Context: an optimization exercise on an open-source flow, tuned for small area. The choices shown serve that exercise and are no tape-out recipe. RTL that was checked went through simulation tests only; none was proved equivalent to the original. The series may have gaps, and a smaller design here may also do less where the tests do not look. No functional check of the RTL was part of run 2. Power is estimated from default activity; no workload was simulated.

## flow/config.mk

```make
export PLATFORM = sky130hd
export DESIGN_NAME = openNocTop
export DESIGN_NICKNAME = openNocTop
export VERILOG_FILES = /design/flow/design.v
export SDC_FILE = /design/flow/constraint.sdc
export NUM_CORES = 4
export LEC_CHECK = 0
export CAP_MARGIN = 20
export CORE_MARGIN = 2
export CORE_UTILIZATION = 40
export SLEW_MARGIN = 20
```

## flow/design.v

```verilog
module nbyn #(parameter x_coord ='d0,parameter y_coord='d0,X=2,Y=2,data_width=32, x_size=1, y_size=1,total_width=(x_size+y_size+data_width),sw_no=X*Y)  
(
input wire clk,
input wire rstn,
input wire i_ready_r,
input wire i_ready_t,
input wire i_valid_l,
input wire i_valid_b,
input wire i_valid_pe,
output wire o_ready_l,
output wire o_ready_b,
output reg  o_ready_pe,
output reg o_valid_r,
output reg o_valid_t,
output reg o_valid_pe,
input wire [total_width-1:0] i_data_l,
input wire [total_width-1:0] i_data_b,
input wire [total_width-1:0] i_data_pe,
output reg [total_width-1:0] o_data_r,
output reg [total_width-1:0] o_data_t,
output reg [total_width-1:0] o_data_pe
);
wire leftToPe;
wire bottomToPe;
wire peTope;
reg  leftToRight;
reg leftToTop;
reg bottomToRight;
reg bottomToTop;
wire peToTop;
wire peToRight;
assign  o_ready_l = 1'b1;
assign  o_ready_b = 1'b1;
assign leftToPe = ((i_data_l[x_size-1:0]==x_coord) & (i_data_l[x_size+y_size-1:x_size]==y_coord) & i_valid_l);
always @(*)
begin
    if(i_valid_l)
    begin
        if(i_data_l[x_size-1:0]!=x_coord)
        begin
            leftToTop = 1'b0;
            leftToRight = 1'b1;
        end
        else if(i_data_l[x_size+y_size-1:x_size]!=y_coord)
        begin
            leftToTop   = 1'b1;
            leftToRight = 1'b0;
        end
        else
        begin
            leftToTop   = 1'b0;
            leftToRight = 1'b0;
        end
    end
    else
    begin
         leftToTop = 1'b0;
         leftToRight = 1'b0;
    end
end
always @(*)
begin
    if(i_valid_b)
    begin
        if(i_data_b[x_size+y_size-1:x_size]!=y_coord)
        begin
            bottomToTop   = 1'b1;
            bottomToRight = 1'b0;
        end
        else if(i_data_b[x_size-1:0]!=x_coord)
        begin
            bottomToTop = 1'b0;
            bottomToRight = 1'b1;
        end
        else
        begin
            bottomToTop   = 1'b0;
            bottomToRight = 1'b0;
        end
    end
    else
    begin
         bottomToTop = 1'b0;
         bottomToRight = 1'b0;
    end
end
assign bottomToPe = ((i_data_b[x_size-1:0]==x_coord) & (i_data_b[x_size+y_size-1:x_size]==y_coord) & i_valid_b);
assign peTope = ((i_data_pe[x_size-1:0]==x_coord) & (i_data_pe[x_size+y_size-1:x_size]==y_coord) & i_valid_pe & o_ready_pe);
assign peToRight = ((i_data_pe[x_size-1:0]!=x_coord) & i_valid_pe & o_ready_pe);
assign peToTop = (~peToRight & (i_data_pe[x_size+y_size-1:x_size]!=y_coord) & i_valid_pe & o_ready_pe);
always @(*)
begin
	if((~leftToRight & ~leftToTop) | (~bottomToTop & ~bottomToRight))
	begin
		o_ready_pe = 1'b1;
	end
	else
	begin
		o_ready_pe = 1'b0;
	end
end
always @(posedge clk)
begin
	if(!rstn)
		o_valid_r <=1'b0;
	if(bottomToRight) 
	begin
		o_data_r  <= i_data_b;
		o_valid_r <= 1'b1;
	end
	else if(leftToTop)
	begin
		if(bottomToTop)
		begin
			o_data_r <= i_data_b;
			o_valid_r <= 1'b1;
		end
		else if(peToTop|peToRight)
		begin
			o_data_r <= i_data_pe;
			o_valid_r <= 1'b1;
		end
		else if(bottomToPe & peTope)
		begin
			o_data_r <= i_data_b;
			o_valid_r <= 1'b1;
		end
		else
			o_valid_r <= 1'b0;
	end
	else if(peToTop)
	begin
		if(bottomToTop)
		begin
			o_data_r  <= i_data_b;
			o_valid_r <= 1'b1;
		end
		else if(leftToRight)
		begin
			o_data_r  <= i_data_l;
			o_valid_r <= 1'b1;
		end
		else if(bottomToPe & leftToPe)
		begin
			o_data_r  <= i_data_l;
			o_valid_r <= 1'b1;
		end
		else
			o_valid_r <= 1'b0;
	end
	else if(leftToPe & bottomToPe)
	begin
		o_data_r  <= i_data_l;
		o_valid_r <= 1'b1;
	end
	else if(leftToPe & peTope)
	begin
		o_data_r <= i_data_l;
		o_valid_r <= 1'b1;
	end
	else if(leftToRight)
	begin
		o_data_r  <= i_data_l;
		o_valid_r <= 1'b1;
	end
	else if(peToRight)
	begin
		o_data_r <=i_data_pe;
		o_valid_r <=1'b1;
	end
	else
	begin
		o_valid_r <=1'b0;
	end
end
always @(posedge clk)
begin
	if(!rstn)
		o_valid_t <= 1'b0;
	else if(bottomToRight) 
	begin
		if(leftToRight|leftToTop)
		begin
			o_data_t <= i_data_l;
			o_valid_t <= 1'b1;
		end
		else if(peToRight|peToTop)  
		begin
			o_data_t <= i_data_pe;
			o_valid_t <= 1'b1;
		end
		else if(leftToPe & peTope)
		begin
			o_data_t <= i_data_l;
			o_valid_t <= 1'b1;
		end
		else
			o_valid_t <= 1'b0;
	end
	else if(leftToTop)
	begin
		o_data_t <= i_data_l;
		o_valid_t <= 1'b1;
	end
	else if(peToTop)
	begin
		o_data_t  <= i_data_pe;
		o_valid_t <= 1'b1;
	end
	else if(leftToRight)
	begin
		if(bottomToTop)
		begin
			o_data_t <= i_data_b;
			o_valid_t <= 1'b1;
		end
		else if(peToRight)
		begin
			o_data_t <= i_data_pe;
			o_valid_t <= 1'b1;
		end
		else if(bottomToPe & peTope)
		begin
			o_data_t <= i_data_b;
			o_valid_t <= 1'b1;
		end
		else
			o_valid_t <= 1'b0;
	end
	else if(leftToPe & bottomToPe) 
	begin
		if(peToRight|peToTop)
		begin
			o_data_t <= i_data_pe;
			o_valid_t <= 1'b1;
		end
		else if(peTope)
		begin
			o_data_t <= i_data_b;
			o_valid_t <= 1'b1;
		end
		else
			o_valid_t <= 1'b0;
	end
	else if(bottomToPe & peTope)
	begin
		o_data_t <= i_data_b;
		o_valid_t <= 1'b1;
	end
	else if(bottomToTop)
	begin
		o_data_t <=i_data_b;
		o_valid_t <=1'b1;
	end
	else if(peToTop)
	begin
		o_data_t <= i_data_pe;
		o_valid_t <= 1'b1;
	end
	else
		o_valid_t <= 1'b0;
end
always @(posedge clk)
begin
	if(!rstn)
		o_valid_pe <= 1'b0; 
	else if(peTope)
	begin
		o_data_pe <= i_data_pe;
		o_valid_pe <=1'b1;
	end
	else if(bottomToPe)
	begin
		o_data_pe  <= i_data_b;
		o_valid_pe <= 1'b1;
	end
	else if(leftToPe)
	begin
		o_data_pe <= i_data_l;
		o_valid_pe <= 1'b1;
	end
	else
		o_valid_pe <=1'b0;
end
endmodule
module openNocTop #(parameter X=2,Y=2,data_width=32, x_size=1, y_size=1,total_width=(x_size+y_size+data_width),sw_no=X*Y)
(
input wire clk,
input wire rstn,
input wire [(X*Y)-1:0] r_valid_pe,
input wire [(total_width*X*Y)-1:0] r_data_pe,
output wire [(X*Y)-1:0] r_ready_pe,
output wire [(X*Y)-1:0] w_valid_pe,
output wire [(total_width*X*Y)-1:0] w_data_pe
);
wire  r_ready_r[X*Y-1:0];
wire  r_ready_t[X*Y-1:0];
wire  r_valid_l[X*Y-1:0];
wire  r_valid_b[X*Y-1:0];
wire  w_ready_l[X*Y-1:0];
wire  w_ready_b[X*Y-1:0];
wire  w_valid_r[X*Y-1:0];
wire  w_valid_t[X*Y-1:0];
wire [total_width-1:0]  w_data_r[X*Y-1:0];
wire [total_width-1:0]  w_data_t[X*Y-1:0];
generate
genvar x, y; 
for (x=0;x<X;x=x+1) begin:xs
   for (y=0; y<Y; y=y+1) begin:ys
      if(x==0 & y==0)
	     begin: instnce
		     nbyn #(.x_coord(x),.y_coord(y),.X(X),.Y(Y),.data_width(data_width), .x_size(x_size), .y_size(y_size),.total_width(total_width))
			   nbyn_instance(
			         .clk(clk), 
			         .rstn(rstn),     
                     .i_ready_r(r_ready_r[(y*X)+x]),    
			         .i_ready_t(r_ready_t[(y*X)+x]), 
					 .i_valid_l(w_valid_r[(y*X)+x+X-1]),
					 .i_valid_b(w_valid_t[(y*X)+x+(Y-1)*X]), 
					 .i_valid_pe(r_valid_pe[x+X*y:x+X*y]),
					 .o_ready_l(r_ready_r[(y*X)+x+X-1]),	 
					 .o_ready_b(r_ready_t[(y*X)+x+(Y-1)*X]), 
                     .o_ready_pe(r_ready_pe[x+X*y:x+X*y]),					 
					 .o_valid_r(w_valid_r[y*X+x]),
					 .o_valid_t(w_valid_t[y*X+x]), 
					 .o_valid_pe(w_valid_pe[x+X*y:x+X*y]),
					 .i_data_l(w_data_r[(y*X)+x+X-1]),	
                     .i_data_b(w_data_t[(y*X)+x+(Y-1)*X]), 
                     .o_data_r(w_data_r[y*X+x]),
                     .o_data_t(w_data_t[y*X+x]), 
					 .i_data_pe(r_data_pe[(total_width*x)+(total_width*X*y)+:total_width]),
					 .o_data_pe(w_data_pe[(total_width*x)+(total_width*X*y)+:total_width])
					 );
		 end
       else if(x!=0 & y==0)
	     begin: instnce
              nbyn #(.x_coord(x),.y_coord(y),.X(X),.Y(Y),.data_width(data_width), .x_size(x_size), .y_size(y_size),.total_width(total_width))
			     nbyn_instance(		  
			         .clk(clk), 
			         .rstn(rstn),     
                     .i_ready_r(r_ready_r[(y*X)+x]),     
			         .i_ready_t(r_ready_t[(y*X)+x]),
					 .i_valid_l(w_valid_r[(y*X)+x-1]),		
					 .i_valid_b(w_valid_t[(y*X)+x+(Y-1)*X]),
					 .i_valid_pe(r_valid_pe[x+X*y:x+X*y]),
					 .o_ready_l(r_ready_r[(y*X)+x-1]),		
					 .o_ready_b(r_ready_t[(y*X)+x+(Y-1)*X]),
					 .o_ready_pe(r_ready_pe[x+X*y:x+X*y]),
					 .o_valid_r(w_valid_r[(y*X)+x]),					  
					 .o_valid_t(w_valid_t[(y*X)+x]),
                     .o_valid_pe(w_valid_pe[x+X*y:x+X*y]),					 
					 .i_data_l(w_data_r[(y*X)+x-1]),			
                     .i_data_b(w_data_t[(y*X)+x+(Y-1)*X]),
                     .o_data_r(w_data_r[(y*X)+x]),
                     .o_data_t(w_data_t[(y*X)+x]),
					 .i_data_pe(r_data_pe[(total_width*x)+(total_width*X*y)+:total_width]),
					 .o_data_pe(w_data_pe[(total_width*x)+(total_width*X*y)+:total_width]));
		 end
      else if(x==0 & y!=0 )
	     begin: instnce
		     nbyn #(.x_coord(x),.y_coord(y),.X(X),.Y(Y),.data_width(data_width), .x_size(x_size), .y_size(y_size),.total_width(total_width))
			    nbyn_instance(
			         .clk(clk),   
			         .rstn(rstn),   
                     .i_ready_r(r_ready_r[(y*X)+x]),     
			         .i_ready_t(r_ready_t[(y*X)+x]),
					 .i_valid_l(w_valid_r[(y*X)+x+X-1]),						  
					 .i_valid_b(w_valid_t[(y*X)+x-X]),
                     .i_valid_pe(r_valid_pe[x+X*y:x+X*y]),					 
					 .o_ready_l(r_ready_r[(y*X)+x+X-1]),						  
					 .o_ready_b(r_ready_t[(y*X)+x-X]),
					 .o_ready_pe(r_ready_pe[x+X*y:x+X*y]),
					 .o_valid_r(w_valid_r[(y*X)+x]),						  
					 .o_valid_t(w_valid_t[(y*X)+x]),
					   .o_valid_pe(w_valid_pe[x+X*y:x+X*y]),	
					 .i_data_l(w_data_r[(y*X)+x+X-1]),						 
                     .i_data_b(w_data_t[(y*X)+x-X]),
                     .o_data_r(w_data_r[(y*X)+x]),
                     .o_data_t(w_data_t[(y*X)+x]),
					 .i_data_pe(r_data_pe[(total_width*x)+(total_width*X*y)+:total_width]),
					 .o_data_pe(w_data_pe[(total_width*x)+(total_width*X*y)+:total_width]))
					 ;
		 end		 
      else if(x!=0 & y!=0)
	     begin: instnce
		     nbyn #(.x_coord(x),.y_coord(y),.X(X),.Y(Y),.data_width(data_width), .x_size(x_size), .y_size(y_size),.total_width(total_width))
			    nbyn_instance(
			         .clk(clk),
			         .rstn(rstn),      
                     .i_ready_r(r_ready_r[(y*X)+x]),     
			         .i_ready_t(r_ready_t[(y*X)+x]),
					 .i_valid_l(w_valid_r[(y*X)+x-1]),						  
					 .i_valid_b(w_valid_t[(y*X)+x-X]),
					 .i_valid_pe(r_valid_pe[x+X*y:x+X*y]),	
					 .o_ready_l(r_ready_r[(y*X)+x-1]),						  
					 .o_ready_b(r_ready_t[(y*X)+x-X]),
					 .o_ready_pe(r_ready_pe[x+X*y:x+X*y]),
					 .o_valid_r(w_valid_r[(y*X)+x]),						  
					 .o_valid_t(w_valid_t[(y*X)+x]),
				     .o_valid_pe(w_valid_pe[x+X*y:x+X*y]),
					 .i_data_l(w_data_r[(y*X)+x-1]),						 
                     .i_data_b(w_data_t[(y*X)+x-X]),
                     .o_data_r(w_data_r[(y*X)+x]),
                     .o_data_t(w_data_t[(y*X)+x]),
					 .i_data_pe(r_data_pe[(total_width*x)+(total_width*X*y)+:total_width]),
					 .o_data_pe(w_data_pe[(total_width*x)+(total_width*X*y)+:total_width]));
		    end
	    end
      end			
endgenerate 
endmodule
```

## flow/run.sh

```bash
#!/bin/bash
# synth_recipe.tcl (not shown) runs the flow's synth.tcl, then flattens the netlist and writes it again
# the make line also repeats each setting of config.mk as NAME=value (left out here)
make -C /OpenROAD-flow-scripts/flow DESIGN_CONFIG=/design/flow/config.mk WORK_HOME=/design/flow/orfs CLKGATE_MAP_FILE= SYNTH_SCRIPT=/design/flow/synth_recipe.tcl finish
```

## flow/constraint.sdc

```tcl
create_clock -name core_clock -period 5.0 [get_ports {clk}]
set_input_delay 1.0000 -clock core_clock [delete_from_list [all_inputs] [get_ports {clk}]]
set_output_delay 1.0000 -clock core_clock [all_outputs]
set_load 0.01 [all_outputs]
```

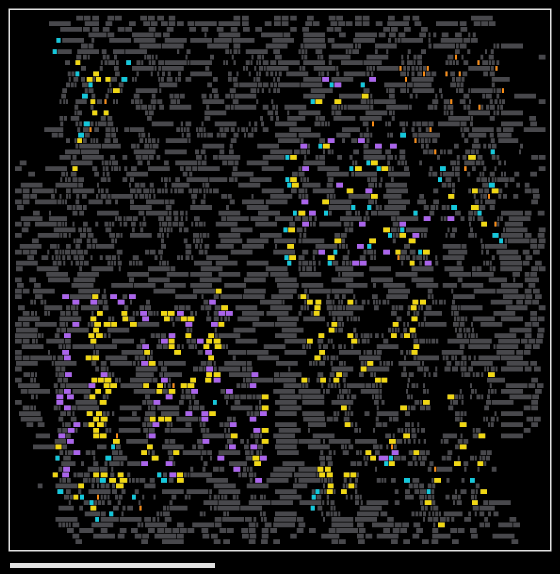
Fig. 1. Gate-type map (run 1).
Scale bar: 100 microns.
[yellow] AND-OR and OR-AND gates | cells: 199 | most used: a22o_1
[cyan] AND and OR gates | cells: 63 | most used: and2_1 | where: widely spread
[orange] inverters | cells: 28 | most used: inv_1 | where: widely spread
[purple] multiplexers | cells: 94 | most used: mux2i_1
Layout Cells excl Fill: 3935
most common cell after layout, fill and taps aside: edfxtp_1
share of cell area taken by multi-input logic gates: 41.7%

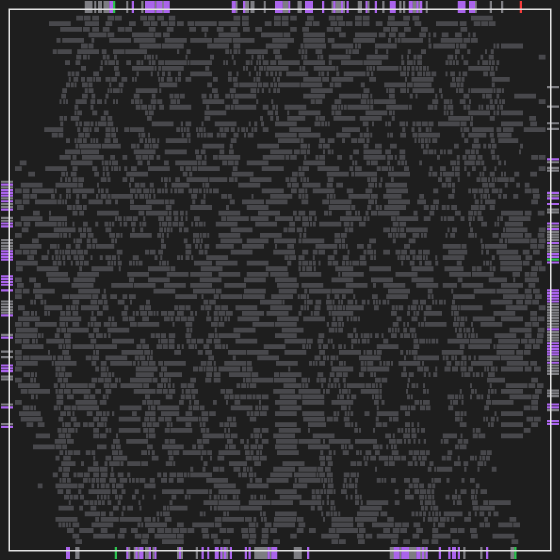
Fig. 2. Pin map (run 1).
Pins as bars across the die edge, other pins in grey.
[red] clk | pins: 1 | direction: input | edge: top
[green] w_valid_pe | pins: 4 | direction: output | edge: 2 bottom, 1 top, 1 right
[purple] r_data_pe | pins: 136 | direction: input | edge: 46 top, 40 bottom, 26 right, 24 left
all pins by edge: 91 top, 80 bottom, 68 right, 47 left

==> flow_metrics.py, run 1 <==
metrics = {
    "synthesis": {
        "async_reset_ff_share_pct": 0,
        "synth_cell_types": 76,
        "synth.most_common_cell": "edfxtp_1",
        "ys_ff_latch": 420,
        "synth_top_cell_area_share_pct": 45.4,
        "yosysTopAreaCell": "edfxtp_1",
        "synth_top_cells_by_count": "edfxtp_1 (408), nand2_1 (360), nor2_1 (280)",
        "syn_area_sq_um": 27000,
        "synthMuxAreaShare_pct": 3.49,
        "ys_seq_area_share_pct": 46.3,
        "synth-compound-area-share_pct": 29.9,
        "yosys-top-cells-area": "edfxtp_1 (45%), nand2_1 (5.0%), nor2_1 (3.9%)",
        "synthCells": 2869,
        "synth_top_family_by_area": "compound AO/OA/AOI/OAI gates",
    },
    "sta": {
        "setup_tns_ns": 0,
        "final.setup.worst_slack_ns": 1.09,
        "slew_violations": 0,
        "max_slew.worst_pin.slew_ns": 1.20,
        "hold_viol_final": 0,
        "fmax_mhz": 256,
        "slew_headroom_pct": 20.0,
        "fin_crit_sh_pct": 78.3,
        "setup_viol": 0,
        "rsz0062_at_grt": "no",
        "finClkSkew_ns": 0.0253,
    },
    "routing": {
        "drc": 0,
        "drtAntennaViolNets": 0,
        "drtPass1Iterations": 7,
    },
    "placement": {
        "placed_area_sq_um": 30800,
        "dp_slack_ns": 0.985,
        "gp_congestion": 0.949,
        "dp_hpwl_microns": 85800,
    },
    "clocking": {
        "clock-sinks": 420,
        "cts_buffers": 52,
        "htree_levels": 2,
        "post-cts-setup-buffers": 0,
        "clk_latency_ns": 0.62,
        "cts_tree": "built",
    },
    "worst_setup_path": {
        "end_kind": "output pin",
        "crit_arrival_ns": 2.91,
        "worstSetupPathType": "reg2out",
        "critical_path_peak_fanout": 14,
        "required_ns": 4.00,
    },
    "floorplan": {
        "die_w_microns": 264,
        "start_util_pct": 40.3,
        "rows": 95,
    },
    "finish": {
        "nNetsFinal": 3163,
        "finalInstanceArea_sq_um": 32600,
        "drive_gt1_share_pct": 7.48,
        "utilization_pct": 48.6,
        "area_delta_synth_final_pct": 20.7,
    },
    "global_route": {
        "use_met2_pct": 50.3,
        "busiest_layer": "met2",
        "track_usage_pct": 34.0,
        "grt_pass1_wl_microns": 175000,
        "grt_pass1_vias": 24100,
    },
    "pwr": {
        "p_per_area_nw_per_um2": 782,
        "irDropWorstVdd_mv": 0.360,
        "finalPower_mw": 25.5,
        "leakagePower_nw": 11.5,
    },
    "run_status": {
        "status": "complete, no violations",
    },
    "hold_path": {
        "hold_path_class": "reg2reg",
    },
}
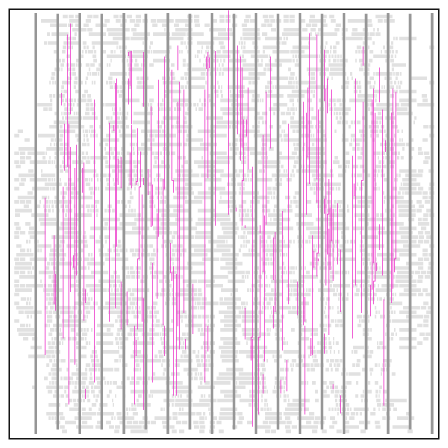
Fig. 3. M4 wires (run 1).
Supply wires on this layer in grey.
nets with wire on the layer: 110
main direction: vertical
total number of vias: 26800
Routed WL: 123000 microns

==> run 1: sequential cells by signal (all words and copies together) (netlist names), 34 cells and up, named ones only <==
name and flops:
xs.ys.genblk1.genblk1.instnce.nbyn_instance.o_data_pe 34, xs.ys.instnce.nbyn_instance.o_data_pe 34, xs.ys.genblk1.genblk1.instnce.nbyn_instance.o_data_t 34, xs.ys.genblk1.instnce.nbyn_instance.o_data_pe 34, xs.ys.instnce.nbyn_instance.o_data_t 34, xs.ys.genblk1.genblk1.genblk1.instnce.nbyn_instance.o_data_r 34, xs.ys.genblk1.instnce.nbyn_instance.o_data_r 34, xs.ys.genblk1.genblk1.instnce.nbyn_instance.o_data_r 34
xs.ys.genblk1.instnce.nbyn_instance.o_data_t 34, xs.ys.instnce.nbyn_instance.o_data_r 34, xs.ys.genblk1.genblk1.genblk1.instnce.nbyn_instance.o_data_t 34
==> run 1: metal layers <==
layer / part of all wire, % / up-vias
met5: 0.0073 / -
met4: 6.4 / 2
met3: 11 / 312
met2: 43 / 1964
met1: 40 / 13000
li1: - / 11500
==> run 1: cell families (layout without fill, tap and decap cells) <==
logic type	count (synthesis)	after routing
muxes	94	94
and+or+nand+nor	931	931
AOI/OAI and AO/OA	1121	1121
DFF	420	420
other	0	1
buffers and inverters	303	495
==> run 1: through the flow <==
step	hold WS, ns	cells
after detailed placement	0.629	3839
after global placement	0.610	3839
final	0.648	3935
after floorplan	0.546	2869
after global routing	0.686	3934
after CTS	0.634	3933
==> run 1: critical path, cell delays in order, from the launching register on <==
cell	delay [ns]
edfxtp_1	0.84
nor2b_1	0.29
or3_1	0.60
clkdlybuf4s50_1	0.55
==> run 1: where the power goes <==
part / internal, mW / switching, mW
combinational: 4.61 / 7.25
sequential: 6.69 / 2.91
clock: 2.40 / 1.61
==> run 1: placed cells by master, fill, tap and decap left out, types with 85 or more instances in the layout <==
cell             netlist  layout
edfxtp_1             408     408
o21ai_0              205     204
nor2_1               280     273
buf_4                 10      85
o221ai_1              98      98
a21oi_1              111     110
mux2i_1               94      93
nand2_1              360     359
clkdlybuf4s50_1        0     285
a22oi_1               98      98
==> run 1: final timing paths <==
| path | start | cells past startpoint | endpoint |
|---|---|---|---|
| worst max-delay path | flop | 3 | r_ready_pe[1] |
| worst min-delay path | xs[0].ys[0].instnce.nbyn_instance.o_data_t[22] | 2 | flop |
| worst max register to register | flop | 6 | xs[0].ys[0].instnce.nbyn_instance.o_data_r[18] |
| worst min register to register | xs[0].ys[0].instnce.nbyn_instance.o_data_t[22] | 2 | flop |
==> run 1: final cells by class <==
type | count | area (sq um)
fillers | 6180 | 34500
repair buffers | 373 | 3550
diodes | 1 | 2.50
well taps | 873 | 1090
clock buffers | 67 | 1380
clock inverters | 27 | 367
inverters | 28 | 105
multi-input cells | 2146 | 13600
flip-flops and latches | 420 | 12500
## Run 2: files that changed since run 1, shown whole
==> flow/design.v <==
module nbyn #(parameter x_coord = 0, y_coord = 0, INV_IN = 0, INV_OUT = 0,
              data_width = 32, total_width = data_width + 2)
(
input  wire clk,
input  wire rstn,
input  wire i_valid_l,
input  wire i_valid_b,
input  wire i_valid_pe,
output wire o_ready_pe,
output reg  o_valid_r,
output reg  o_valid_t,
output reg  o_valid_pe,
input  wire [total_width-1:0] i_data_l,
input  wire [total_width-1:0] i_data_b,
input  wire [total_width-1:0] i_data_pe,
output reg  [total_width-1:0] o_data_r,
output reg  [total_width-1:0] o_data_t,
output wire [total_width-1:0] o_data_pe
);
wire [total_width-1:0] dl = INV_IN ? ~i_data_l : i_data_l;
wire [total_width-1:0] db = INV_IN ? ~i_data_b : i_data_b;
wire [total_width-1:0] dp = i_data_pe;
wire lx = dl[0] == x_coord[0];
wire ly = dl[1] == y_coord[0];
wire bx = db[0] == x_coord[0];
wire by = db[1] == y_coord[0];
wire px = dp[0] == x_coord[0];
wire py = dp[1] == y_coord[0];
wire LR = i_valid_l & ~lx;
wire LT = i_valid_l & lx & ~ly;
wire LP = i_valid_l & lx & ly;
wire BT = i_valid_b & ~by;
wire BR = i_valid_b & by & ~bx;
wire BP = i_valid_b & by & bx;
assign o_ready_pe = ~(LR | LT) | ~(BT | BR);
wire pv = i_valid_pe & o_ready_pe;
wire PR = pv & ~px;
wire PT = pv & px & ~py;
wire PP = pv & px & py;
reg [2:0] sr, st, sp;
always @(*) begin
    sr = 3'b000;
    if (BR)
        sr = 3'b001;
    else if (LT) begin
        if (BT)            sr = 3'b001;
        else if (PT | PR)  sr = 3'b100;
        else if (BP & PP)  sr = 3'b001;
    end
    else if (PT) begin
        if (BT)            sr = 3'b001;
        else if (LR)       sr = 3'b010;
        else if (BP & LP)  sr = 3'b010;
    end
    else if (LP & BP)      sr = 3'b010;
    else if (LP & PP)      sr = 3'b010;
    else if (LR)           sr = 3'b010;
    else if (PR)           sr = 3'b100;
end
always @(*) begin
    st = 3'b000;
    if (BR) begin
        if (LR | LT)       st = 3'b010;
        else if (PR | PT)  st = 3'b100;
        else if (LP & PP)  st = 3'b010;
    end
    else if (LT)           st = 3'b010;
    else if (PT)           st = 3'b100;
    else if (LR) begin
        if (BT)            st = 3'b001;
        else if (PR)       st = 3'b100;
        else if (BP & PP)  st = 3'b001;
    end
    else if (LP & BP) begin
        if (PR | PT)       st = 3'b100;
        else if (PP)       st = 3'b001;
    end
    else if (BP & PP)      st = 3'b001;
    else if (BT)           st = 3'b001;
end
always @(*) begin
    sp = 3'b000;
    if (PP)      sp = 3'b100;
    else if (BP) sp = 3'b001;
    else if (LP) sp = 3'b010;
end
wire [total_width-1:0] nr = ({total_width{sr[0]}} & db) | ({total_width{sr[1]}} & dl) | ({total_width{sr[2]}} & dp);
wire [total_width-1:0] nt = ({total_width{st[0]}} & db) | ({total_width{st[1]}} & dl) | ({total_width{st[2]}} & dp);
wire [data_width-1:0]  np = ({data_width{sp[0]}} & db[total_width-1:2]) | ({data_width{sp[1]}} & dl[total_width-1:2]) | ({data_width{sp[2]}} & dp[total_width-1:2]);
reg [data_width-1:0] pe_payload;
assign o_data_pe = {pe_payload, y_coord[0], x_coord[0]};
always @(posedge clk) begin
    o_valid_r  <= |sr;
    o_valid_t  <= rstn & (|st);
    o_valid_pe <= rstn & (|sp);
    o_data_r   <= INV_OUT ? ~nr : nr;
    o_data_t   <= INV_OUT ? ~nt : nt;
    pe_payload <= np;
end
endmodule
module openNocTop #(parameter X=2,Y=2,data_width=32, x_size=1, y_size=1,total_width=(x_size+y_size+data_width),sw_no=X*Y)
(
input wire clk,
input wire rstn,
input wire [(X*Y)-1:0] r_valid_pe,
input wire [(total_width*X*Y)-1:0] r_data_pe,
output wire [(X*Y)-1:0] r_ready_pe,
output wire [(X*Y)-1:0] w_valid_pe,
output wire [(total_width*X*Y)-1:0] w_data_pe
);
wire                   w_valid_r[3:0];
wire                   w_valid_t[3:0];
wire [total_width-1:0] w_data_r[3:0];
wire [total_width-1:0] w_data_t[3:0];
genvar p;
generate
for (p = 0; p < 4; p = p + 1) begin : node
    localparam xc = p % 2;
    localparam yc = p / 2;
    localparam pl = (1 - xc) + 2 * yc;    
    localparam pb = xc + 2 * (1 - yc);    
    localparam inv = (xc + yc) % 2;
    nbyn #(.x_coord(xc), .y_coord(yc), .INV_IN(1 - inv), .INV_OUT(inv),
           .data_width(data_width), .total_width(total_width))
    nbyn_instance (
        .clk(clk),
        .rstn(rstn),
        .i_valid_l(w_valid_r[pl]),
        .i_valid_b(w_valid_t[pb]),
        .i_valid_pe(r_valid_pe[p]),
        .o_ready_pe(r_ready_pe[p]),
        .o_valid_r(w_valid_r[p]),
        .o_valid_t(w_valid_t[p]),
        .o_valid_pe(w_valid_pe[p]),
        .i_data_l(w_data_r[pl]),
        .i_data_b(w_data_t[pb]),
        .i_data_pe(r_data_pe[total_width*p +: total_width]),
        .o_data_r(w_data_r[p]),
        .o_data_t(w_data_t[p]),
        .o_data_pe(w_data_pe[total_width*p +: total_width])
    );
end
endgenerate
endmodule
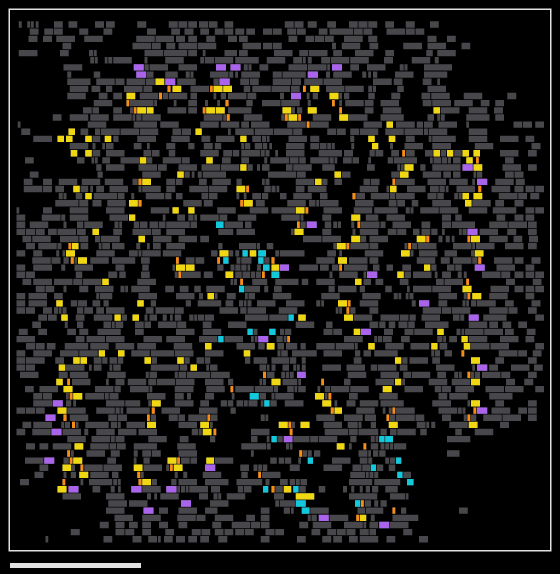
Fig. 4. Gate-type map (run 2).
Scale bar: 50 microns.
[orange] inverters | cells: 81 | most used: inv_1 | where: widely spread
[cyan] AND and OR gates | cells: 27 | most used: and3_1
[yellow] AND-OR and OR-AND gates | cells: 145 | most used: a221o_1
[purple] multiplexers | cells: 36 | most used: mux2_2 | where: widely spread
share of cell area taken by multi-input logic gates: 33.3%
Layout Cells excl Fill: 2337
most common cell after layout, fill and taps aside: dfxtp_1

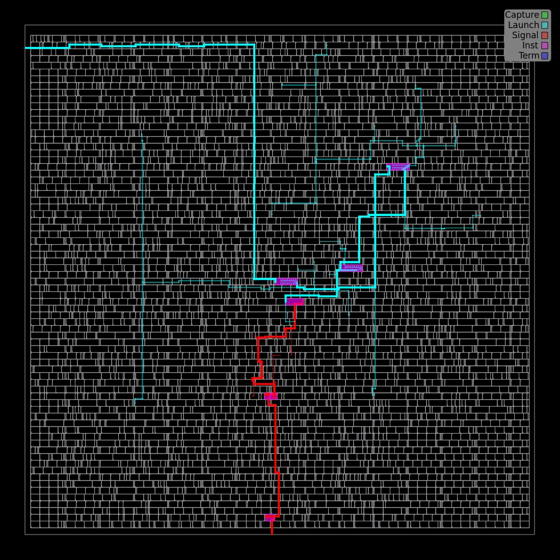
Fig. 5. The worst timing path (run 2).
Period minus WS final: 3.36 ns
Post-Route Setup TNS: 0 ns
Final Worst Setup Slack: 1.64 ns
Final Util: 51.8%

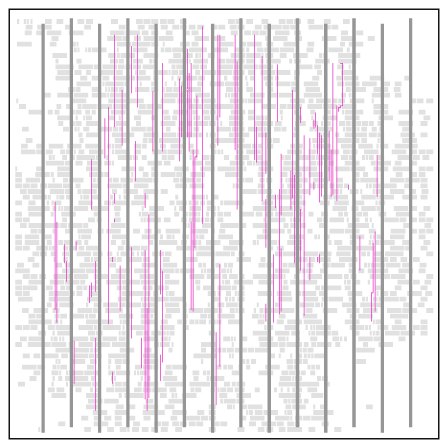
Fig. 6. M4 wires (run 2).
Supply wires on this layer in grey.
main direction: vertical
wire length on this layer: 2770 microns
share of all routed wire: 4.2%
longest straight run: 104 microns
nets with wire on the layer: 62
total number of vias: 15200
Routed WL: 66400 microns

==> flow_metrics.py, run 2 <==
metrics = {
    "run_status": {
        "status": "complete, no violations",
    },
    "finish": {
        "area_delta_synth_final_pct": 27.4,
        "mostFrequentLayoutCells": "dfxtp_1 (412), clkdlybuf4s50_1 (277), a222oi_1 (130)",
        "drive_gt1_share_pct": 10.2,
        "nNetsFinal": 1919,
        "reg_top3": "node.nbyn_instance.o_data_r: 136 flops, node.nbyn_instance.o_data_t: 136 flops, node.nbyn_instance.pe_payload: 128 flops",
    },
    "global_route": {
        "grt_max_degree": 67,
        "grt_pass1_vias": 14900,
        "grt_pass1_wl_microns": 94700,
        "track_usage_pct": 30.4,
    },
    "clocking": {
        "clock-sinks": 412,
        "cts_tree": "built",
        "post-cts-setup-buffers": 0,
        "cts_buffers": 44,
        "clk_latency_ns": 0.60,
        "htree_levels": 2,
        "cts_resized": 0,
    },
    "floorplan": {
        "rows": 73,
        "die_w_microns": 205,
        "core_area_sq_um": 39900,
        "start_util_pct": 40.7,
        "io_pins": 286,
        "die_y_microns": 205,
    },
    "sta": {
        "setup_viol": 0,
        "rsz0062_at_grt": "no",
        "max_slew.worst_pin.slew_ns": 1.10,
        "slew_headroom_pct": 26.9,
        "finClkSkew_ns": 0.0262,
        "fin_crit_sh_pct": 67.1,
        "fmax_mhz": 298,
        "hold_viol_final": 0,
        "slew_violations": 0,
    },
    "worst_setup_path": {
        "critical_path_peak_fanout": 10,
        "crit_end": "r_ready_pe[3]",
        "reg2regPathDepth": 6,
        "r2r-start": "node[2].nbyn_instance.o_valid_r",
        "rr_endpoint": "node[3].nbyn_instance.o_data_t[16]",
        "crit_arrival_ns": 2.36,
        "worstSetupPathType": "reg2out",
        "end_kind": "output pin",
        "crit_start": "node[2].nbyn_instance.o_valid_r",
        "required_ns": 4.00,
        "r2r_setup_slack_ns": 1.96,
    },
    "placement": {
        "port_buffers": 277,
        "gp_congestion": 0.896,
        "dpl.cell_count": 2255,
        "dp_hpwl_microns": 41600,
    },
    "routing": {
        "drtPass1Iterations": 9,
        "drtAntennaViolNets": 0,
        "drc": 0,
        "drt_iter0_drc": 2644,
    },
    "synthesis": {
        "syn_area_sq_um": 16200,
        "synth_top_cells_by_count": "dfxtp_1 (412), a222oi_1 (130), nand2_1 (118)",
        "ys_seq_area_share_pct": 50.8,
        "synth_cell_types": 76,
        "ys_ff_latch": 412,
        "yosys-top-cells-area": "dfxtp_1 (51%), a222oi_1 (8.0%), a221o_1 (4.1%)",
        "async_reset_ff_share_pct": 0,
        "synth_top_cell_area_share_pct": 50.8,
        "yosysTopAreaCell": "dfxtp_1",
        "synth.most_common_cell": "dfxtp_1",
        "synthCells": 1576,
    },
    "pwr": {
        "pwr-share-seq_pct": 42.9,
        "switchingPower_mw": 3.49,
        "swShare_pct": 33.8,
        "power.internal_mw": 6.82,
        "clock_power_share_pct": 33.3,
        "p_comb_share_pct": 23.9,
        "irDropWorstVdd_mv": 0.248,
        "leakagePower_nw": 8.03,
        "p_per_area_nw_per_um2": 499,
    },
    "hold_path": {
        "min_from": "node[0].nbyn_instance.o_data_t[8]",
        "hold_path_class": "reg2reg",
    },
}
[run 2: cell count changes after synthesis, moves of 96 or more]
cell	change
edfxtp_1	-408
dfxtp_1	+400
nand2_1	-242
nor2_1	-198
clkbuf_1	-152
o21ai_0	-150
a222oi_1	+130
a21oi_1	-96
[run 2: area by class of cell]
type / count / area, sq um
sequential: 412 / 8250
tap: 525 / 657
inverter: 81 / 304
timing repair buffer: 312 / 3070
multi-input combinational: 926 / 6880
clock inverter: 18 / 249
fill: 3570 / 19200
clock buffer: 60 / 1250
antenna: 3 / 7.51
[run 2: cells by family (layout without fill, tap and decap cells)]
| kind of cell | count (synthesis) | count (layout) | share of synthesized area (%) |
|---|---|---|---|
| AOI/OAI and AO/OA | 606 | 606 | 30.7 |
| buffers and inverters | 244 | 471 | 7.78 |
| DFF | 412 | 412 | 50.8 |
| muxes | 36 | 36 | 2.47 |
| other | 2 | 11 | 0.0463 |
| and+or+nand+nor | 276 | 276 | 8.23 |
[run 2: power by group through the flow]
stage	registers, mW	logic [mW]	clock network (mW)
finish	4.42	2.46	3.43
global route	4.47	2.55	3.58
CTS	4.39	2.38	3.44
detailed placement	4.45	2.36	0
global placement	4.45	2.35	0
floorplan	4.26	1.43	0
[run 2: stage by stage]
step	hold WS, ns	utilization (%)	setup WS [ns]	cell area (sq um)	power [mW]
after global placement	0.451	47.9	1.34	19100	6.80
after CTS	0.467	51.7	1.65	20600	10.2
after floorplan	0.442	-	2.57	16300	5.70
after global routing	0.484	51.8	1.60	20700	10.6
final	0.465	51.8	1.64	20700	10.3
after detailed placement	0.463	47.9	1.26	19100	6.81
[run 2: critical path: stages (launching register included)]
cell and delay [ns]:
dfxtp_1 0.59, o211ai_1 0.30, or2_2 0.38, clkdlybuf4s50_1 0.49
[run 2: worst min-delay path by stage]
| stage | endpoint | slack (ns) | cells past startpoint |
|---|---|---|---|
| detailed placement | node[2].nbyn_instance.o_data_r[8] | 0.46 | 1 |
| global route | node[2].nbyn_instance.o_data_r[4] | 0.48 | 1 |
| global placement | node[2].nbyn_instance.o_data_t[2] | 0.45 | 1 |
| CTS | node[2].nbyn_instance.o_data_t[2] | 0.47 | 1 |
| finish | node[2].nbyn_instance.o_data_r[8] | 0.47 | 1 |
| floorplan | node[2].nbyn_instance.o_data_t[2] | 0.44 | 1 |
[run 2: per-layer routing]
| metal | part of all wire [%] | track usage (%) | vias up |
|---|---|---|---|
| met4 | 4.2 | 15.0 | 4 |
| li1 | - | - | 6510 |
| met5 | 0.039 | 0 | - |
| met1 | 39 | 38.6 | 7361 |
| met2 | 45 | 47.6 | 1161 |
| met3 | 12 | 8.19 | 198 |
## Run 3: what changed since run 2
--- a/flow/design.v
+++ b/flow/design.v
@@ -20,6 +20,7 @@
 wire [total_width-1:0] dl = INV_IN ? ~i_data_l : i_data_l;
 wire [total_width-1:0] db = INV_IN ? ~i_data_b : i_data_b;
 wire [total_width-1:0] dp = i_data_pe;
+wire [total_width-1:0] rp = INV_IN ? ~i_data_pe : i_data_pe;
 wire lx = dl[0] == x_coord[0];
 wire ly = dl[1] == y_coord[0];
 wire bx = db[0] == x_coord[0];
@@ -84,19 +85,31 @@
     else if (BP) sp = 3'b001;
     else if (LP) sp = 3'b010;
 end
-wire [total_width-1:0] nr = ({total_width{sr[0]}} & db) | ({total_width{sr[1]}} & dl) | ({total_width{sr[2]}} & dp);
-wire [total_width-1:0] nt = ({total_width{st[0]}} & db) | ({total_width{st[1]}} & dl) | ({total_width{st[2]}} & dp);
-wire [data_width-1:0]  np = ({data_width{sp[0]}} & db[total_width-1:2]) | ({data_width{sp[1]}} & dl[total_width-1:2]) | ({data_width{sp[2]}} & dp[total_width-1:2]);
+wire [total_width-1:0] nr, nt;
+wire [data_width-1:0]  np;
+sel3n #(total_width) mux_r (.s(sr), .a(i_data_b), .b(i_data_l), .c(rp), .y(nr));
+sel3n #(total_width) mux_t (.s(st), .a(i_data_b), .b(i_data_l), .c(rp), .y(nt));
+sel3n #(data_width)  mux_p (.s(sp), .a(i_data_b[total_width-1:2]), .b(i_data_l[total_width-1:2]), .c(rp[total_width-1:2]), .y(np));
 reg [data_width-1:0] pe_payload;
-assign o_data_pe = {pe_payload, y_coord[0], x_coord[0]};
+assign o_data_pe = {INV_IN ? pe_payload : ~pe_payload, y_coord[0], x_coord[0]};
 always @(posedge clk) begin
     o_valid_r  <= |sr;
     o_valid_t  <= rstn & (|st);
     o_valid_pe <= rstn & (|sp);
-    o_data_r   <= INV_OUT ? ~nr : nr;
-    o_data_t   <= INV_OUT ? ~nt : nt;
+    o_data_r   <= nr;
+    o_data_t   <= nt;
     pe_payload <= np;
 end
+endmodule
+module sel3n #(parameter W = 1)
+(
+input  wire [2:0]   s,
+input  wire [W-1:0] a,
+input  wire [W-1:0] b,
+input  wire [W-1:0] c,
+output wire [W-1:0] y
+);
+assign y = ~(({W{s[0]}} & a) | ({W{s[1]}} & b) | ({W{s[2]}} & c));
 endmodule
 module openNocTop #(parameter X=2,Y=2,data_width=32, x_size=1, y_size=1,total_width=(x_size+y_size+data_width),sw_no=X*Y)
 (
==> flow/flow/run.sh (new file) <==
#!/bin/bash
# Standard ORFS layout, with the ports buffered by the smallest buffer cell
# instead of ORFS's default choice. Each tool's full output stays in
# orfs/logs; the make output goes to flow_make.log.
set -euo pipefail
bash standard.sh \
  "BUFFER_PORTS_ARGS=-buffer_cell sky130_fd_sc_hd__buf_1" \
  REMOVE_ABC_BUFFERS=1 \
  finish > flow_make.log 2>&1
==> flow/standard.sh (new file) <==
#!/bin/bash
# synth_recipe.tcl (not shown) runs the flow's synth.tcl, then flattens the netlist and writes it again
# the make line also repeats each setting of config.mk as NAME=value (left out here)
make -C /OpenROAD-flow-scripts/flow DESIGN_CONFIG=/design/flow/config.mk WORK_HOME=/design/flow/orfs CLKGATE_MAP_FILE= SYNTH_SCRIPT=/design/flow/synth_recipe.tcl "${@:-finish}"
--- a/flow/config.mk
+++ b/flow/config.mk
@@ -7,5 +7,8 @@
 export LEC_CHECK = 0
 export CAP_MARGIN = 20
 export CORE_MARGIN = 2
-export CORE_UTILIZATION = 40
+export CORE_UTILIZATION = 60
+export CTS_BUF_LIST = sky130_fd_sc_hd__clkbuf_4 sky130_fd_sc_hd__clkbuf_8
 export SLEW_MARGIN = 20
+export SYNTH_HIERARCHICAL = 1
+export SYNTH_MINIMUM_KEEP_SIZE = 0
removed: flow/run.sh
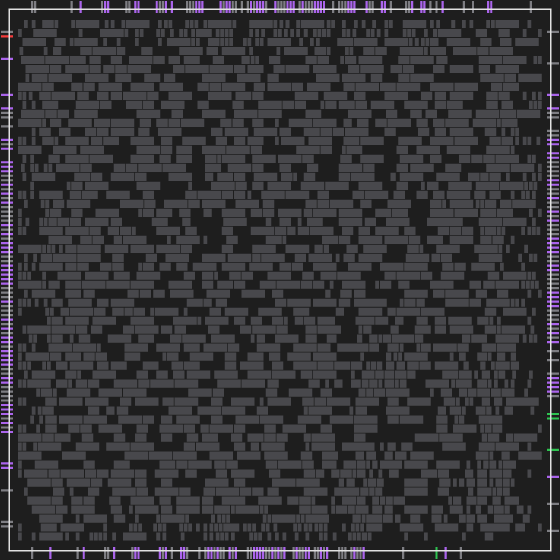
Fig. 7. Pin map (run 3).
Pins as bars across the die edge, other pins in grey.
[green] w_valid_pe | pins: 4 | direction: output | edge: 3 right, 1 bottom
[red] clk | pins: 1 | direction: input | edge: left
[purple] r_data_pe | pins: 136 | direction: input | edge: 39 left, 39 top, 29 bottom, 29 right
die height: 163 microns
die width: 163 microns

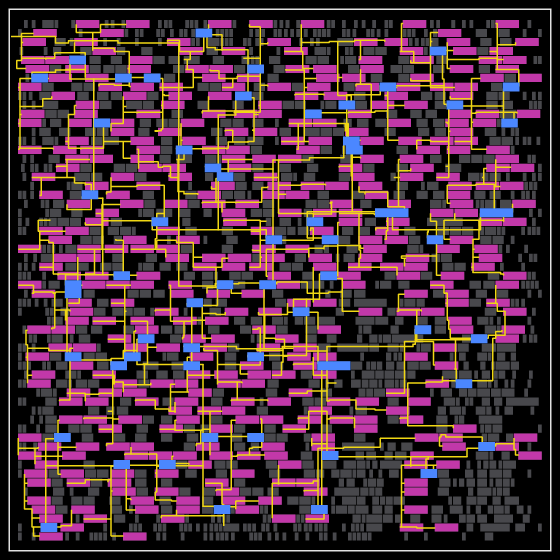
Fig. 8. Clock network drawn from the DEF (run 3).
[blue] cells driving clock nets | count: 61
[magenta] flip-flops | count: 412
[yellow] clock wires | length: 4580 microns
flops lie: widely spread
routed clock nets: 62
Clock Power: 2.79 mW
Skew-Pair Late Insertion Delay: 0.61 ns
clk_skew: 0.0313 ns
clock power share: 22.6%

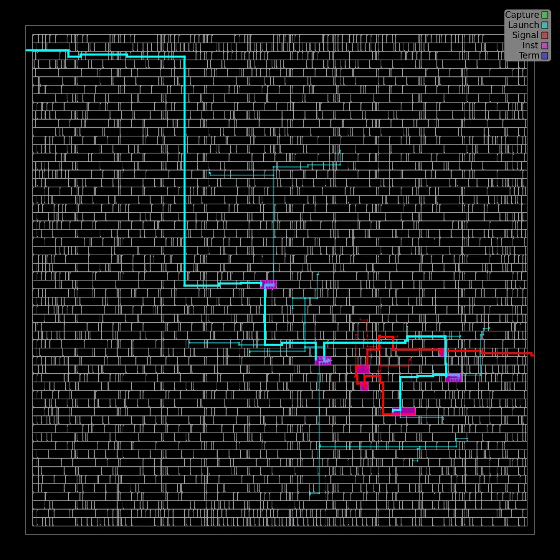
Fig. 9. The worst timing path (run 3).
Final Util: 68.3%
Layout Cells excl Fill: 1865
Final Worst Setup Slack: 2.02 ns

==> flow_metrics.py, run 3 <==
metrics = {
    "clocking": {
        "htree_levels": 2,
        "cts_resized": 0,
        "cts_tree": "built",
        "clock-sinks": 412,
    },
    "synthesis": {
        "synth_top_cells_by_count": "dfxtp_1 (412), a222oi_1 (400), inv_1 (150)",
        "synth.most_common_cell": "dfxtp_1",
        "synth-compound-area-share_pct": 29.9,
        "yosys-top-cells-area": "dfxtp_1 (54%), a222oi_1 (26%), buf_6 (6.5%)",
        "ys_seq_area_share_pct": 54.1,
        "synthCells": 1267,
        "synth_top_cell_area_share_pct": 54.1,
        "synth_xor_area_share_pct": 0,
        "synth_top_family_by_area": "compound AO/OA/AOI/OAI gates",
        "yosys.area_share.adder_pct": 0,
        "yosysTopAreaCell": "dfxtp_1",
        "ys_ff_latch": 412,
        "yosys.area_share.simple_pct": 3.65,
        "synth_cell_types": 68,
    },
    "sta": {
        "fmax_mhz": 336,
        "rsz0062_at_grt": "no",
        "period_minus_slack_ns": 2.98,
        "slew_headroom_pct": 16.7,
        "setup_viol": 0,
    },
    "pwr": {
        "irDropWorstVdd_mv": 0.381,
        "power.internal_mw": 7.72,
        "switchingPower_mw": 4.60,
        "leakagePower_nw": 6.93,
        "swShare_pct": 37.4,
    },
    "global_route": {
        "grt_pass1_wl_microns": 77200,
        "track_usage_pct": 38.7,
        "grt_pass1_vias": 12900,
        "grt_max_degree": 36,
    },
    "routing": {
        "via_count": 13900,
        "drtPass1Iterations": 14,
        "drtAntennaViolNets": 0,
    },
    "floorplan": {
        "io_pins": 286,
        "core_area_sq_um": 25000,
        "rows": 58,
    },
    "placement": {
        "gp_congestion": 0.901,
        "dp_hpwl_microns": 30000,
    },
    "finish": {
        "final_common_cell": "dfxtp_1",
        "drive_gt1_share_pct": 11.5,
    },
    "worst_setup_path": {
        "required_ns": 4.00,
        "critical_path.top_delay_family": "simple AND/OR/NAND/NOR gates",
        "crit_arrival_ns": 1.98,
        "r2r_setup_slack_ns": 2.17,
        "critical-path-slowest-cell": "or4_4",
        "cp.depth": 3,
    },
    "run_status": {
        "status": "complete, no violations",
    },
}
[run 3: cell count changes in the layout (fill, tap and decap cells not counted), moves of 67 or more]
cell	delta
clkdlybuf4s50_1	-277
a221o_1	-67
o221ai_1	-67
a222oi_1	+270
clkbuf_8	+67
nand2_1	-102
buf_1	+277
nor2_1	-74
[run 3: worst reg2reg max path, stage by stage (launching register included)]
cell and delay [ns]:
dfxtp_1 0.46, nor2b_1 0.37, or4_4 0.23, nand2_1 0.10, nor3_2 0.80, buf_4 0.53
a222oi_1 0.17
[run 3: power by group through the flow]
stage                     combinational [mW]  sequential (mW)  clock (mW)
after floorplan                         2.23             5.44           0
after global placement                  3.59             5.65           0
after detailed placement                3.66             5.64           0
after CTS                               3.68             5.60        2.80
after global routing                    4.01             5.79        2.93
final                                   3.85             5.68        2.79
[run 3: final cells by class]
type / count / area, sq um
multi-input cells: 564 / 5300
inverters: 151 / 567
well taps: 330 / 413
fillers: 2017 / 7950
repair buffers: 306 / 1320
diodes: 2 / 5.00
flip-flops and latches: 412 / 8250
clock inverters: 7 / 66.3
clock buffers: 93 / 1170
[run 3: logic make-up after synthesis]
kind of cell | Yosys count
other | 6
DFF | 412
buffers and inverters | 293
and+or+nand+nor | 88
muxes | 1
AOI/OAI and AO/OA | 467
[run 3: path summary, 6_finish.rpt]
path                                                         start                                  to
worst max register to register   node[0].nbyn_instance.o_data_r[0]  node[1].nbyn_instance.o_data_t[32]
worst min register to register  node[0].nbyn_instance.o_data_r[32]  node[1].nbyn_instance.o_data_r[32]
worst max-delay path             node[3].nbyn_instance.o_data_t[1]                       r_ready_pe[1]
worst min-delay path            node[0].nbyn_instance.o_data_r[32]  node[1].nbyn_instance.o_data_r[32]
[run 3: metal layers]
layer / global-route usage [%] / up-vias / share of wire, %
met2: 59.3 / 1368 / 43
met3: 10.7 / 216 / 16
met5: 0.189 / - / 0.068
met1: 49.8 / 6518 / 36
met4: 20.4 / 4 / 5.0
li1: - / 5782 / -
[run 3: metrics by stage]
step                util (%)  cell area (sq um)  hold slack, ns  power [mW]  cells
floorplan                  -              14000           0.444        7.67   1127
global placement        62.9              15800           0.461        9.25   1759
detailed placement      63.1              15800           0.468        9.30   1761
CTS                     68.0              17000           0.470        12.1   1861
global route            68.2              17100           0.488        12.7   1864
finish                  68.3              17100           0.476        12.3   1865
## Run 4: what changed since run 3
==> flow/flow/run.sh (replaced) <==
#!/bin/bash
# Standard ORFS layout with two changes: the ports are buffered by the
# smallest buffer cell, and the clock tree is built from small clock buffers
# in small clusters, without dummy loads. Each tool's full output stays in
# orfs/logs; the make output goes to flow_make.log.
set -euo pipefail
bash standard.sh \
  "BUFFER_PORTS_ARGS=-buffer_cell sky130_fd_sc_hd__buf_1" \
  REMOVE_ABC_BUFFERS=1 \
  "CTS_ARGS=-sink_clustering_enable -repair_clock_nets -dont_use_dummy_load -buf_list sky130_fd_sc_hd__clkbuf_4 -sink_clustering_size 10 -sink_clustering_max_diameter 50" \
  finish > flow_make.log 2>&1
--- a/flow/config.mk
+++ b/flow/config.mk
@@ -7,8 +7,7 @@
 export LEC_CHECK = 0
 export CAP_MARGIN = 20
 export CORE_MARGIN = 2
-export CORE_UTILIZATION = 60
-export CTS_BUF_LIST = sky130_fd_sc_hd__clkbuf_4 sky130_fd_sc_hd__clkbuf_8
+export CORE_UTILIZATION = 50
 export SLEW_MARGIN = 20
 export SYNTH_HIERARCHICAL = 1
 export SYNTH_MINIMUM_KEEP_SIZE = 0
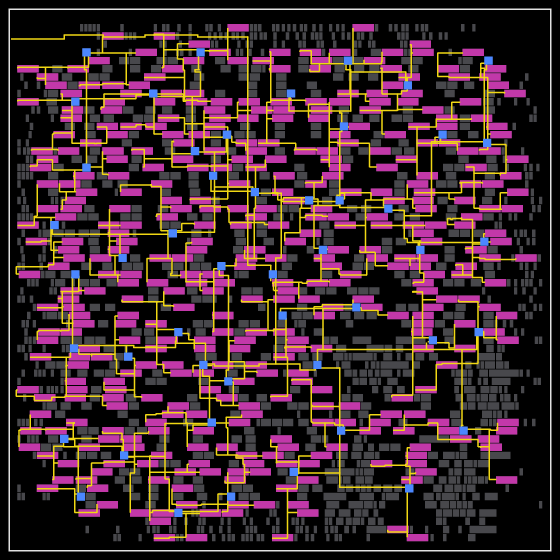
Fig. 10. Clock network drawn from the DEF (run 4).
[yellow] clock wires | length: 4470 microns
[magenta] flip-flops | count: 412
[blue] cells driving clock nets | count: 48
routed clock nets: 49
flops lie: widely spread

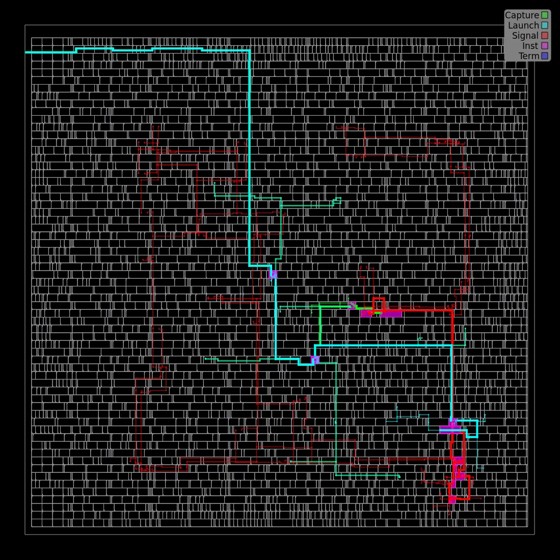
Fig. 11. The worst timing path (run 4).
Final Util: 54.7%
Layout Cells excl Fill: 1871

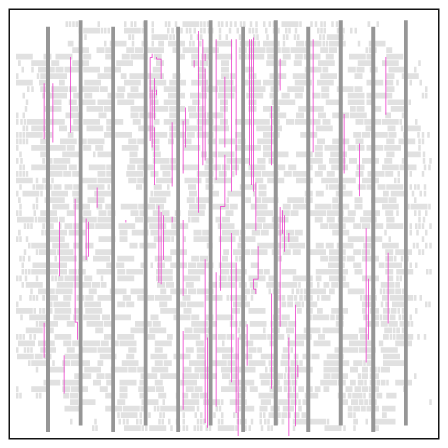
Fig. 12. M4 wires (run 4).
Supply wires on this layer in grey.
total number of vias: 13600
Routed WL: 55700 microns

==> flow_metrics.py, run 4 <==
metrics = {
    "run_status": {
        "status": "complete, no violations",
    },
    "worst_setup_path": {
        "critical-path-slowest-cell": "nor2_4",
        "required_ns": 5.44,
        "crit_arrival_ns": 3.48,
    },
    "pwr": {
        "finalPower_mw": 11.0,
        "irDropWorstVdd_mv": 0.306,
        "leakagePower_nw": 6.49,
        "p_per_area_nw_per_um2": 674,
    },
    "synthesis": {
        "yosys.area_share.adder_pct": 0,
        "ys_seq_area_share_pct": 54.1,
        "synth_top_cell_area_share_pct": 54.1,
        "synth.most_common_cell": "dfxtp_1",
        "yosysTopAreaCell": "dfxtp_1",
        "synth_top_cells_by_count": "dfxtp_1 (412), a222oi_1 (400), inv_1 (150)",
        "synth_xor_area_share_pct": 0,
        "synth_cell_types": 68,
        "yosys-top-cells-area": "dfxtp_1 (54%), a222oi_1 (26%), buf_6 (6.5%)",
        "synth_top_family_by_area": "compound AO/OA/AOI/OAI gates",
        "synth-compound-area-share_pct": 29.9,
        "ys_ff_latch": 412,
        "synthMuxAreaShare_pct": 0.0657,
        "synthCells": 1267,
    },
    "floorplan": {
        "rows": 63,
        "die_y_microns": 179,
        "die_w_microns": 179,
        "core_area_sq_um": 29800,
    },
    "finish": {
        "n_fill_cell": 2714,
        "multi_input_area_sq_um": 5310,
        "drive_gt1_share_pct": 8.32,
        "mostFrequentLayoutCells": "dfxtp_1 (412), a222oi_1 (400), buf_1 (277)",
    },
    "sta": {
        "finClkSkew_ns": 0.0996,
        "period_minus_slack_ns": 3.04,
        "rsz0062_at_grt": "no",
        "setup_viol": 0,
        "timing.hold.ws_ns": 0.412,
        "slew_headroom_pct": 17.0,
        "fmax_mhz": 329,
    },
    "global_route": {
        "grt_pass1_vias": 12900,
        "grt_pass1_wl_microns": 78800,
        "grt_max_degree": 36,
        "track_usage_pct": 33.4,
    },
    "placement": {
        "gp_congestion": 0.882,
        "placed_area_sq_um": 15800,
        "dp_hpwl_microns": 30700,
    },
    "clocking": {
        "clk_latency_ns": 0.73,
        "clock-sinks": 412,
        "cts_resized": 0,
        "htree_levels": 2,
    },
    "flow_run": {
        "max-cap-violations": 0,
    },
    "hold_path": {
        "hold_path_class": "reg2reg",
    },
    "routing": {
        "drtAntennaViolNets": 0,
        "drtPass1Iterations": 15,
    },
}
==> run 4: changes by cell type in the layout (fill, tap and decap cells not counted), moves of 2 or more <==
cell,delta
clkbuf_8,-76
clkbuf_4,+31
clkinv_2,-5
buf_4,-3
buf_16,+2
inv_2,+2
==> run 4: cell type report <==
cell class | count | area share (%)
antenna | 3 | 0.0461
clock buffer | 48 | 2.21
inverter | 151 | 3.48
multi-input combinational | 564 | 32.6
sequential | 412 | 50.6
tap | 390 | 2.99
timing repair buffer | 303 | 8.07
==> run 4: path summary, 6_finish.rpt <==
check	from	to	slack (ns)	depth (start not counted)
worst max register to register	node[3].nbyn_instance.o_data_r[0]	node[2].nbyn_instance.pe_payload[18]	1.96	6
worst max-delay path	node[3].nbyn_instance.o_data_r[0]	node[2].nbyn_instance.pe_payload[18]	1.96	6
worst min register to register	node[2].nbyn_instance.o_data_r[20]	node[3].nbyn_instance.o_data_t[20]	0.41	1
worst min-delay path	node[2].nbyn_instance.o_data_r[20]	node[3].nbyn_instance.o_data_t[20]	0.41	1
==> run 4: kinds of logic after synthesis <==
| kind of cell | Yosys count |
|---|---|
| flops | 412 |
| other cells | 6 |
| simple gates | 88 |
| compound gates | 467 |
| mux | 1 |
| buf+inv | 293 |
==> run 4: metal layers <==
layer  up-vias  wire [microns]  global-route usage [%]  share of wire (%)
met4         2            2030                    15.4                3.6
met5         -              19                       0              0.034
li1       5731               -                       -                  -
met3       144            7890                    7.74                 14
met2      1229           25200                    52.3                 45
met1      6515           20600                    43.8                 37
==> run 4: power breakdown <==
part           switching [mW]  total, mW  internal, mW
Clock                    1.04       1.48         0.441
Sequential               1.04       5.67          4.63
Combinational            2.29       3.83          1.54
Total                    4.37       11.0          6.61
==> run 4: metrics by stage <==
step                      setup slack, ns  instances  util [%]
after global routing                 1.89       1871      54.7
final                                1.96       1871      54.7
after detailed placement             1.60       1817      53.1
after CTS                            1.98       1865      54.3
after global placement               1.64       1816      53.0
after floorplan                     0.622       1127         -
==> run 4: critical path, delay by kind of cell, from the launching register on <==
family,cells,cell delay (ns)
AOI/OAI and AO/OA,1,0.26
DFF,1,0.52
and+or+nand+nor,4,1.66
buffers and inverters,1,0.37
## Run 5: what changed since run 4
==> flow/flow/run.sh (replaced) <==
#!/bin/bash
# Standard ORFS layout with two changes: the ports are buffered by the
# smallest buffer cell, and the clock tree is built from small clock buffers
# in small clusters, without dummy loads; after global routing, gates off the
# critical paths are downsized (RECOVER_POWER). Each tool's full output stays in
# orfs/logs; the make output goes to flow_make.log.
set -euo pipefail
bash standard.sh \
  "BUFFER_PORTS_ARGS=-buffer_cell sky130_fd_sc_hd__buf_1" \
  REMOVE_ABC_BUFFERS=1 RECOVER_POWER=100 \
  "CTS_ARGS=-sink_clustering_enable -repair_clock_nets -dont_use_dummy_load -buf_list sky130_fd_sc_hd__clkbuf_4 -sink_clustering_size 10 -sink_clustering_max_diameter 50" \
  finish > flow_make.log 2>&1
--- a/flow/config.mk
+++ b/flow/config.mk
@@ -7,7 +7,7 @@
 export LEC_CHECK = 0
 export CAP_MARGIN = 20
 export CORE_MARGIN = 2
-export CORE_UTILIZATION = 50
+export CORE_UTILIZATION = 40
 export SLEW_MARGIN = 20
 export SYNTH_HIERARCHICAL = 1
 export SYNTH_MINIMUM_KEEP_SIZE = 0
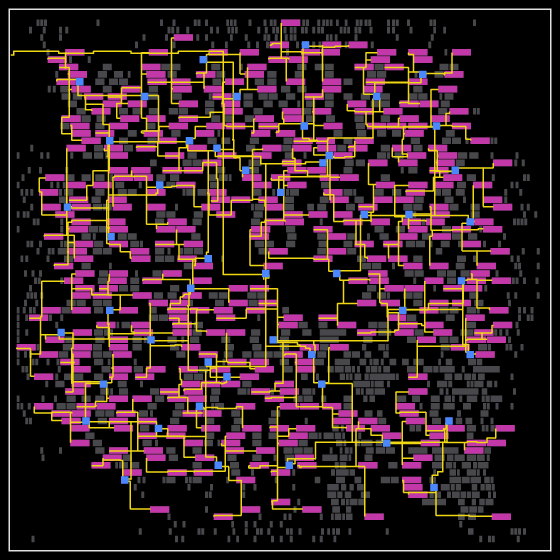
Fig. 13. Clock network drawn from the DEF (run 5).
[yellow] clock wires | length: 4750 microns
[magenta] flip-flops | count: 412
[blue] cells driving clock nets | count: 48
routed clock nets: 49
flops lie: widely spread
Skew-Pair Late Insertion Delay: 0.72 ns
clk_skew: 0.0567 ns
Clock Power: 1.50 mW
clock power share: 13.6%

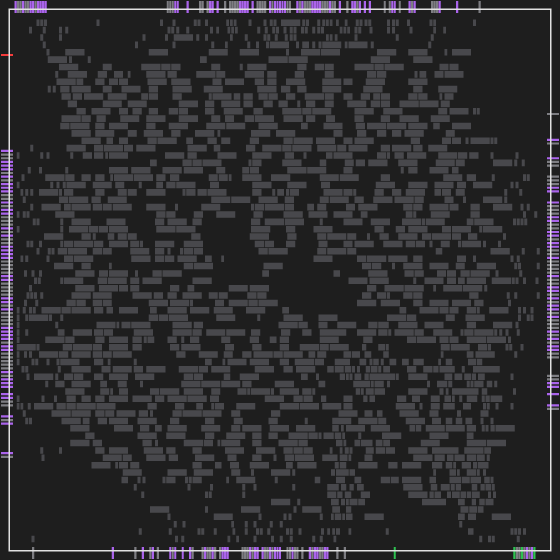
Fig. 14. Pin map (run 5).
Pins as bars across the die edge, other pins in grey.
[red] clk | pins: 1 | direction: input | edge: left
[green] w_valid_pe | pins: 4 | direction: output | edge: bottom
[purple] r_data_pe | pins: 136 | direction: input | edge: 44 top, 37 left, 28 bottom, 27 right
all pins by edge: 86 top, 75 left, 64 bottom, 61 right

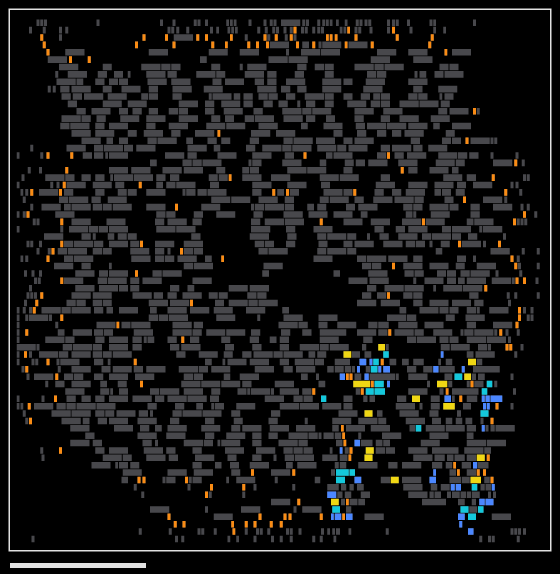
Fig. 15. Gate-type map (run 5).
Scale bar: 50 microns.
[blue] NAND gates | cells: 36 | most used: nand2_1 | where: lower right
[cyan] AND and OR gates | cells: 20 | most used: and3_1
[yellow] AND-OR and OR-AND gates | cells: 15 | most used: o31a_1
[orange] inverters | cells: 151 | most used: inv_1 | where: widely spread
share of cell area taken by multi-input logic gates: 32.0%
Layout Cells excl Fill: 1995

==> flow_metrics.py, run 5 <==
metrics = {
    "sta": {
        "timing.hold.ws_ns": 0.462,
        "rsz0062_at_grt": "no",
        "fin_crit_sh_pct": 83.5,
        "fmax_mhz": 240,
        "setup_tns_ns": 0,
        "max_slew.worst_pin.slew_ns": 2.88,
        "period_minus_slack_ns": 4.17,
        "slew_headroom_pct": -92.2,
        "setup_viol": 0,
        "slew_violations": 395,
        "final.setup.worst_slack_ns": 0.826,
    },
    "floorplan": {
        "dieArea_sq_um": 39700,
        "io_pins": 286,
        "die_w_microns": 199,
        "start_util_pct": 40.5,
        "die_y_microns": 199,
        "core_area_sq_um": 37600,
        "rows": 71,
    },
    "routing": {
        "post_drt_wl_per_cell_microns": 29.6,
        "drtAntennaViolNets": 0,
        "drc": 0,
        "drtPass1Iterations": 14,
        "wirelength_microns": 59100,
        "vias_per_cell": 6.81,
        "via_count": 13600,
        "drt_iter0_drc": 4242,
    },
    "synthesis": {
        "synth_area_per_cell_sq_um": 12.0,
        "synth_top_cell_area_share_pct": 54.1,
        "synthCells": 1267,
        "ys_warn_count": 11,
        "syn_area_sq_um": 15200,
        "synth_cell_types": 68,
        "ys_seq_area_share_pct": 54.1,
        "synth_edf_count": 0,
        "synth_top_cells_by_count": "dfxtp_1 (412), a222oi_1 (400), inv_1 (150)",
        "yosys-top-cells-area": "dfxtp_1 (54%), a222oi_1 (26%), buf_6 (6.5%)",
        "synth.most_common_cell": "dfxtp_1",
        "ys_ff_latch": 412,
        "ys.flop_type": "dfxtp_1",
        "async_reset_ff_share_pct": 0,
        "yosysTopAreaCell": "dfxtp_1",
    },
    "worst_setup_path": {
        "required_ns": 5.56,
        "crit_arrival_ns": 4.74,
        "critical-path-slowest-cell": "a21oi_1",
        "reg2regPathDepth": 6,
        "worstSetupPathType": "reg2reg",
        "r2r_setup_slack_ns": 0.83,
        "slowest_delay_ns": 2.15,
        "startpoint_type": "flop",
        "critical_path_peak_fanout": 22,
        "r2r-start": "node[0].nbyn_instance.o_data_r[0]",
        "end_kind": "flop",
        "critical_path.cell_chain": "nor2b_1 -> or4_4 -> a21boi_0 -> a21oi_1 -> buf_4 -> a222oi_1",
        "rr_endpoint": "node[1].nbyn_instance.o_data_r[21]",
    },
    "hold_path": {
        "hold_depth": 1,
        "hold_path_class": "reg2reg",
        "min_from": "node[0].nbyn_instance.o_data_t[24]",
        "min_to": "node[2].nbyn_instance.o_data_r[24]",
    },
    "clocking": {
        "htree_levels": 2,
        "clock-sinks": 412,
        "cts_buffers": 48,
        "clk_path_buf_depth": 3,
        "root_buffer": "clkbuf_4",
        "cts_tree": "built",
        "cts_resized": 0,
        "ctsHoldBuffers": 0,
        "clkTransAtPathRegs_ns": 0.12,
        "post-cts-setup-buffers": 0,
    },
    "placement": {
        "dp_hpwl_microns": 34000,
        "placed_area_sq_um": 16000,
        "dp_slack_ns": 1.45,
        "port_buffers": 277,
        "dpl.cell_count": 1936,
        "gp_congestion": 0.834,
    },
    "finish": {
        "finalInstanceArea_sq_um": 16400,
        "final_common_cell": "dfxtp_1",
        "n_fill_cell": 3681,
        "mostFrequentLayoutCells": "dfxtp_1 (412), a222oi_1 (400), buf_1 (274)",
        "register_area_sq_um": 8250,
        "drive_gt1_share_pct": 7.11,
        "area_delta_synth_final_pct": 7.61,
        "multi_input_area_sq_um": 5240,
    },
    "global_route": {
        "grt_pass1_wl_microns": 82000,
        "grt_pass1_vias": 13000,
        "overflow": 0,
        "antenna_found_initial": 7,
        "track_usage_pct": 28.2,
        "grt_max_degree": 36,
    },
    "pwr": {
        "p_per_area_nw_per_um2": 673,
        "irDropWorstVdd_mv": 0.219,
        "leakagePower_nw": 6.47,
    },
    "run_status": {
        "violatedChecks": "capacitance limit, slew limit",
        "status": "failed layout checks",
    },
    "flow_run": {
        "max-cap-violations": 12,
    },
}
-- run 5: worst max path at each step --
stage | from | to | slack (ns) | depth (start not counted)
detailed placement | r_data_pe[68] | node[2].nbyn_instance.pe_payload[25] | 1.45 | 6
global placement | r_data_pe[68] | node[2].nbyn_instance.pe_payload[30] | 1.55 | 6
CTS | node[3].nbyn_instance.o_data_t[1] | r_ready_pe[1] | 1.87 | 3
floorplan | r_valid_pe[0] | node[0].nbyn_instance.pe_payload[0] | 0.62 | 4
global route | node[0].nbyn_instance.o_data_r[0] | node[1].nbyn_instance.o_data_r[21] | 0.91 | 6
finish | node[0].nbyn_instance.o_data_r[0] | node[1].nbyn_instance.o_data_r[21] | 0.83 | 6
-- run 5: kinds of logic (layout without fill, tap and decap cells) --
family | after synthesis | count (layout) | synth area share [%]
AND/OR/NAND/NOR | 88 | 88 | 3.65
flip-flops | 412 | 412 | 54.1
buffers and inverters | 293 | 501 | 12.1
other | 6 | 15 | 0.148
multiplexers | 1 | 1 | 0.0657
AO/OA/AOI/OAI | 467 | 467 | 29.9
-- run 5: where the power goes --
part | switching, mW | total (mW) | internal, mW
sequential | 1.04 | 5.68 | 4.64
clock | 1.06 | 1.50 | 0.441
combinational | 2.31 | 3.86 | 1.54
total | 4.42 | 11.0 | 6.62
-- run 5: through the flow --
stage               util [%]  power (mW)
floorplan                  -        7.67
global placement        42.4        9.32
detailed placement      42.6        9.39
CTS                     43.5        10.9
global route            43.6        11.5
finish                  43.6        11.0
-- run 5: layer usage --
| layer | global-route usage, % | vias to the layer above | routed length [microns] |
|---|---|---|---|
| li1 | - | 5728 | - |
| met3 | 5.28 | 153 | 7860 |
| met5 | 0 | - | 9 |
| met2 | 45.3 | 1135 | 26800 |
| met4 | 12.1 | 2 | 2010 |
| met1 | 37.1 | 6561 | 22400 |
-- run 5: layout make-up --
cell class / instances / share of cell area (%)
clock buffers: 48 / 2.20
flip-flops and latches: 412 / 50.3
well taps: 511 / 3.90
diodes: 7 / 0.107
repair buffers: 302 / 8.06
multi-input cells: 564 / 32.0
inverters: 151 / 3.46
-- run 5: critical path, delay by kind of cell (launching register included) --
family,cells,cell delay (ns)
AOI/OAI and AO/OA,3,2.40
buffers and inverters,1,0.53
DFF,1,0.48
and+or+nand+nor,2,0.60
==> run 6: a larger rewrite; changed files in full <==
==> flow/design.v <==
module nbyn #(parameter x_coord = 0, y_coord = 0, INV_IN = 0,
              data_width = 32, total_width = data_width + 2)
(
input  wire clk,
input  wire rstn,
input  wire i_valid_l,
input  wire i_valid_b,
input  wire i_valid_pe,
output wire o_ready_pe,
output reg  o_valid_r,
output reg  o_valid_t,
output reg  o_valid_pe,
input  wire [total_width-1:0] i_data_l,
input  wire [total_width-1:0] i_data_b,
input  wire [total_width-1:0] i_data_pe,
output reg  [total_width-1:0] o_data_r,
output reg  [total_width-1:0] o_data_t,
output wire [total_width-1:0] o_data_pe
);
wire [total_width-1:0] dl = INV_IN ? ~i_data_l : i_data_l;
wire [total_width-1:0] db = INV_IN ? ~i_data_b : i_data_b;
wire [total_width-1:0] dp = i_data_pe;
wire [total_width-1:0] rp = INV_IN ? ~i_data_pe : i_data_pe;
wire lx = dl[0] == x_coord[0];
wire ly = dl[1] == y_coord[0];
wire bx = db[0] == x_coord[0];
wire by = db[1] == y_coord[0];
wire px = dp[0] == x_coord[0];
wire py = dp[1] == y_coord[0];
wire LR = i_valid_l & ~lx;
wire LT = i_valid_l & lx & ~ly;
wire LP = i_valid_l & lx & ly;
wire BT = i_valid_b & ~by;
wire BR = i_valid_b & by & ~bx;
wire BP = i_valid_b & by & bx;
assign o_ready_pe = ~(LR | LT) | ~(BT | BR);
wire pv = i_valid_pe & o_ready_pe;
wire PR = pv & ~px;
wire PT = pv & px & ~py;
wire PP = pv & px & py;
wire lR = LR | (LP & (PP | BP));    
wire bT = BT | (BP & PP);           
wire r_b = BR | (bT & (LT | PT));
wire r_l = ~BR & lR;
wire r_p = (PR & ~BR & ~lR) | (PT & LT);
wire t_l = LT | (lR & BR);
wire t_p = (PT & ~LT) | (PR & (BR | lR));
wire t_b = bT & ~LT & ~PT;
wire [2:0] sr = {r_p, r_l, r_b};
wire [2:0] st = {t_p, t_l, t_b};
wire [2:0] sp = {PP, LP, BP};
wire [2:0] dr = {~(r_b | r_l), r_l, r_b};
wire [2:0] dt = {t_p, t_l, ~(t_l | t_p)};
wire [2:0] dq = {PP, ~PP & ~BP, ~PP & BP};
wire [total_width-1:0] nr, nt;
wire [data_width-1:0]  np;
sel3n #(total_width) mux_r (.s(dr), .a(i_data_b), .b(i_data_l), .c(rp), .y(nr));
sel3n #(total_width) mux_t (.s(dt), .a(i_data_b), .b(i_data_l), .c(rp), .y(nt));
sel3n #(data_width)  mux_p (.s(dq), .a(i_data_b[total_width-1:2]), .b(i_data_l[total_width-1:2]), .c(rp[total_width-1:2]), .y(np));
reg [data_width-1:0] pe_payload;
assign o_data_pe = {INV_IN ? pe_payload : ~pe_payload, y_coord[0], x_coord[0]};
always @(posedge clk) begin
    o_valid_r  <= |sr;
    o_valid_t  <= rstn & (|st);
    o_valid_pe <= rstn & (|sp);
    o_data_r   <= nr;
    o_data_t   <= nt;
    pe_payload <= np;
end
endmodule
module sel3n #(parameter W = 1)
(
input  wire [2:0]   s,
input  wire [W-1:0] a,
input  wire [W-1:0] b,
input  wire [W-1:0] c,
output wire [W-1:0] y
);
assign y = ~(({W{s[0]}} & a) | ({W{s[1]}} & b) | ({W{s[2]}} & c));
endmodule
module openNocTop #(parameter X=2,Y=2,data_width=32, x_size=1, y_size=1,total_width=(x_size+y_size+data_width),sw_no=X*Y)
(
input wire clk,
input wire rstn,
input wire [(X*Y)-1:0] r_valid_pe,
input wire [(total_width*X*Y)-1:0] r_data_pe,
output wire [(X*Y)-1:0] r_ready_pe,
output wire [(X*Y)-1:0] w_valid_pe,
output wire [(total_width*X*Y)-1:0] w_data_pe
);
wire                   w_valid_r[3:0];
wire                   w_valid_t[3:0];
wire [total_width-1:0] w_data_r[3:0];
wire [total_width-1:0] w_data_t[3:0];
genvar p;
generate
for (p = 0; p < 4; p = p + 1) begin : node
    localparam xc = p % 2;
    localparam yc = p / 2;
    localparam pl = (1 - xc) + 2 * yc;    
    localparam pb = xc + 2 * (1 - yc);    
    localparam inv = (xc + yc) % 2;
    nbyn #(.x_coord(xc), .y_coord(yc), .INV_IN(1 - inv),
           .data_width(data_width), .total_width(total_width))
    nbyn_instance (
        .clk(clk),
        .rstn(rstn),
        .i_valid_l(w_valid_r[pl]),
        .i_valid_b(w_valid_t[pb]),
        .i_valid_pe(r_valid_pe[p]),
        .o_ready_pe(r_ready_pe[p]),
        .o_valid_r(w_valid_r[p]),
        .o_valid_t(w_valid_t[p]),
        .o_valid_pe(w_valid_pe[p]),
        .i_data_l(w_data_r[pl]),
        .i_data_b(w_data_t[pb]),
        .i_data_pe(r_data_pe[total_width*p +: total_width]),
        .o_data_r(w_data_r[p]),
        .o_data_t(w_data_t[p]),
        .o_data_pe(w_data_pe[total_width*p +: total_width])
    );
end
endgenerate
endmodule
==> flow/flow/run.sh <==
#!/bin/bash
# Standard ORFS layout with three changes after the standard synthesis:
# the ports are buffered by the smallest buffer cell; the clock tree is built
# from small clock buffers in small clusters, without dummy loads; and the
# repair steps may not use the cells listed in flow/dont_use.txt (the
# platform's own don't-use cells plus the high-drive logic and buffer cells),
# so that they buffer heavy nets with small buffers instead of upsizing.
# Each tool's full output stays in orfs/logs; the make output goes to
# flow_synth.log and flow_make.log.
set -euo pipefail
bash standard.sh synth > flow_synth.log 2>&1
dont_use=$(grep -v '^#' flow/dont_use.txt | tr '\n' ' ')
bash standard.sh \
  "BUFFER_PORTS_ARGS=-buffer_cell sky130_fd_sc_hd__buf_1" \
  REMOVE_ABC_BUFFERS=1 \
  "DONT_USE_CELLS=$dont_use" \
  "CTS_ARGS=-sink_clustering_enable -repair_clock_nets -dont_use_dummy_load -buf_list sky130_fd_sc_hd__clkbuf_4 -sink_clustering_size 10 -sink_clustering_max_diameter 50" \
  finish > flow_make.log 2>&1
==> flow/flow/dont_use.txt <==
# Cells the layout steps after synthesis may not use: the platform's own
# don't-use list, then every logic and buffer cell of drive 2 or more
# except buf_2, buf_4 and the clock buffers and flip-flops.
sky130_fd_sc_hd__probe_p_8
sky130_fd_sc_hd__probec_p_8
sky130_fd_sc_hd__lpflow_bleeder_1
sky130_fd_sc_hd__lpflow_clkbufkapwr_1
sky130_fd_sc_hd__lpflow_clkbufkapwr_16
sky130_fd_sc_hd__lpflow_clkbufkapwr_2
sky130_fd_sc_hd__lpflow_clkbufkapwr_4
sky130_fd_sc_hd__lpflow_clkbufkapwr_8
sky130_fd_sc_hd__lpflow_clkinvkapwr_1
sky130_fd_sc_hd__lpflow_clkinvkapwr_16
sky130_fd_sc_hd__lpflow_clkinvkapwr_2
sky130_fd_sc_hd__lpflow_clkinvkapwr_4
sky130_fd_sc_hd__lpflow_clkinvkapwr_8
sky130_fd_sc_hd__lpflow_decapkapwr_12
sky130_fd_sc_hd__lpflow_decapkapwr_3
sky130_fd_sc_hd__lpflow_decapkapwr_4
sky130_fd_sc_hd__lpflow_decapkapwr_6
sky130_fd_sc_hd__lpflow_decapkapwr_8
sky130_fd_sc_hd__lpflow_inputiso0n_1
sky130_fd_sc_hd__lpflow_inputiso0p_1
sky130_fd_sc_hd__lpflow_inputiso1n_1
sky130_fd_sc_hd__lpflow_inputiso1p_1
sky130_fd_sc_hd__lpflow_inputisolatch_1
sky130_fd_sc_hd__lpflow_isobufsrc_1
sky130_fd_sc_hd__lpflow_isobufsrc_16
sky130_fd_sc_hd__lpflow_isobufsrc_2
sky130_fd_sc_hd__lpflow_isobufsrc_4
sky130_fd_sc_hd__lpflow_isobufsrc_8
sky130_fd_sc_hd__lpflow_isobufsrckapwr_16
sky130_fd_sc_hd__lpflow_lsbuf_lh_hl_isowell_tap_1
sky130_fd_sc_hd__lpflow_lsbuf_lh_hl_isowell_tap_2
sky130_fd_sc_hd__lpflow_lsbuf_lh_hl_isowell_tap_4
sky130_fd_sc_hd__lpflow_lsbuf_lh_isowell_4
sky130_fd_sc_hd__lpflow_lsbuf_lh_isowell_tap_1
sky130_fd_sc_hd__lpflow_lsbuf_lh_isowell_tap_2
sky130_fd_sc_hd__lpflow_lsbuf_lh_isowell_tap_4
sky130_fd_sc_hd__fill_1
sky130_fd_sc_hd__fill_2
sky130_fd_sc_hd__fill_4
sky130_fd_sc_hd__fill_8
sky130_fd_sc_hd__a2111o_4
sky130_fd_sc_hd__a2111oi_4
sky130_fd_sc_hd__a211o_4
sky130_fd_sc_hd__a211oi_4
sky130_fd_sc_hd__a21bo_4
sky130_fd_sc_hd__a21boi_4
sky130_fd_sc_hd__a21o_4
sky130_fd_sc_hd__a21oi_4
sky130_fd_sc_hd__a221o_4
sky130_fd_sc_hd__a221oi_4
sky130_fd_sc_hd__a22o_4
sky130_fd_sc_hd__a22oi_4
sky130_fd_sc_hd__a2bb2o_4
sky130_fd_sc_hd__a2bb2oi_4
sky130_fd_sc_hd__a311o_4
sky130_fd_sc_hd__a311oi_4
sky130_fd_sc_hd__a31o_4
sky130_fd_sc_hd__a31oi_4
sky130_fd_sc_hd__a32o_4
sky130_fd_sc_hd__a32oi_4
sky130_fd_sc_hd__a41o_4
sky130_fd_sc_hd__a41oi_4
sky130_fd_sc_hd__and2_4
sky130_fd_sc_hd__and2b_4
sky130_fd_sc_hd__and3_4
sky130_fd_sc_hd__and3b_4
sky130_fd_sc_hd__and4_4
sky130_fd_sc_hd__and4b_4
sky130_fd_sc_hd__and4bb_4
sky130_fd_sc_hd__buf_12
sky130_fd_sc_hd__buf_16
sky130_fd_sc_hd__buf_6
sky130_fd_sc_hd__buf_8
sky130_fd_sc_hd__bufbuf_16
sky130_fd_sc_hd__bufbuf_8
sky130_fd_sc_hd__bufinv_16
sky130_fd_sc_hd__bufinv_8
sky130_fd_sc_hd__clkinv_16
sky130_fd_sc_hd__clkinv_4
sky130_fd_sc_hd__clkinv_8
sky130_fd_sc_hd__clkinvlp_4
sky130_fd_sc_hd__dfrtp_4
sky130_fd_sc_hd__dfstp_4
sky130_fd_sc_hd__dlclkp_4
sky130_fd_sc_hd__dlrtn_4
sky130_fd_sc_hd__dlrtp_4
sky130_fd_sc_hd__dlxtn_4
sky130_fd_sc_hd__ebufn_4
sky130_fd_sc_hd__ebufn_8
sky130_fd_sc_hd__einvn_4
sky130_fd_sc_hd__einvn_8
sky130_fd_sc_hd__einvp_4
sky130_fd_sc_hd__einvp_8
sky130_fd_sc_hd__fa_4
sky130_fd_sc_hd__ha_4
sky130_fd_sc_hd__inv_12
sky130_fd_sc_hd__inv_16
sky130_fd_sc_hd__inv_4
sky130_fd_sc_hd__inv_6
sky130_fd_sc_hd__inv_8
sky130_fd_sc_hd__maj3_4
sky130_fd_sc_hd__mux2_4
sky130_fd_sc_hd__mux2_8
sky130_fd_sc_hd__mux2i_4
sky130_fd_sc_hd__mux4_4
sky130_fd_sc_hd__nand2_4
sky130_fd_sc_hd__nand2_8
sky130_fd_sc_hd__nand2b_4
sky130_fd_sc_hd__nand3_4
sky130_fd_sc_hd__nand3b_4
sky130_fd_sc_hd__nand4_4
sky130_fd_sc_hd__nand4b_4
sky130_fd_sc_hd__nand4bb_4
sky130_fd_sc_hd__nor2_4
sky130_fd_sc_hd__nor2_8
sky130_fd_sc_hd__nor2b_4
sky130_fd_sc_hd__nor3_4
sky130_fd_sc_hd__nor3b_4
sky130_fd_sc_hd__nor4_4
sky130_fd_sc_hd__nor4b_4
sky130_fd_sc_hd__nor4bb_4
sky130_fd_sc_hd__o2111a_4
sky130_fd_sc_hd__o2111ai_4
sky130_fd_sc_hd__o211a_4
sky130_fd_sc_hd__o211ai_4
sky130_fd_sc_hd__o21a_4
sky130_fd_sc_hd__o21ai_4
sky130_fd_sc_hd__o21ba_4
sky130_fd_sc_hd__o21bai_4
sky130_fd_sc_hd__o221a_4
sky130_fd_sc_hd__o221ai_4
sky130_fd_sc_hd__o22a_4
sky130_fd_sc_hd__o22ai_4
sky130_fd_sc_hd__o2bb2a_4
sky130_fd_sc_hd__o2bb2ai_4
sky130_fd_sc_hd__o311a_4
sky130_fd_sc_hd__o311ai_4
sky130_fd_sc_hd__o31a_4
sky130_fd_sc_hd__o31ai_4
sky130_fd_sc_hd__o32a_4
sky130_fd_sc_hd__o32ai_4
sky130_fd_sc_hd__o41a_4
sky130_fd_sc_hd__o41ai_4
sky130_fd_sc_hd__or2_4
sky130_fd_sc_hd__or2b_4
sky130_fd_sc_hd__or3_4
sky130_fd_sc_hd__or3b_4
sky130_fd_sc_hd__or4_4
sky130_fd_sc_hd__or4b_4
sky130_fd_sc_hd__or4bb_4
sky130_fd_sc_hd__probe_p_8
sky130_fd_sc_hd__probec_p_8
sky130_fd_sc_hd__sdfrtp_4
sky130_fd_sc_hd__sdfstp_4
sky130_fd_sc_hd__sdfxtp_4
sky130_fd_sc_hd__sdlclkp_4
sky130_fd_sc_hd__sedfxtp_4
sky130_fd_sc_hd__xnor2_4
sky130_fd_sc_hd__xnor3_4
sky130_fd_sc_hd__xor2_4
sky130_fd_sc_hd__xor3_4
sky130_fd_sc_hd__a2111o_2
sky130_fd_sc_hd__a2111oi_2
sky130_fd_sc_hd__a211o_2
sky130_fd_sc_hd__a211oi_2
sky130_fd_sc_hd__a21bo_2
sky130_fd_sc_hd__a21boi_2
sky130_fd_sc_hd__a21o_2
sky130_fd_sc_hd__a21oi_2
sky130_fd_sc_hd__a221o_2
sky130_fd_sc_hd__a221oi_2
sky130_fd_sc_hd__a22o_2
sky130_fd_sc_hd__a22oi_2
sky130_fd_sc_hd__a2bb2o_2
sky130_fd_sc_hd__a2bb2oi_2
sky130_fd_sc_hd__a311o_2
sky130_fd_sc_hd__a311oi_2
sky130_fd_sc_hd__a31o_2
sky130_fd_sc_hd__a31oi_2
sky130_fd_sc_hd__a32o_2
sky130_fd_sc_hd__a32oi_2
sky130_fd_sc_hd__a41o_2
sky130_fd_sc_hd__a41oi_2
sky130_fd_sc_hd__and2_2
sky130_fd_sc_hd__and2b_2
sky130_fd_sc_hd__and3_2
sky130_fd_sc_hd__and3b_2
sky130_fd_sc_hd__and4_2
sky130_fd_sc_hd__and4b_2
sky130_fd_sc_hd__and4bb_2
sky130_fd_sc_hd__clkdlybuf4s15_2
sky130_fd_sc_hd__clkdlybuf4s18_2
sky130_fd_sc_hd__clkdlybuf4s25_2
sky130_fd_sc_hd__clkdlybuf4s50_2
sky130_fd_sc_hd__clkinv_2
sky130_fd_sc_hd__clkinvlp_2
sky130_fd_sc_hd__dfbbn_2
sky130_fd_sc_hd__dfrbp_2
sky130_fd_sc_hd__dfrtp_2
sky130_fd_sc_hd__dfsbp_2
sky130_fd_sc_hd__dfstp_2
sky130_fd_sc_hd__dfxbp_2
sky130_fd_sc_hd__dlclkp_2
sky130_fd_sc_hd__dlrbn_2
sky130_fd_sc_hd__dlrbp_2
sky130_fd_sc_hd__dlrtn_2
sky130_fd_sc_hd__dlrtp_2
sky130_fd_sc_hd__dlxbn_2
sky130_fd_sc_hd__dlxtn_2
sky130_fd_sc_hd__ebufn_2
sky130_fd_sc_hd__einvn_2
sky130_fd_sc_hd__einvp_2
sky130_fd_sc_hd__fa_2
sky130_fd_sc_hd__ha_2
sky130_fd_sc_hd__inv_2
sky130_fd_sc_hd__maj3_2
sky130_fd_sc_hd__mux2_2
sky130_fd_sc_hd__mux2i_2
sky130_fd_sc_hd__mux4_2
sky130_fd_sc_hd__nand2_2
sky130_fd_sc_hd__nand2b_2
sky130_fd_sc_hd__nand3_2
sky130_fd_sc_hd__nand3b_2
sky130_fd_sc_hd__nand4_2
sky130_fd_sc_hd__nand4b_2
sky130_fd_sc_hd__nand4bb_2
sky130_fd_sc_hd__nor2_2
sky130_fd_sc_hd__nor2b_2
sky130_fd_sc_hd__nor3_2
sky130_fd_sc_hd__nor3b_2
sky130_fd_sc_hd__nor4_2
sky130_fd_sc_hd__nor4b_2
sky130_fd_sc_hd__nor4bb_2
sky130_fd_sc_hd__o2111a_2
sky130_fd_sc_hd__o2111ai_2
sky130_fd_sc_hd__o211a_2
sky130_fd_sc_hd__o211ai_2
sky130_fd_sc_hd__o21a_2
sky130_fd_sc_hd__o21ai_2
sky130_fd_sc_hd__o21ba_2
sky130_fd_sc_hd__o21bai_2
sky130_fd_sc_hd__o221a_2
sky130_fd_sc_hd__o221ai_2
sky130_fd_sc_hd__o22a_2
sky130_fd_sc_hd__o22ai_2
sky130_fd_sc_hd__o2bb2a_2
sky130_fd_sc_hd__o2bb2ai_2
sky130_fd_sc_hd__o311a_2
sky130_fd_sc_hd__o311ai_2
sky130_fd_sc_hd__o31a_2
sky130_fd_sc_hd__o31ai_2
sky130_fd_sc_hd__o32a_2
sky130_fd_sc_hd__o32ai_2
sky130_fd_sc_hd__o41a_2
sky130_fd_sc_hd__o41ai_2
sky130_fd_sc_hd__or2_2
sky130_fd_sc_hd__or2b_2
sky130_fd_sc_hd__or3_2
sky130_fd_sc_hd__or3b_2
sky130_fd_sc_hd__or4_2
sky130_fd_sc_hd__or4b_2
sky130_fd_sc_hd__or4bb_2
sky130_fd_sc_hd__sdfbbn_2
sky130_fd_sc_hd__sdfrbp_2
sky130_fd_sc_hd__sdfrtp_2
sky130_fd_sc_hd__sdfsbp_2
sky130_fd_sc_hd__sdfstp_2
sky130_fd_sc_hd__sdfxbp_2
sky130_fd_sc_hd__sdfxtp_2
sky130_fd_sc_hd__sdlclkp_2
sky130_fd_sc_hd__sedfxbp_2
sky130_fd_sc_hd__sedfxtp_2
sky130_fd_sc_hd__xnor2_2
sky130_fd_sc_hd__xnor3_2
sky130_fd_sc_hd__xor2_2
sky130_fd_sc_hd__xor3_2
==> flow/config.mk <==
export PLATFORM = sky130hd
export DESIGN_NAME = openNocTop
export DESIGN_NICKNAME = openNocTop
export VERILOG_FILES = /design/flow/design.v
export SDC_FILE = /design/flow/constraint.sdc
export NUM_CORES = 4
export LEC_CHECK = 0
export CAP_MARGIN = 20
export CORE_MARGIN = 2
export CORE_UTILIZATION = 45
export SLEW_MARGIN = 20
export SYNTH_HIERARCHICAL = 1
export SYNTH_MINIMUM_KEEP_SIZE = 0
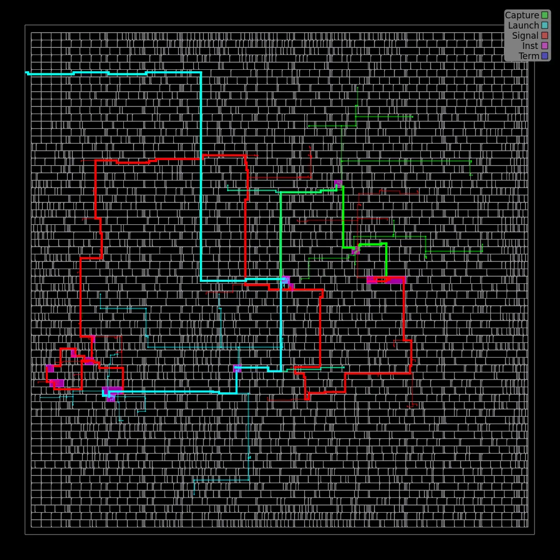
Fig. 16. The worst timing path (run 6).
Final Worst Setup Slack: 1.82 ns
Final Util: 48.4%
Period minus WS final: 3.18 ns
Layout Cells excl Fill: 1953

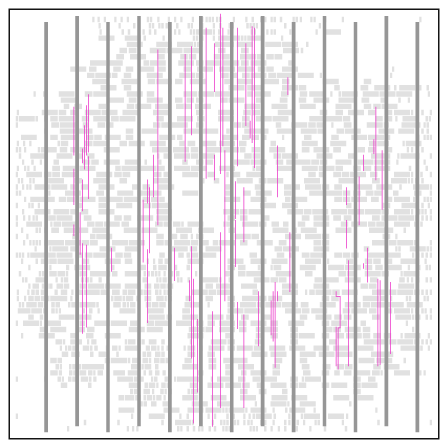
Fig. 17. M4 wires (run 6).
Supply wires on this layer in grey.
share of all routed wire: 3.5%
wire length on this layer: 1930 microns

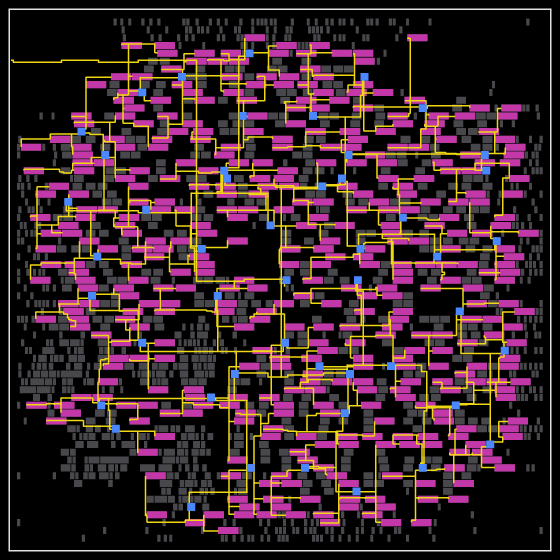
Fig. 18. Clock network drawn from the DEF (run 6).
[yellow] clock wires | length: 4540 microns
[blue] cells driving clock nets | count: 48
[magenta] flip-flops | count: 412
routed clock nets: 49

==> flow_metrics.py, run 6 <==
metrics = {
    "routing": {
        "drtPass1Iterations": 13,
        "wirelength_microns": 55400,
        "via_count": 13600,
        "vias_per_cell": 6.94,
        "drc": 0,
        "drt_iter0_drc": 4032,
        "drtAntennaViolNets": 0,
        "post_drt_wl_per_cell_microns": 28.3,
    },
    "sta": {
        "slew_headroom_pct": 18.2,
        "finClkSkew_ns": 0.0651,
        "hold_viol_final": 0,
        "setup_tns_ns": 0,
        "rsz0062_at_grt": "no",
        "setup_viol": 0,
        "fmax_mhz": 315,
        "max_slew.worst_pin.slew_ns": 1.22,
        "slew_violations": 0,
        "fin_crit_sh_pct": 63.5,
    },
    "synthesis": {
        "yosys-top-cells-area": "dfxtp_1 (54%), a222oi_1 (26%), buf_6 (6.6%)",
        "ys_seq_area_share_pct": 54.3,
        "synth_edf_count": 0,
        "ys_ff_latch": 412,
        "yosysTopAreaCell": "dfxtp_1",
        "syn_area_sq_um": 15200,
        "async_reset_ff_share_pct": 0,
        "synth_top_cell_area_share_pct": 54.3,
        "synth_area_per_cell_sq_um": 12.0,
        "synth_cell_types": 65,
        "synth.most_common_cell": "dfxtp_1",
        "synthCells": 1269,
        "ys_warn_count": 11,
        "synth_top_cells_by_count": "dfxtp_1 (412), a222oi_1 (400), inv_1 (145)",
        "ys.flop_type": "dfxtp_1",
    },
    "worst_setup_path": {
        "critical_path_peak_fanout": 18,
        "required_ns": 5.58,
        "crit_arrival_ns": 3.76,
        "end_kind": "flop",
        "worstSetupPathType": "reg2reg",
        "startpoint_type": "flop",
        "r2r-start": "node[0].nbyn_instance.o_data_t[0]",
        "crit_start": "node[0].nbyn_instance.o_data_t[0]",
    },
    "floorplan": {
        "core_area_sq_um": 33400,
        "dieArea_sq_um": 35300,
        "io_pins": 286,
        "die_y_microns": 188,
        "rows": 67,
        "die_w_microns": 188,
        "start_util_pct": 45.6,
    },
    "finish": {
        "n_fill_cell": 3230,
        "drive_gt1_share_pct": 6.59,
        "area_delta_synth_final_pct": 6.17,
        "multi_input_area_sq_um": 5130,
        "final_common_cell": "dfxtp_1",
        "register_area_sq_um": 8250,
    },
    "pwr": {
        "p_per_area_nw_per_um2": 816,
        "irDropWorstVdd_mv": 0.557,
        "leakagePower_nw": 6.38,
    },
    "placement": {
        "port_buffers": 277,
        "dp_hpwl_microns": 34100,
        "dpl.cell_count": 1901,
        "gp_congestion": 0.901,
    },
    "clocking": {
        "clock-sinks": 412,
        "clk_path_buf_depth": 3,
        "htree_levels": 2,
        "clkTransAtPathRegs_ns": 0.11,
        "post-cts-setup-buffers": 0,
        "cts_buffers": 48,
        "ctsHoldBuffers": 0,
        "clk_latency_ns": 0.72,
        "cts_resized": 0,
        "root_buffer": "clkbuf_4",
        "cts_tree": "built",
    },
    "run_status": {
        "status": "complete, no violations",
    },
    "global_route": {
        "track_usage_pct": 29.7,
        "grt_pass1_wl_microns": 79900,
        "grt_pass1_vias": 13000,
        "grt_max_degree": 36,
    },
    "hold_path": {
        "min_from": "node[2].nbyn_instance.o_data_r[32]",
        "hold_path_class": "reg2reg",
    },
    "flow_run": {
        "max-cap-violations": 0,
    },
}
==> run 6: critical path, cell delays in order (launching register included) <==
cell      delay (ns)
dfxtp_1         0.56
nor2b_4         0.09
o31ai_1         0.36
a21oi_1         0.14
o21ai_2         0.16
clkinv_1        0.59
buf_1           0.64
a222oi_1        0.48
==> run 6: report_power, final <==
part	total (mW)	leakage [nW]	switching (mW)	internal [mW]
Sequential	6.51	3.48	1.37	5.14
Combinational	5.18	2.68	3.19	1.99
Clock	1.49	0.221	1.05	0.441
Total	13.2	6.38	5.61	7.57
==> run 6: worst paths after layout <==
kind | end | slack [ns] | depth (start not counted)
worst max-delay path | node[2].nbyn_instance.o_data_r[22] | 1.82 | 7
worst min-delay path | node[3].nbyn_instance.o_data_t[32] | 0.48 | 1
worst max register to register | node[2].nbyn_instance.o_data_r[22] | 1.82 | 7
worst min register to register | node[3].nbyn_instance.o_data_t[32] | 0.48 | 1
==> run 6: through the flow <==
stage	area [sq um]	hold slack [ns]	setup slack, ns	power, mW
2_1_floorplan	13900	0.444	0.871	9.21
3_3_place_gp	15800	0.458	1.46	11.4
3_5_place_dp	15800	0.466	1.45	11.5
4_1_cts	16100	0.471	1.96	13.0
5_1_grt	16100	0.502	1.68	13.8
6_report	16100	0.478	1.82	13.2
==> run 6: metal layers <==
layer	track usage, %	part of all wire (%)	up-vias
li1	-	-	5765
met1	40.1	38	6457
met2	46.1	44	1184
met3	6.79	14	153
met4	12.2	3.5	0
met5	0	0	-
==> run 6: area by class of cell <==
cell class                      instances  area share (%)
Sequential cell                       412            51.1
Antenna cell                            2          0.0310
Inverter                              145            3.37
Clock buffer                           48            2.23
Multi-Input combinational cell        571            31.8
Tap cell                              448            3.47
Timing Repair Buffer                  327            7.97
==> run 6: cell families after synthesis <==
group / after synthesis / synth area share, %
flip-flops: 412 / 54.3
other: 6 / 0.148
AND/OR/NAND/NOR: 100 / 3.90
adder cells (fa/ha/maj): 1 / 0.0741
AO/OA/AOI/OAI: 462 / 29.6
buffers and inverters: 288 / 12.0
## Run 7: what changed since run 6
--- a/flow/design.v
+++ b/flow/design.v
@@ -51,7 +51,8 @@
 wire [2:0] sp = {PP, LP, BP};
 wire [2:0] dr = {~(r_b | r_l), r_l, r_b};
 wire [2:0] dt = {t_p, t_l, ~(t_l | t_p)};
-wire [2:0] dq = {PP, ~PP & ~BP, ~PP & BP};
+wire pself = i_valid_pe & px & py;
+wire [2:0] dq = {pself, ~pself & ~BP, ~pself & BP};
 wire [total_width-1:0] nr, nt;
 wire [data_width-1:0]  np;
 sel3n #(total_width) mux_r (.s(dr), .a(i_data_b), .b(i_data_l), .c(rp), .y(nr));
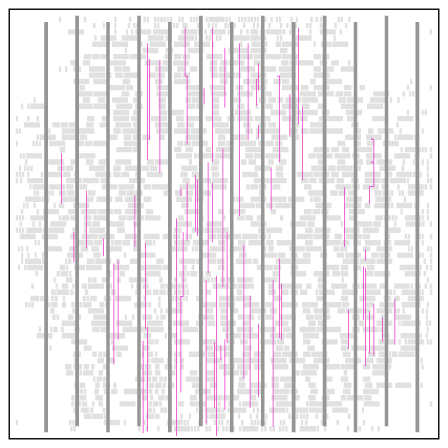
Fig. 19. M4 wires (run 7).
Supply wires on this layer in grey.
main direction: vertical
longest straight run: 95.2 microns

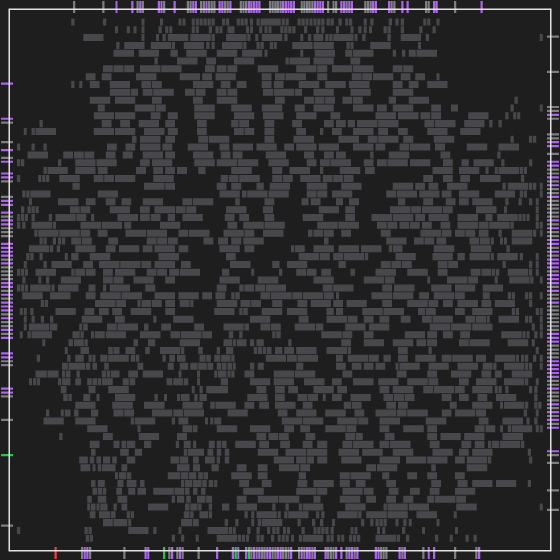
Fig. 20. Pin map (run 7).
Pins as bars across the die edge, other pins in grey.
[green] w_valid_pe | pins: 4 | direction: output | edge: 3 bottom, 1 left
[purple] r_data_pe | pins: 136 | direction: input | edge: 38 top, 35 right, 34 bottom, 29 left
[red] clk | pins: 1 | direction: input | edge: bottom
all pins by edge: 85 right, 77 top, 69 bottom, 55 left

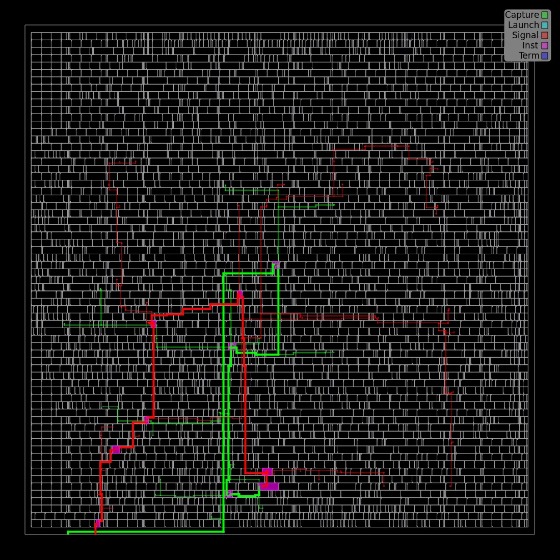
Fig. 21. The worst timing path (run 7).
Final Worst Setup Slack: 1.68 ns
Final Util: 48.3%

==> flow_metrics.py, run 7 <==
metrics = {
    "floorplan": {
        "die_w_microns": 188,
        "dieArea_sq_um": 35200,
        "die_y_microns": 188,
    },
    "worst_setup_path": {
        "startpoint_type": "input port",
        "critical_path.top_delay_family": "buffers and inverters",
        "worstSetupPathType": "in2reg",
        "required_ns": 5.52,
        "end_kind": "flop",
    },
    "sta": {
        "period_minus_slack_ns": 3.32,
        "setup_tns_ns": 0,
        "fin_crit_sh_pct": 66.4,
        "max_slew.worst_pin.slew_ns": 1.05,
        "slew_violations": 0,
        "slew_headroom_pct": 29.8,
        "rsz0062_at_grt": "no",
        "timing.hold.ws_ns": 0.410,
    },
    "clocking": {
        "clkTransAtPathRegs_ns": 0.11,
        "clock-sinks": 412,
        "cts_tree": "built",
        "post-cts-setup-buffers": 0,
        "ctsHoldBuffers": 0,
        "clk_path_buf_depth": 3,
    },
    "synthesis": {
        "synth.most_common_cell": "dfxtp_1",
        "ys_seq_area_share_pct": 54.3,
        "synth_top_cells_by_count": "dfxtp_1 (412), a222oi_1 (401), inv_1 (145)",
        "synth_xor_area_share_pct": 0,
        "yosysTopAreaCell": "dfxtp_1",
        "yosys.area_share.simple_pct": 3.96,
        "synth_edf_count": 0,
        "synth_top_cell_area_share_pct": 54.3,
        "ys.flop_type": "dfxtp_1",
        "syn_area_sq_um": 15200,
        "ys_warn_count": 11,
        "yosys-top-cells-area": "dfxtp_1 (54%), a222oi_1 (26%), buf_6 (6.7%)",
        "ys_ff_latch": 412,
        "yosys.area_share.adder_pct": 0,
    },
    "finish": {
        "drive_gt1_share_pct": 7.40,
        "area_delta_synth_final_pct": 6.15,
        "final_common_cell": "dfxtp_1",
        "n_fill_cell": 3171,
        "final_cells": 1952,
    },
    "pwr": {
        "swShare_pct": 42.4,
        "leakagePower_nw": 6.37,
        "finalPower_mw": 13.3,
        "irDropWorstVdd_mv": 0.336,
        "switchingPower_mw": 5.62,
        "pwr-share-seq_pct": 48.9,
        "power.internal_mw": 7.63,
        "p_comb_share_pct": 39.8,
    },
    "global_route": {
        "grt_pass1_wl_microns": 80800,
        "grt_pass1_vias": 13300,
        "track_usage_pct": 29.9,
    },
    "routing": {
        "drtPass1Iterations": 17,
        "drt_iter0_drc": 3993,
        "drc": 0,
    },
    "flow_run": {
        "max-cap-violations": 0,
    },
    "run_status": {
        "status": "complete, no violations",
    },
}
run 7: cell types whose count changed after synthesis, sizes merged, moves of 4 or more:
cell,previous run,this run
nand2,19,24
nor2,24,14
o211ai,2,6
o31a,4,0
run 7: final cells by class:
type	instances	area, sq um	share of cell area, %
Sequential cell	412	8250	51.1
Multi-Input combinational cell	572	5120	31.8
Timing Repair Buffer	321	1260	7.84
Tap cell	448	561	3.48
Inverter	145	544	3.37
Clock buffer	50	375	2.33
Antenna cell	4	10.0	0.0621
run 7: per-stage QoR:
stage	setup slack, ns	cell area [sq um]
after floorplan	1.06	13900
after global placement	1.28	15700
after detailed placement	1.19	15700
after CTS	1.93	16100
after global routing	1.75	16100
final	1.68	16100
run 7: layer usage:
layer,part of all wire [%],routed length (microns),track usage [%]
met1,38,21100,39.6
met5,0,0,0
met2,45,25000,46.9
met3,13,7390,6.78
met4,3.5,1970,13.0
run 7: path summary, 6_finish.rpt:
check / from / end / slack, ns / cells after the start
hold reg to reg: node[1].nbyn_instance.o_data_t[29] / node[3].nbyn_instance.o_data_r[29] / 0.41 / 1
setup / recovery: r_data_pe[35] / node[1].nbyn_instance.pe_payload[29] / 1.68 / 6
hold / removal: node[1].nbyn_instance.o_data_t[29] / node[3].nbyn_instance.o_data_r[29] / 0.41 / 1
setup reg to reg: node[2].nbyn_instance.o_data_t[0] / node[0].nbyn_instance.o_data_t[2] / 2.03 / 6
run 7: kinds of logic (layout without fill, tap and decap cells):
group,count (synthesis),count (layout)
and+or+nand+nor,98,98
DFF,412,412
other,6,12
buffers and inverters,287,516
AOI/OAI and AO/OA,466,466
run 7: power groups by stage:
stage / Clock, mW / Sequential (mW) / Combinational [mW]
finish: 1.51 / 6.48 / 5.27
CTS: 1.53 / 6.39 / 5.12
global route: 1.66 / 6.63 / 5.56
detailed placement: 0 / 6.44 / 5.10
floorplan: 0 / 6.19 / 3.06
global placement: 0 / 6.45 / 5.08
## Run 8: what changed since run 7
==> flow/flow/run.sh (replaced) <==
#!/bin/bash
# Standard ORFS layout with four changes after the standard synthesis:
# after floorplanning, flow/downsize.tcl sets every combinational cell to
# drive strength 1; the ports are buffered by the smallest buffer cell; the
# clock tree is built from small clock buffers in small clusters, without
# dummy loads; and the repair steps may not use the cells listed in
# flow/dont_use.txt (the platform's own don't-use cells plus the high-drive
# logic and buffer cells), so that they buffer heavy nets with small buffers
# instead of upsizing.
# Each tool's full output stays in orfs/logs; the make output goes to
# flow_synth.log and flow_make.log.
set -euo pipefail
bash standard.sh synth > flow_synth.log 2>&1
dont_use=$(grep -v '^#' flow/dont_use.txt | tr '\n' ' ')
bash standard.sh \
  "BUFFER_PORTS_ARGS=-buffer_cell sky130_fd_sc_hd__buf_1" \
  REMOVE_ABC_BUFFERS=1 \
  "POST_FLOORPLAN_TCL=$PWD/flow/downsize.tcl" \
  "DONT_USE_CELLS=$dont_use" \
  "CTS_ARGS=-sink_clustering_enable -repair_clock_nets -dont_use_dummy_load -buf_list sky130_fd_sc_hd__clkbuf_4 -sink_clustering_size 10 -sink_clustering_max_diameter 50" \
  finish > flow_make.log 2>&1
==> flow/flow/downsize.tcl (new file) <==
# Downsize every combinational cell that synthesis gave a drive strength
# above 1 to its drive-1 variant; the placement repair then buffers any net
# that needs more drive.
set n 0
foreach inst [get_cells *] {
  set m [get_property $inst ref_name]
  if {![regexp {^(sky130_fd_sc_hd__[a-z0-9]+)_([0-9]+)$} $m -> base sz]} { continue }
  if {$sz <= 1 || [regexp {df|dl|clk|conb|tap|fill|decap|diode} $base]} { continue }
  set cand [get_lib_cells -quiet */${base}_1]
  if {$cand == ""} { continue }
  if {[get_property $cand dont_use]} { continue }
  replace_cell $inst $cand
  incr n
}
puts "downsized $n cells"
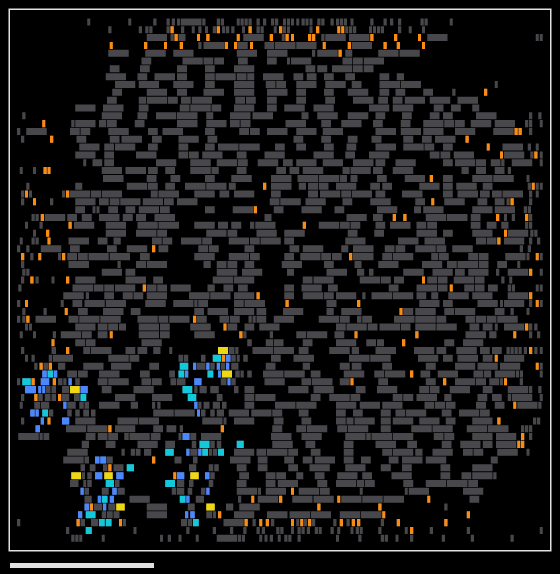
Fig. 22. Gate-type map (run 8).
Scale bar: 50 microns.
share of cell area taken by multi-input logic gates: 31.4%
Layout Cells excl Fill: 1944

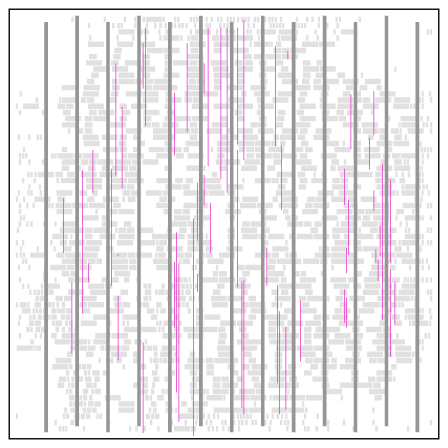
Fig. 23. M4 wires (run 8).
Supply wires on this layer in grey.
wire length on this layer: 1870 microns
share of all routed wire: 3.4%

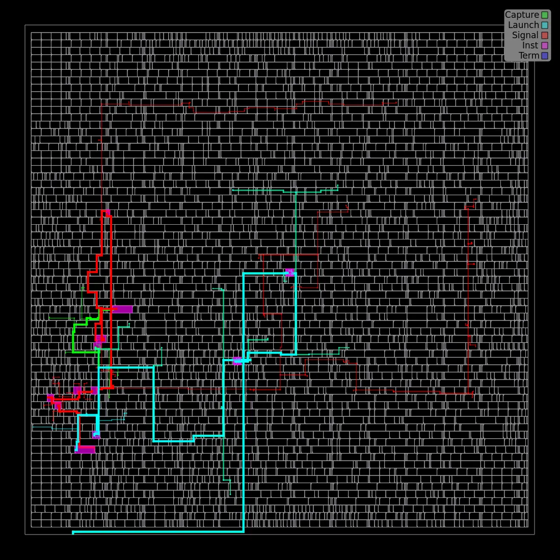
Fig. 24. The worst timing path (run 8).
Period minus WS final: 3.28 ns
Final Util: 47.9%
Final Worst Setup Slack: 1.72 ns

==> flow_metrics.py, run 8 <==
metrics = {
    "run_status": {
        "status": "complete, no violations",
    },
    "synthesis": {
        "synth_edf_count": 0,
        "synth.most_common_cell": "dfxtp_1",
        "ys_warn_count": 11,
        "yosys-top-cells-area": "dfxtp_1 (54%), a222oi_1 (26%), buf_6 (6.7%)",
        "syn_area_sq_um": 15200,
        "async_reset_ff_share_pct": 0,
        "ys_ff_latch": 412,
        "ys.flop_type": "dfxtp_1",
        "ys_seq_area_share_pct": 54.3,
        "yosysTopAreaCell": "dfxtp_1",
        "synth_area_per_cell_sq_um": 12.0,
        "synth_top_cells_by_count": "dfxtp_1 (412), a222oi_1 (401), inv_1 (145)",
    },
    "clocking": {
        "ctsHoldBuffers": 0,
        "clkTransAtPathRegs_ns": 0.12,
        "cts_resized": 0,
        "root_buffer": "clkbuf_4",
        "clk_path_buf_depth": 3,
        "clock-sinks": 412,
        "cts_tree": "built",
        "clk_latency_ns": 0.72,
    },
    "finish": {
        "final_common_cell": "dfxtp_1",
        "drive_gt1_share_pct": 5.48,
        "n_fill_cell": 3229,
        "finalInstanceArea_sq_um": 16000,
        "area_delta_synth_final_pct": 5.27,
    },
    "sta": {
        "rsz0062_at_grt": "no",
        "slew_headroom_pct": 17.6,
        "setup_tns_ns": 0,
        "max_slew.worst_pin.slew_ns": 1.24,
        "timing.hold.ws_ns": 0.447,
        "fmax_mhz": 305,
        "fin_crit_sh_pct": 65.6,
        "slew_violations": 0,
    },
    "routing": {
        "drtPass1Iterations": 14,
        "drt_iter0_drc": 3884,
        "drc": 0,
    },
    "global_route": {
        "grt_pass1_vias": 13000,
        "track_usage_pct": 29.2,
        "grt_pass1_wl_microns": 78300,
    },
    "hold_path": {
        "hold_depth": 1,
        "min_from": "node[3].nbyn_instance.o_data_r[13]",
        "min_to": "node[2].nbyn_instance.o_data_r[13]",
    },
    "flow_run": {
        "max-cap-violations": 0,
    },
    "pwr": {
        "finalPower_mw": 13.1,
        "irDropWorstVdd_mv": 0.339,
        "leakagePower_nw": 6.34,
    },
    "floorplan": {
        "die_w_microns": 188,
        "io_pins": 286,
        "dieArea_sq_um": 35200,
        "die_y_microns": 188,
    },
    "worst_setup_path": {
        "r2r-start": "node[1].nbyn_instance.o_valid_r",
        "reg2regPathDepth": 6,
        "required_ns": 5.53,
        "startpoint_type": "flop",
        "end_kind": "flop",
        "r2r_setup_slack_ns": 1.72,
        "rr_endpoint": "node[0].nbyn_instance.o_data_t[17]",
        "worstSetupPathType": "reg2reg",
    },
    "placement": {
        "placed_area_sq_um": 15600,
    },
}
==> run 8: cells by family (layout without fill, tap and decap cells) <==
logic type / Yosys count / after routing / synth area share [%]
AND/OR/NAND/NOR: 98 / 98 / 3.96
buffers and inverters: 287 / 511 / 12.0
other: 6 / 9 / 0.148
AO/OA/AOI/OAI: 466 / 466 / 29.6
flip-flops: 412 / 412 / 54.3
==> run 8: routing by layer <==
layer | track usage, % | routed length (microns) | vias up
met3 | 5.32 | 6860 | 141
met2 | 47.1 | 25100 | 1092
met5 | 0 | 14 | -
met1 | 38.4 | 21100 | 6408
li1 | - | - | 5763
met4 | 12.9 | 1870 | 2
==> run 8: how the worst max path moves through the flow <==
stage / startpoint / to / cells past startpoint
global route: node[2].nbyn_instance.o_data_t[0] / node[0].nbyn_instance.o_data_t[17] / 6
detailed placement: r_data_pe[0] / node[0].nbyn_instance.o_data_t[17] / 7
CTS: node[1].nbyn_instance.o_valid_r / node[0].nbyn_instance.o_data_t[17] / 6
global placement: r_data_pe[0] / node[0].nbyn_instance.o_data_t[32] / 7
floorplan: r_valid_pe[3] / node[3].nbyn_instance.o_data_t[0] / 5
finish: node[1].nbyn_instance.o_valid_r / node[0].nbyn_instance.o_data_t[17] / 6
==> run 8: worst max-delay path, cell delays in order (launching register included) <==
cell and delay [ns]:
dfxtp_1 0.46, and2_1 0.21, a31oi_1 0.13, a21boi_1 0.30, and2_1 1.01, buf_1 0.75
a222oi_1 0.27
==> run 8: area by class of cell <==
type	instances	area [sq um]	share of cell area [%]
Sequential cell	412	8250	51.6
Multi-Input combinational cell	572	5030	31.4
Timing Repair Buffer	318	1250	7.82
Tap cell	448	561	3.50
Inverter	145	544	3.40
Clock buffer	48	360	2.25
Antenna cell	1	2.50	0.0156
==> run 8: power breakdown <==
part	internal (mW)	switching (mW)	leakage, nW
Combinational	1.99	3.21	2.64
Clock	0.441	1.05	0.221
Sequential	5.15	1.30	3.48
==> run 8: through the flow <==
stage | setup WS, ns | instances
global placement | 1.29 | 1895
detailed placement | 1.29 | 1895
floorplan | 1.06 | 1129
finish | 1.72 | 1944
global route | 1.52 | 1944
CTS | 1.87 | 1943

==> screenshots <==
Pin map.
Pins as bars across the die edge, other pins in grey.
picture 1
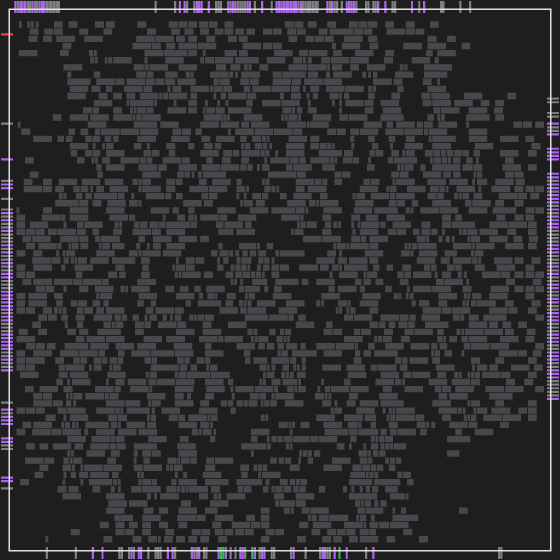
picture 2
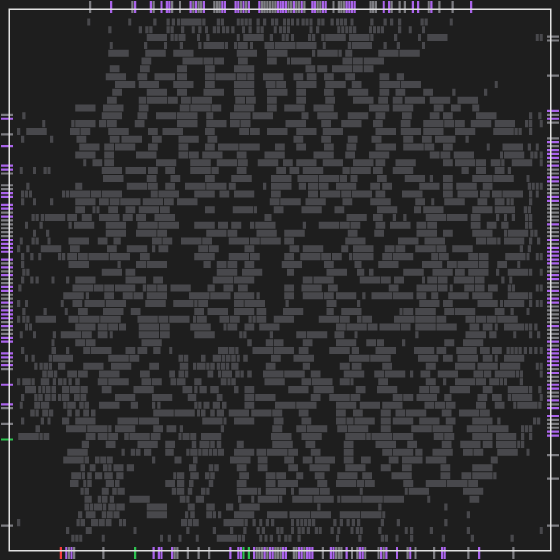
picture 3
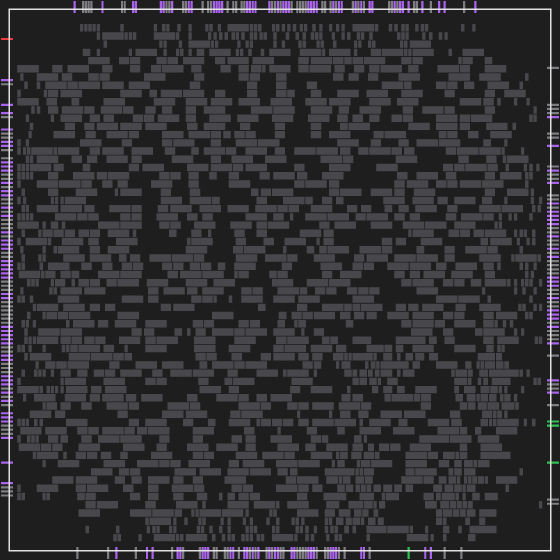
picture 4
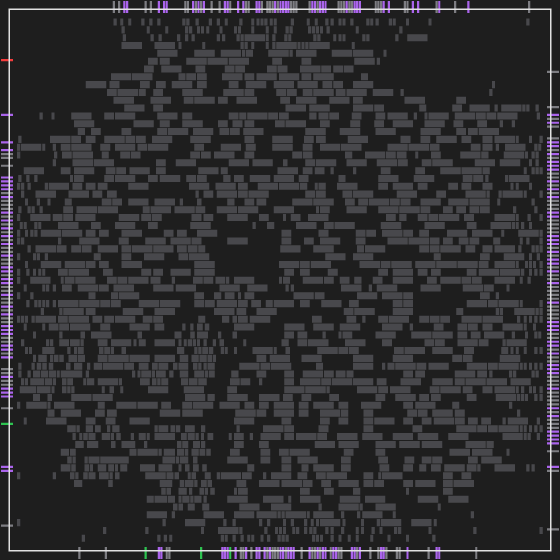
| from | picture |
|---|---|
| run 2 | picture 1 |
| run 8 | picture 2 |
| run 6 | picture 4 |
| run 4 | picture 3 |


==> screenshots <==
Clock network drawn from the DEF.
panel A
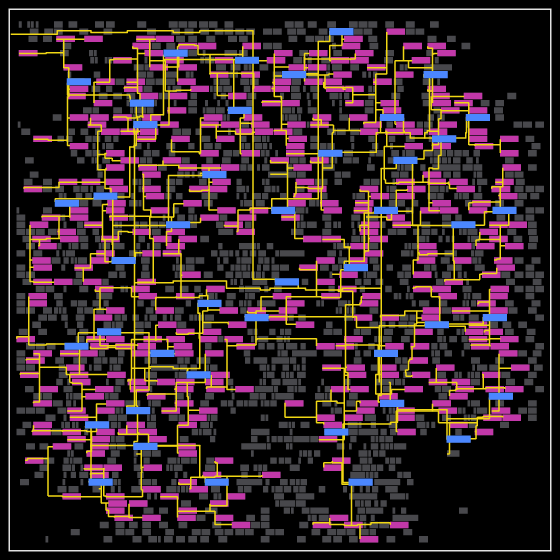
panel B
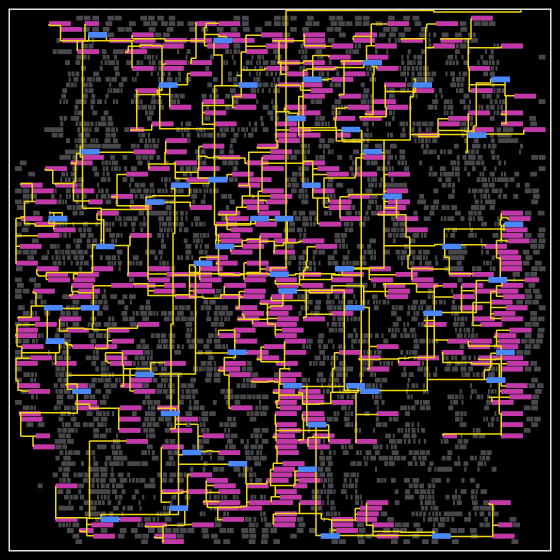
panel C
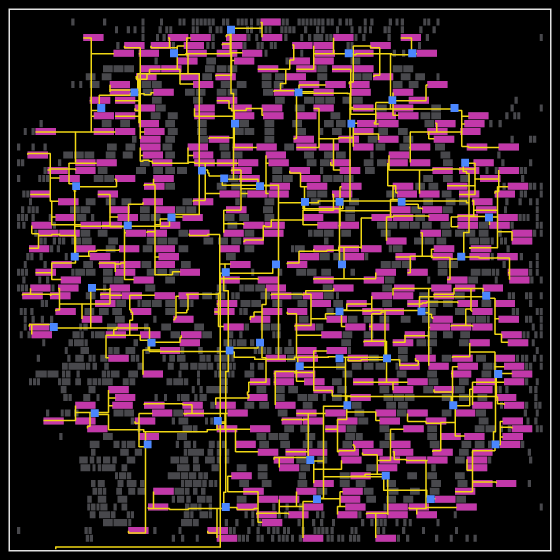
run 1: panel B
run 7: panel C
run 2: panel A

separate check: timing with driven ports:
No port has a modelled driver above. Below, the same layouts with a new extraction and two added sets of constraints.
Step 1, drivers: a clkbuf_16 drives clk and a buf_2 each remaining input, both assumed.
Step 2 adds t to the input delays and takes it off the output delays; t is the mean of the earliest and latest rising clock arrival at the registers after step 1. Input paths then give back, and output paths get back, about the clock's delay inside the block.
a / b / c = no drivers / after step 1 / after step 2; a / b = the first two.
run	t (ns)	slack for setup (ns)	latest minus earliest clock arrival (ns)	slew at the worst register clock pin (ns)
run 1	0.667	1.087 / 1.026 / 0.886	0.027 / 0.027	0.07 / 0.07
run 2	0.646	1.643 / 1.586 / 1.152	0.029 / 0.028	0.07 / 0.07
run 3	0.645	2.022 / 1.975 / 1.487	0.032 / 0.032	0.07 / 0.07
run 4	0.728	1.959 / 1.937 / 1.455	0.109 / 0.109	0.11 / 0.11
run 5	0.742	0.826 / 0.826 / 0.120	0.061 / 0.061	0.12 / 0.12
run 6	0.735	1.823 / 1.823 / 1.312	0.065 / 0.066	0.11 / 0.11
run 7	0.719	1.681 / 1.706 / 0.988	0.141 / 0.141	0.12 / 0.12
run 8	0.728	1.722 / 1.722 / 1.123	0.080 / 0.080	0.12 / 0.12
The setup slack of run 5, which loses most, moves by 0.000 ns with the drivers and by -0.706 ns with both steps.
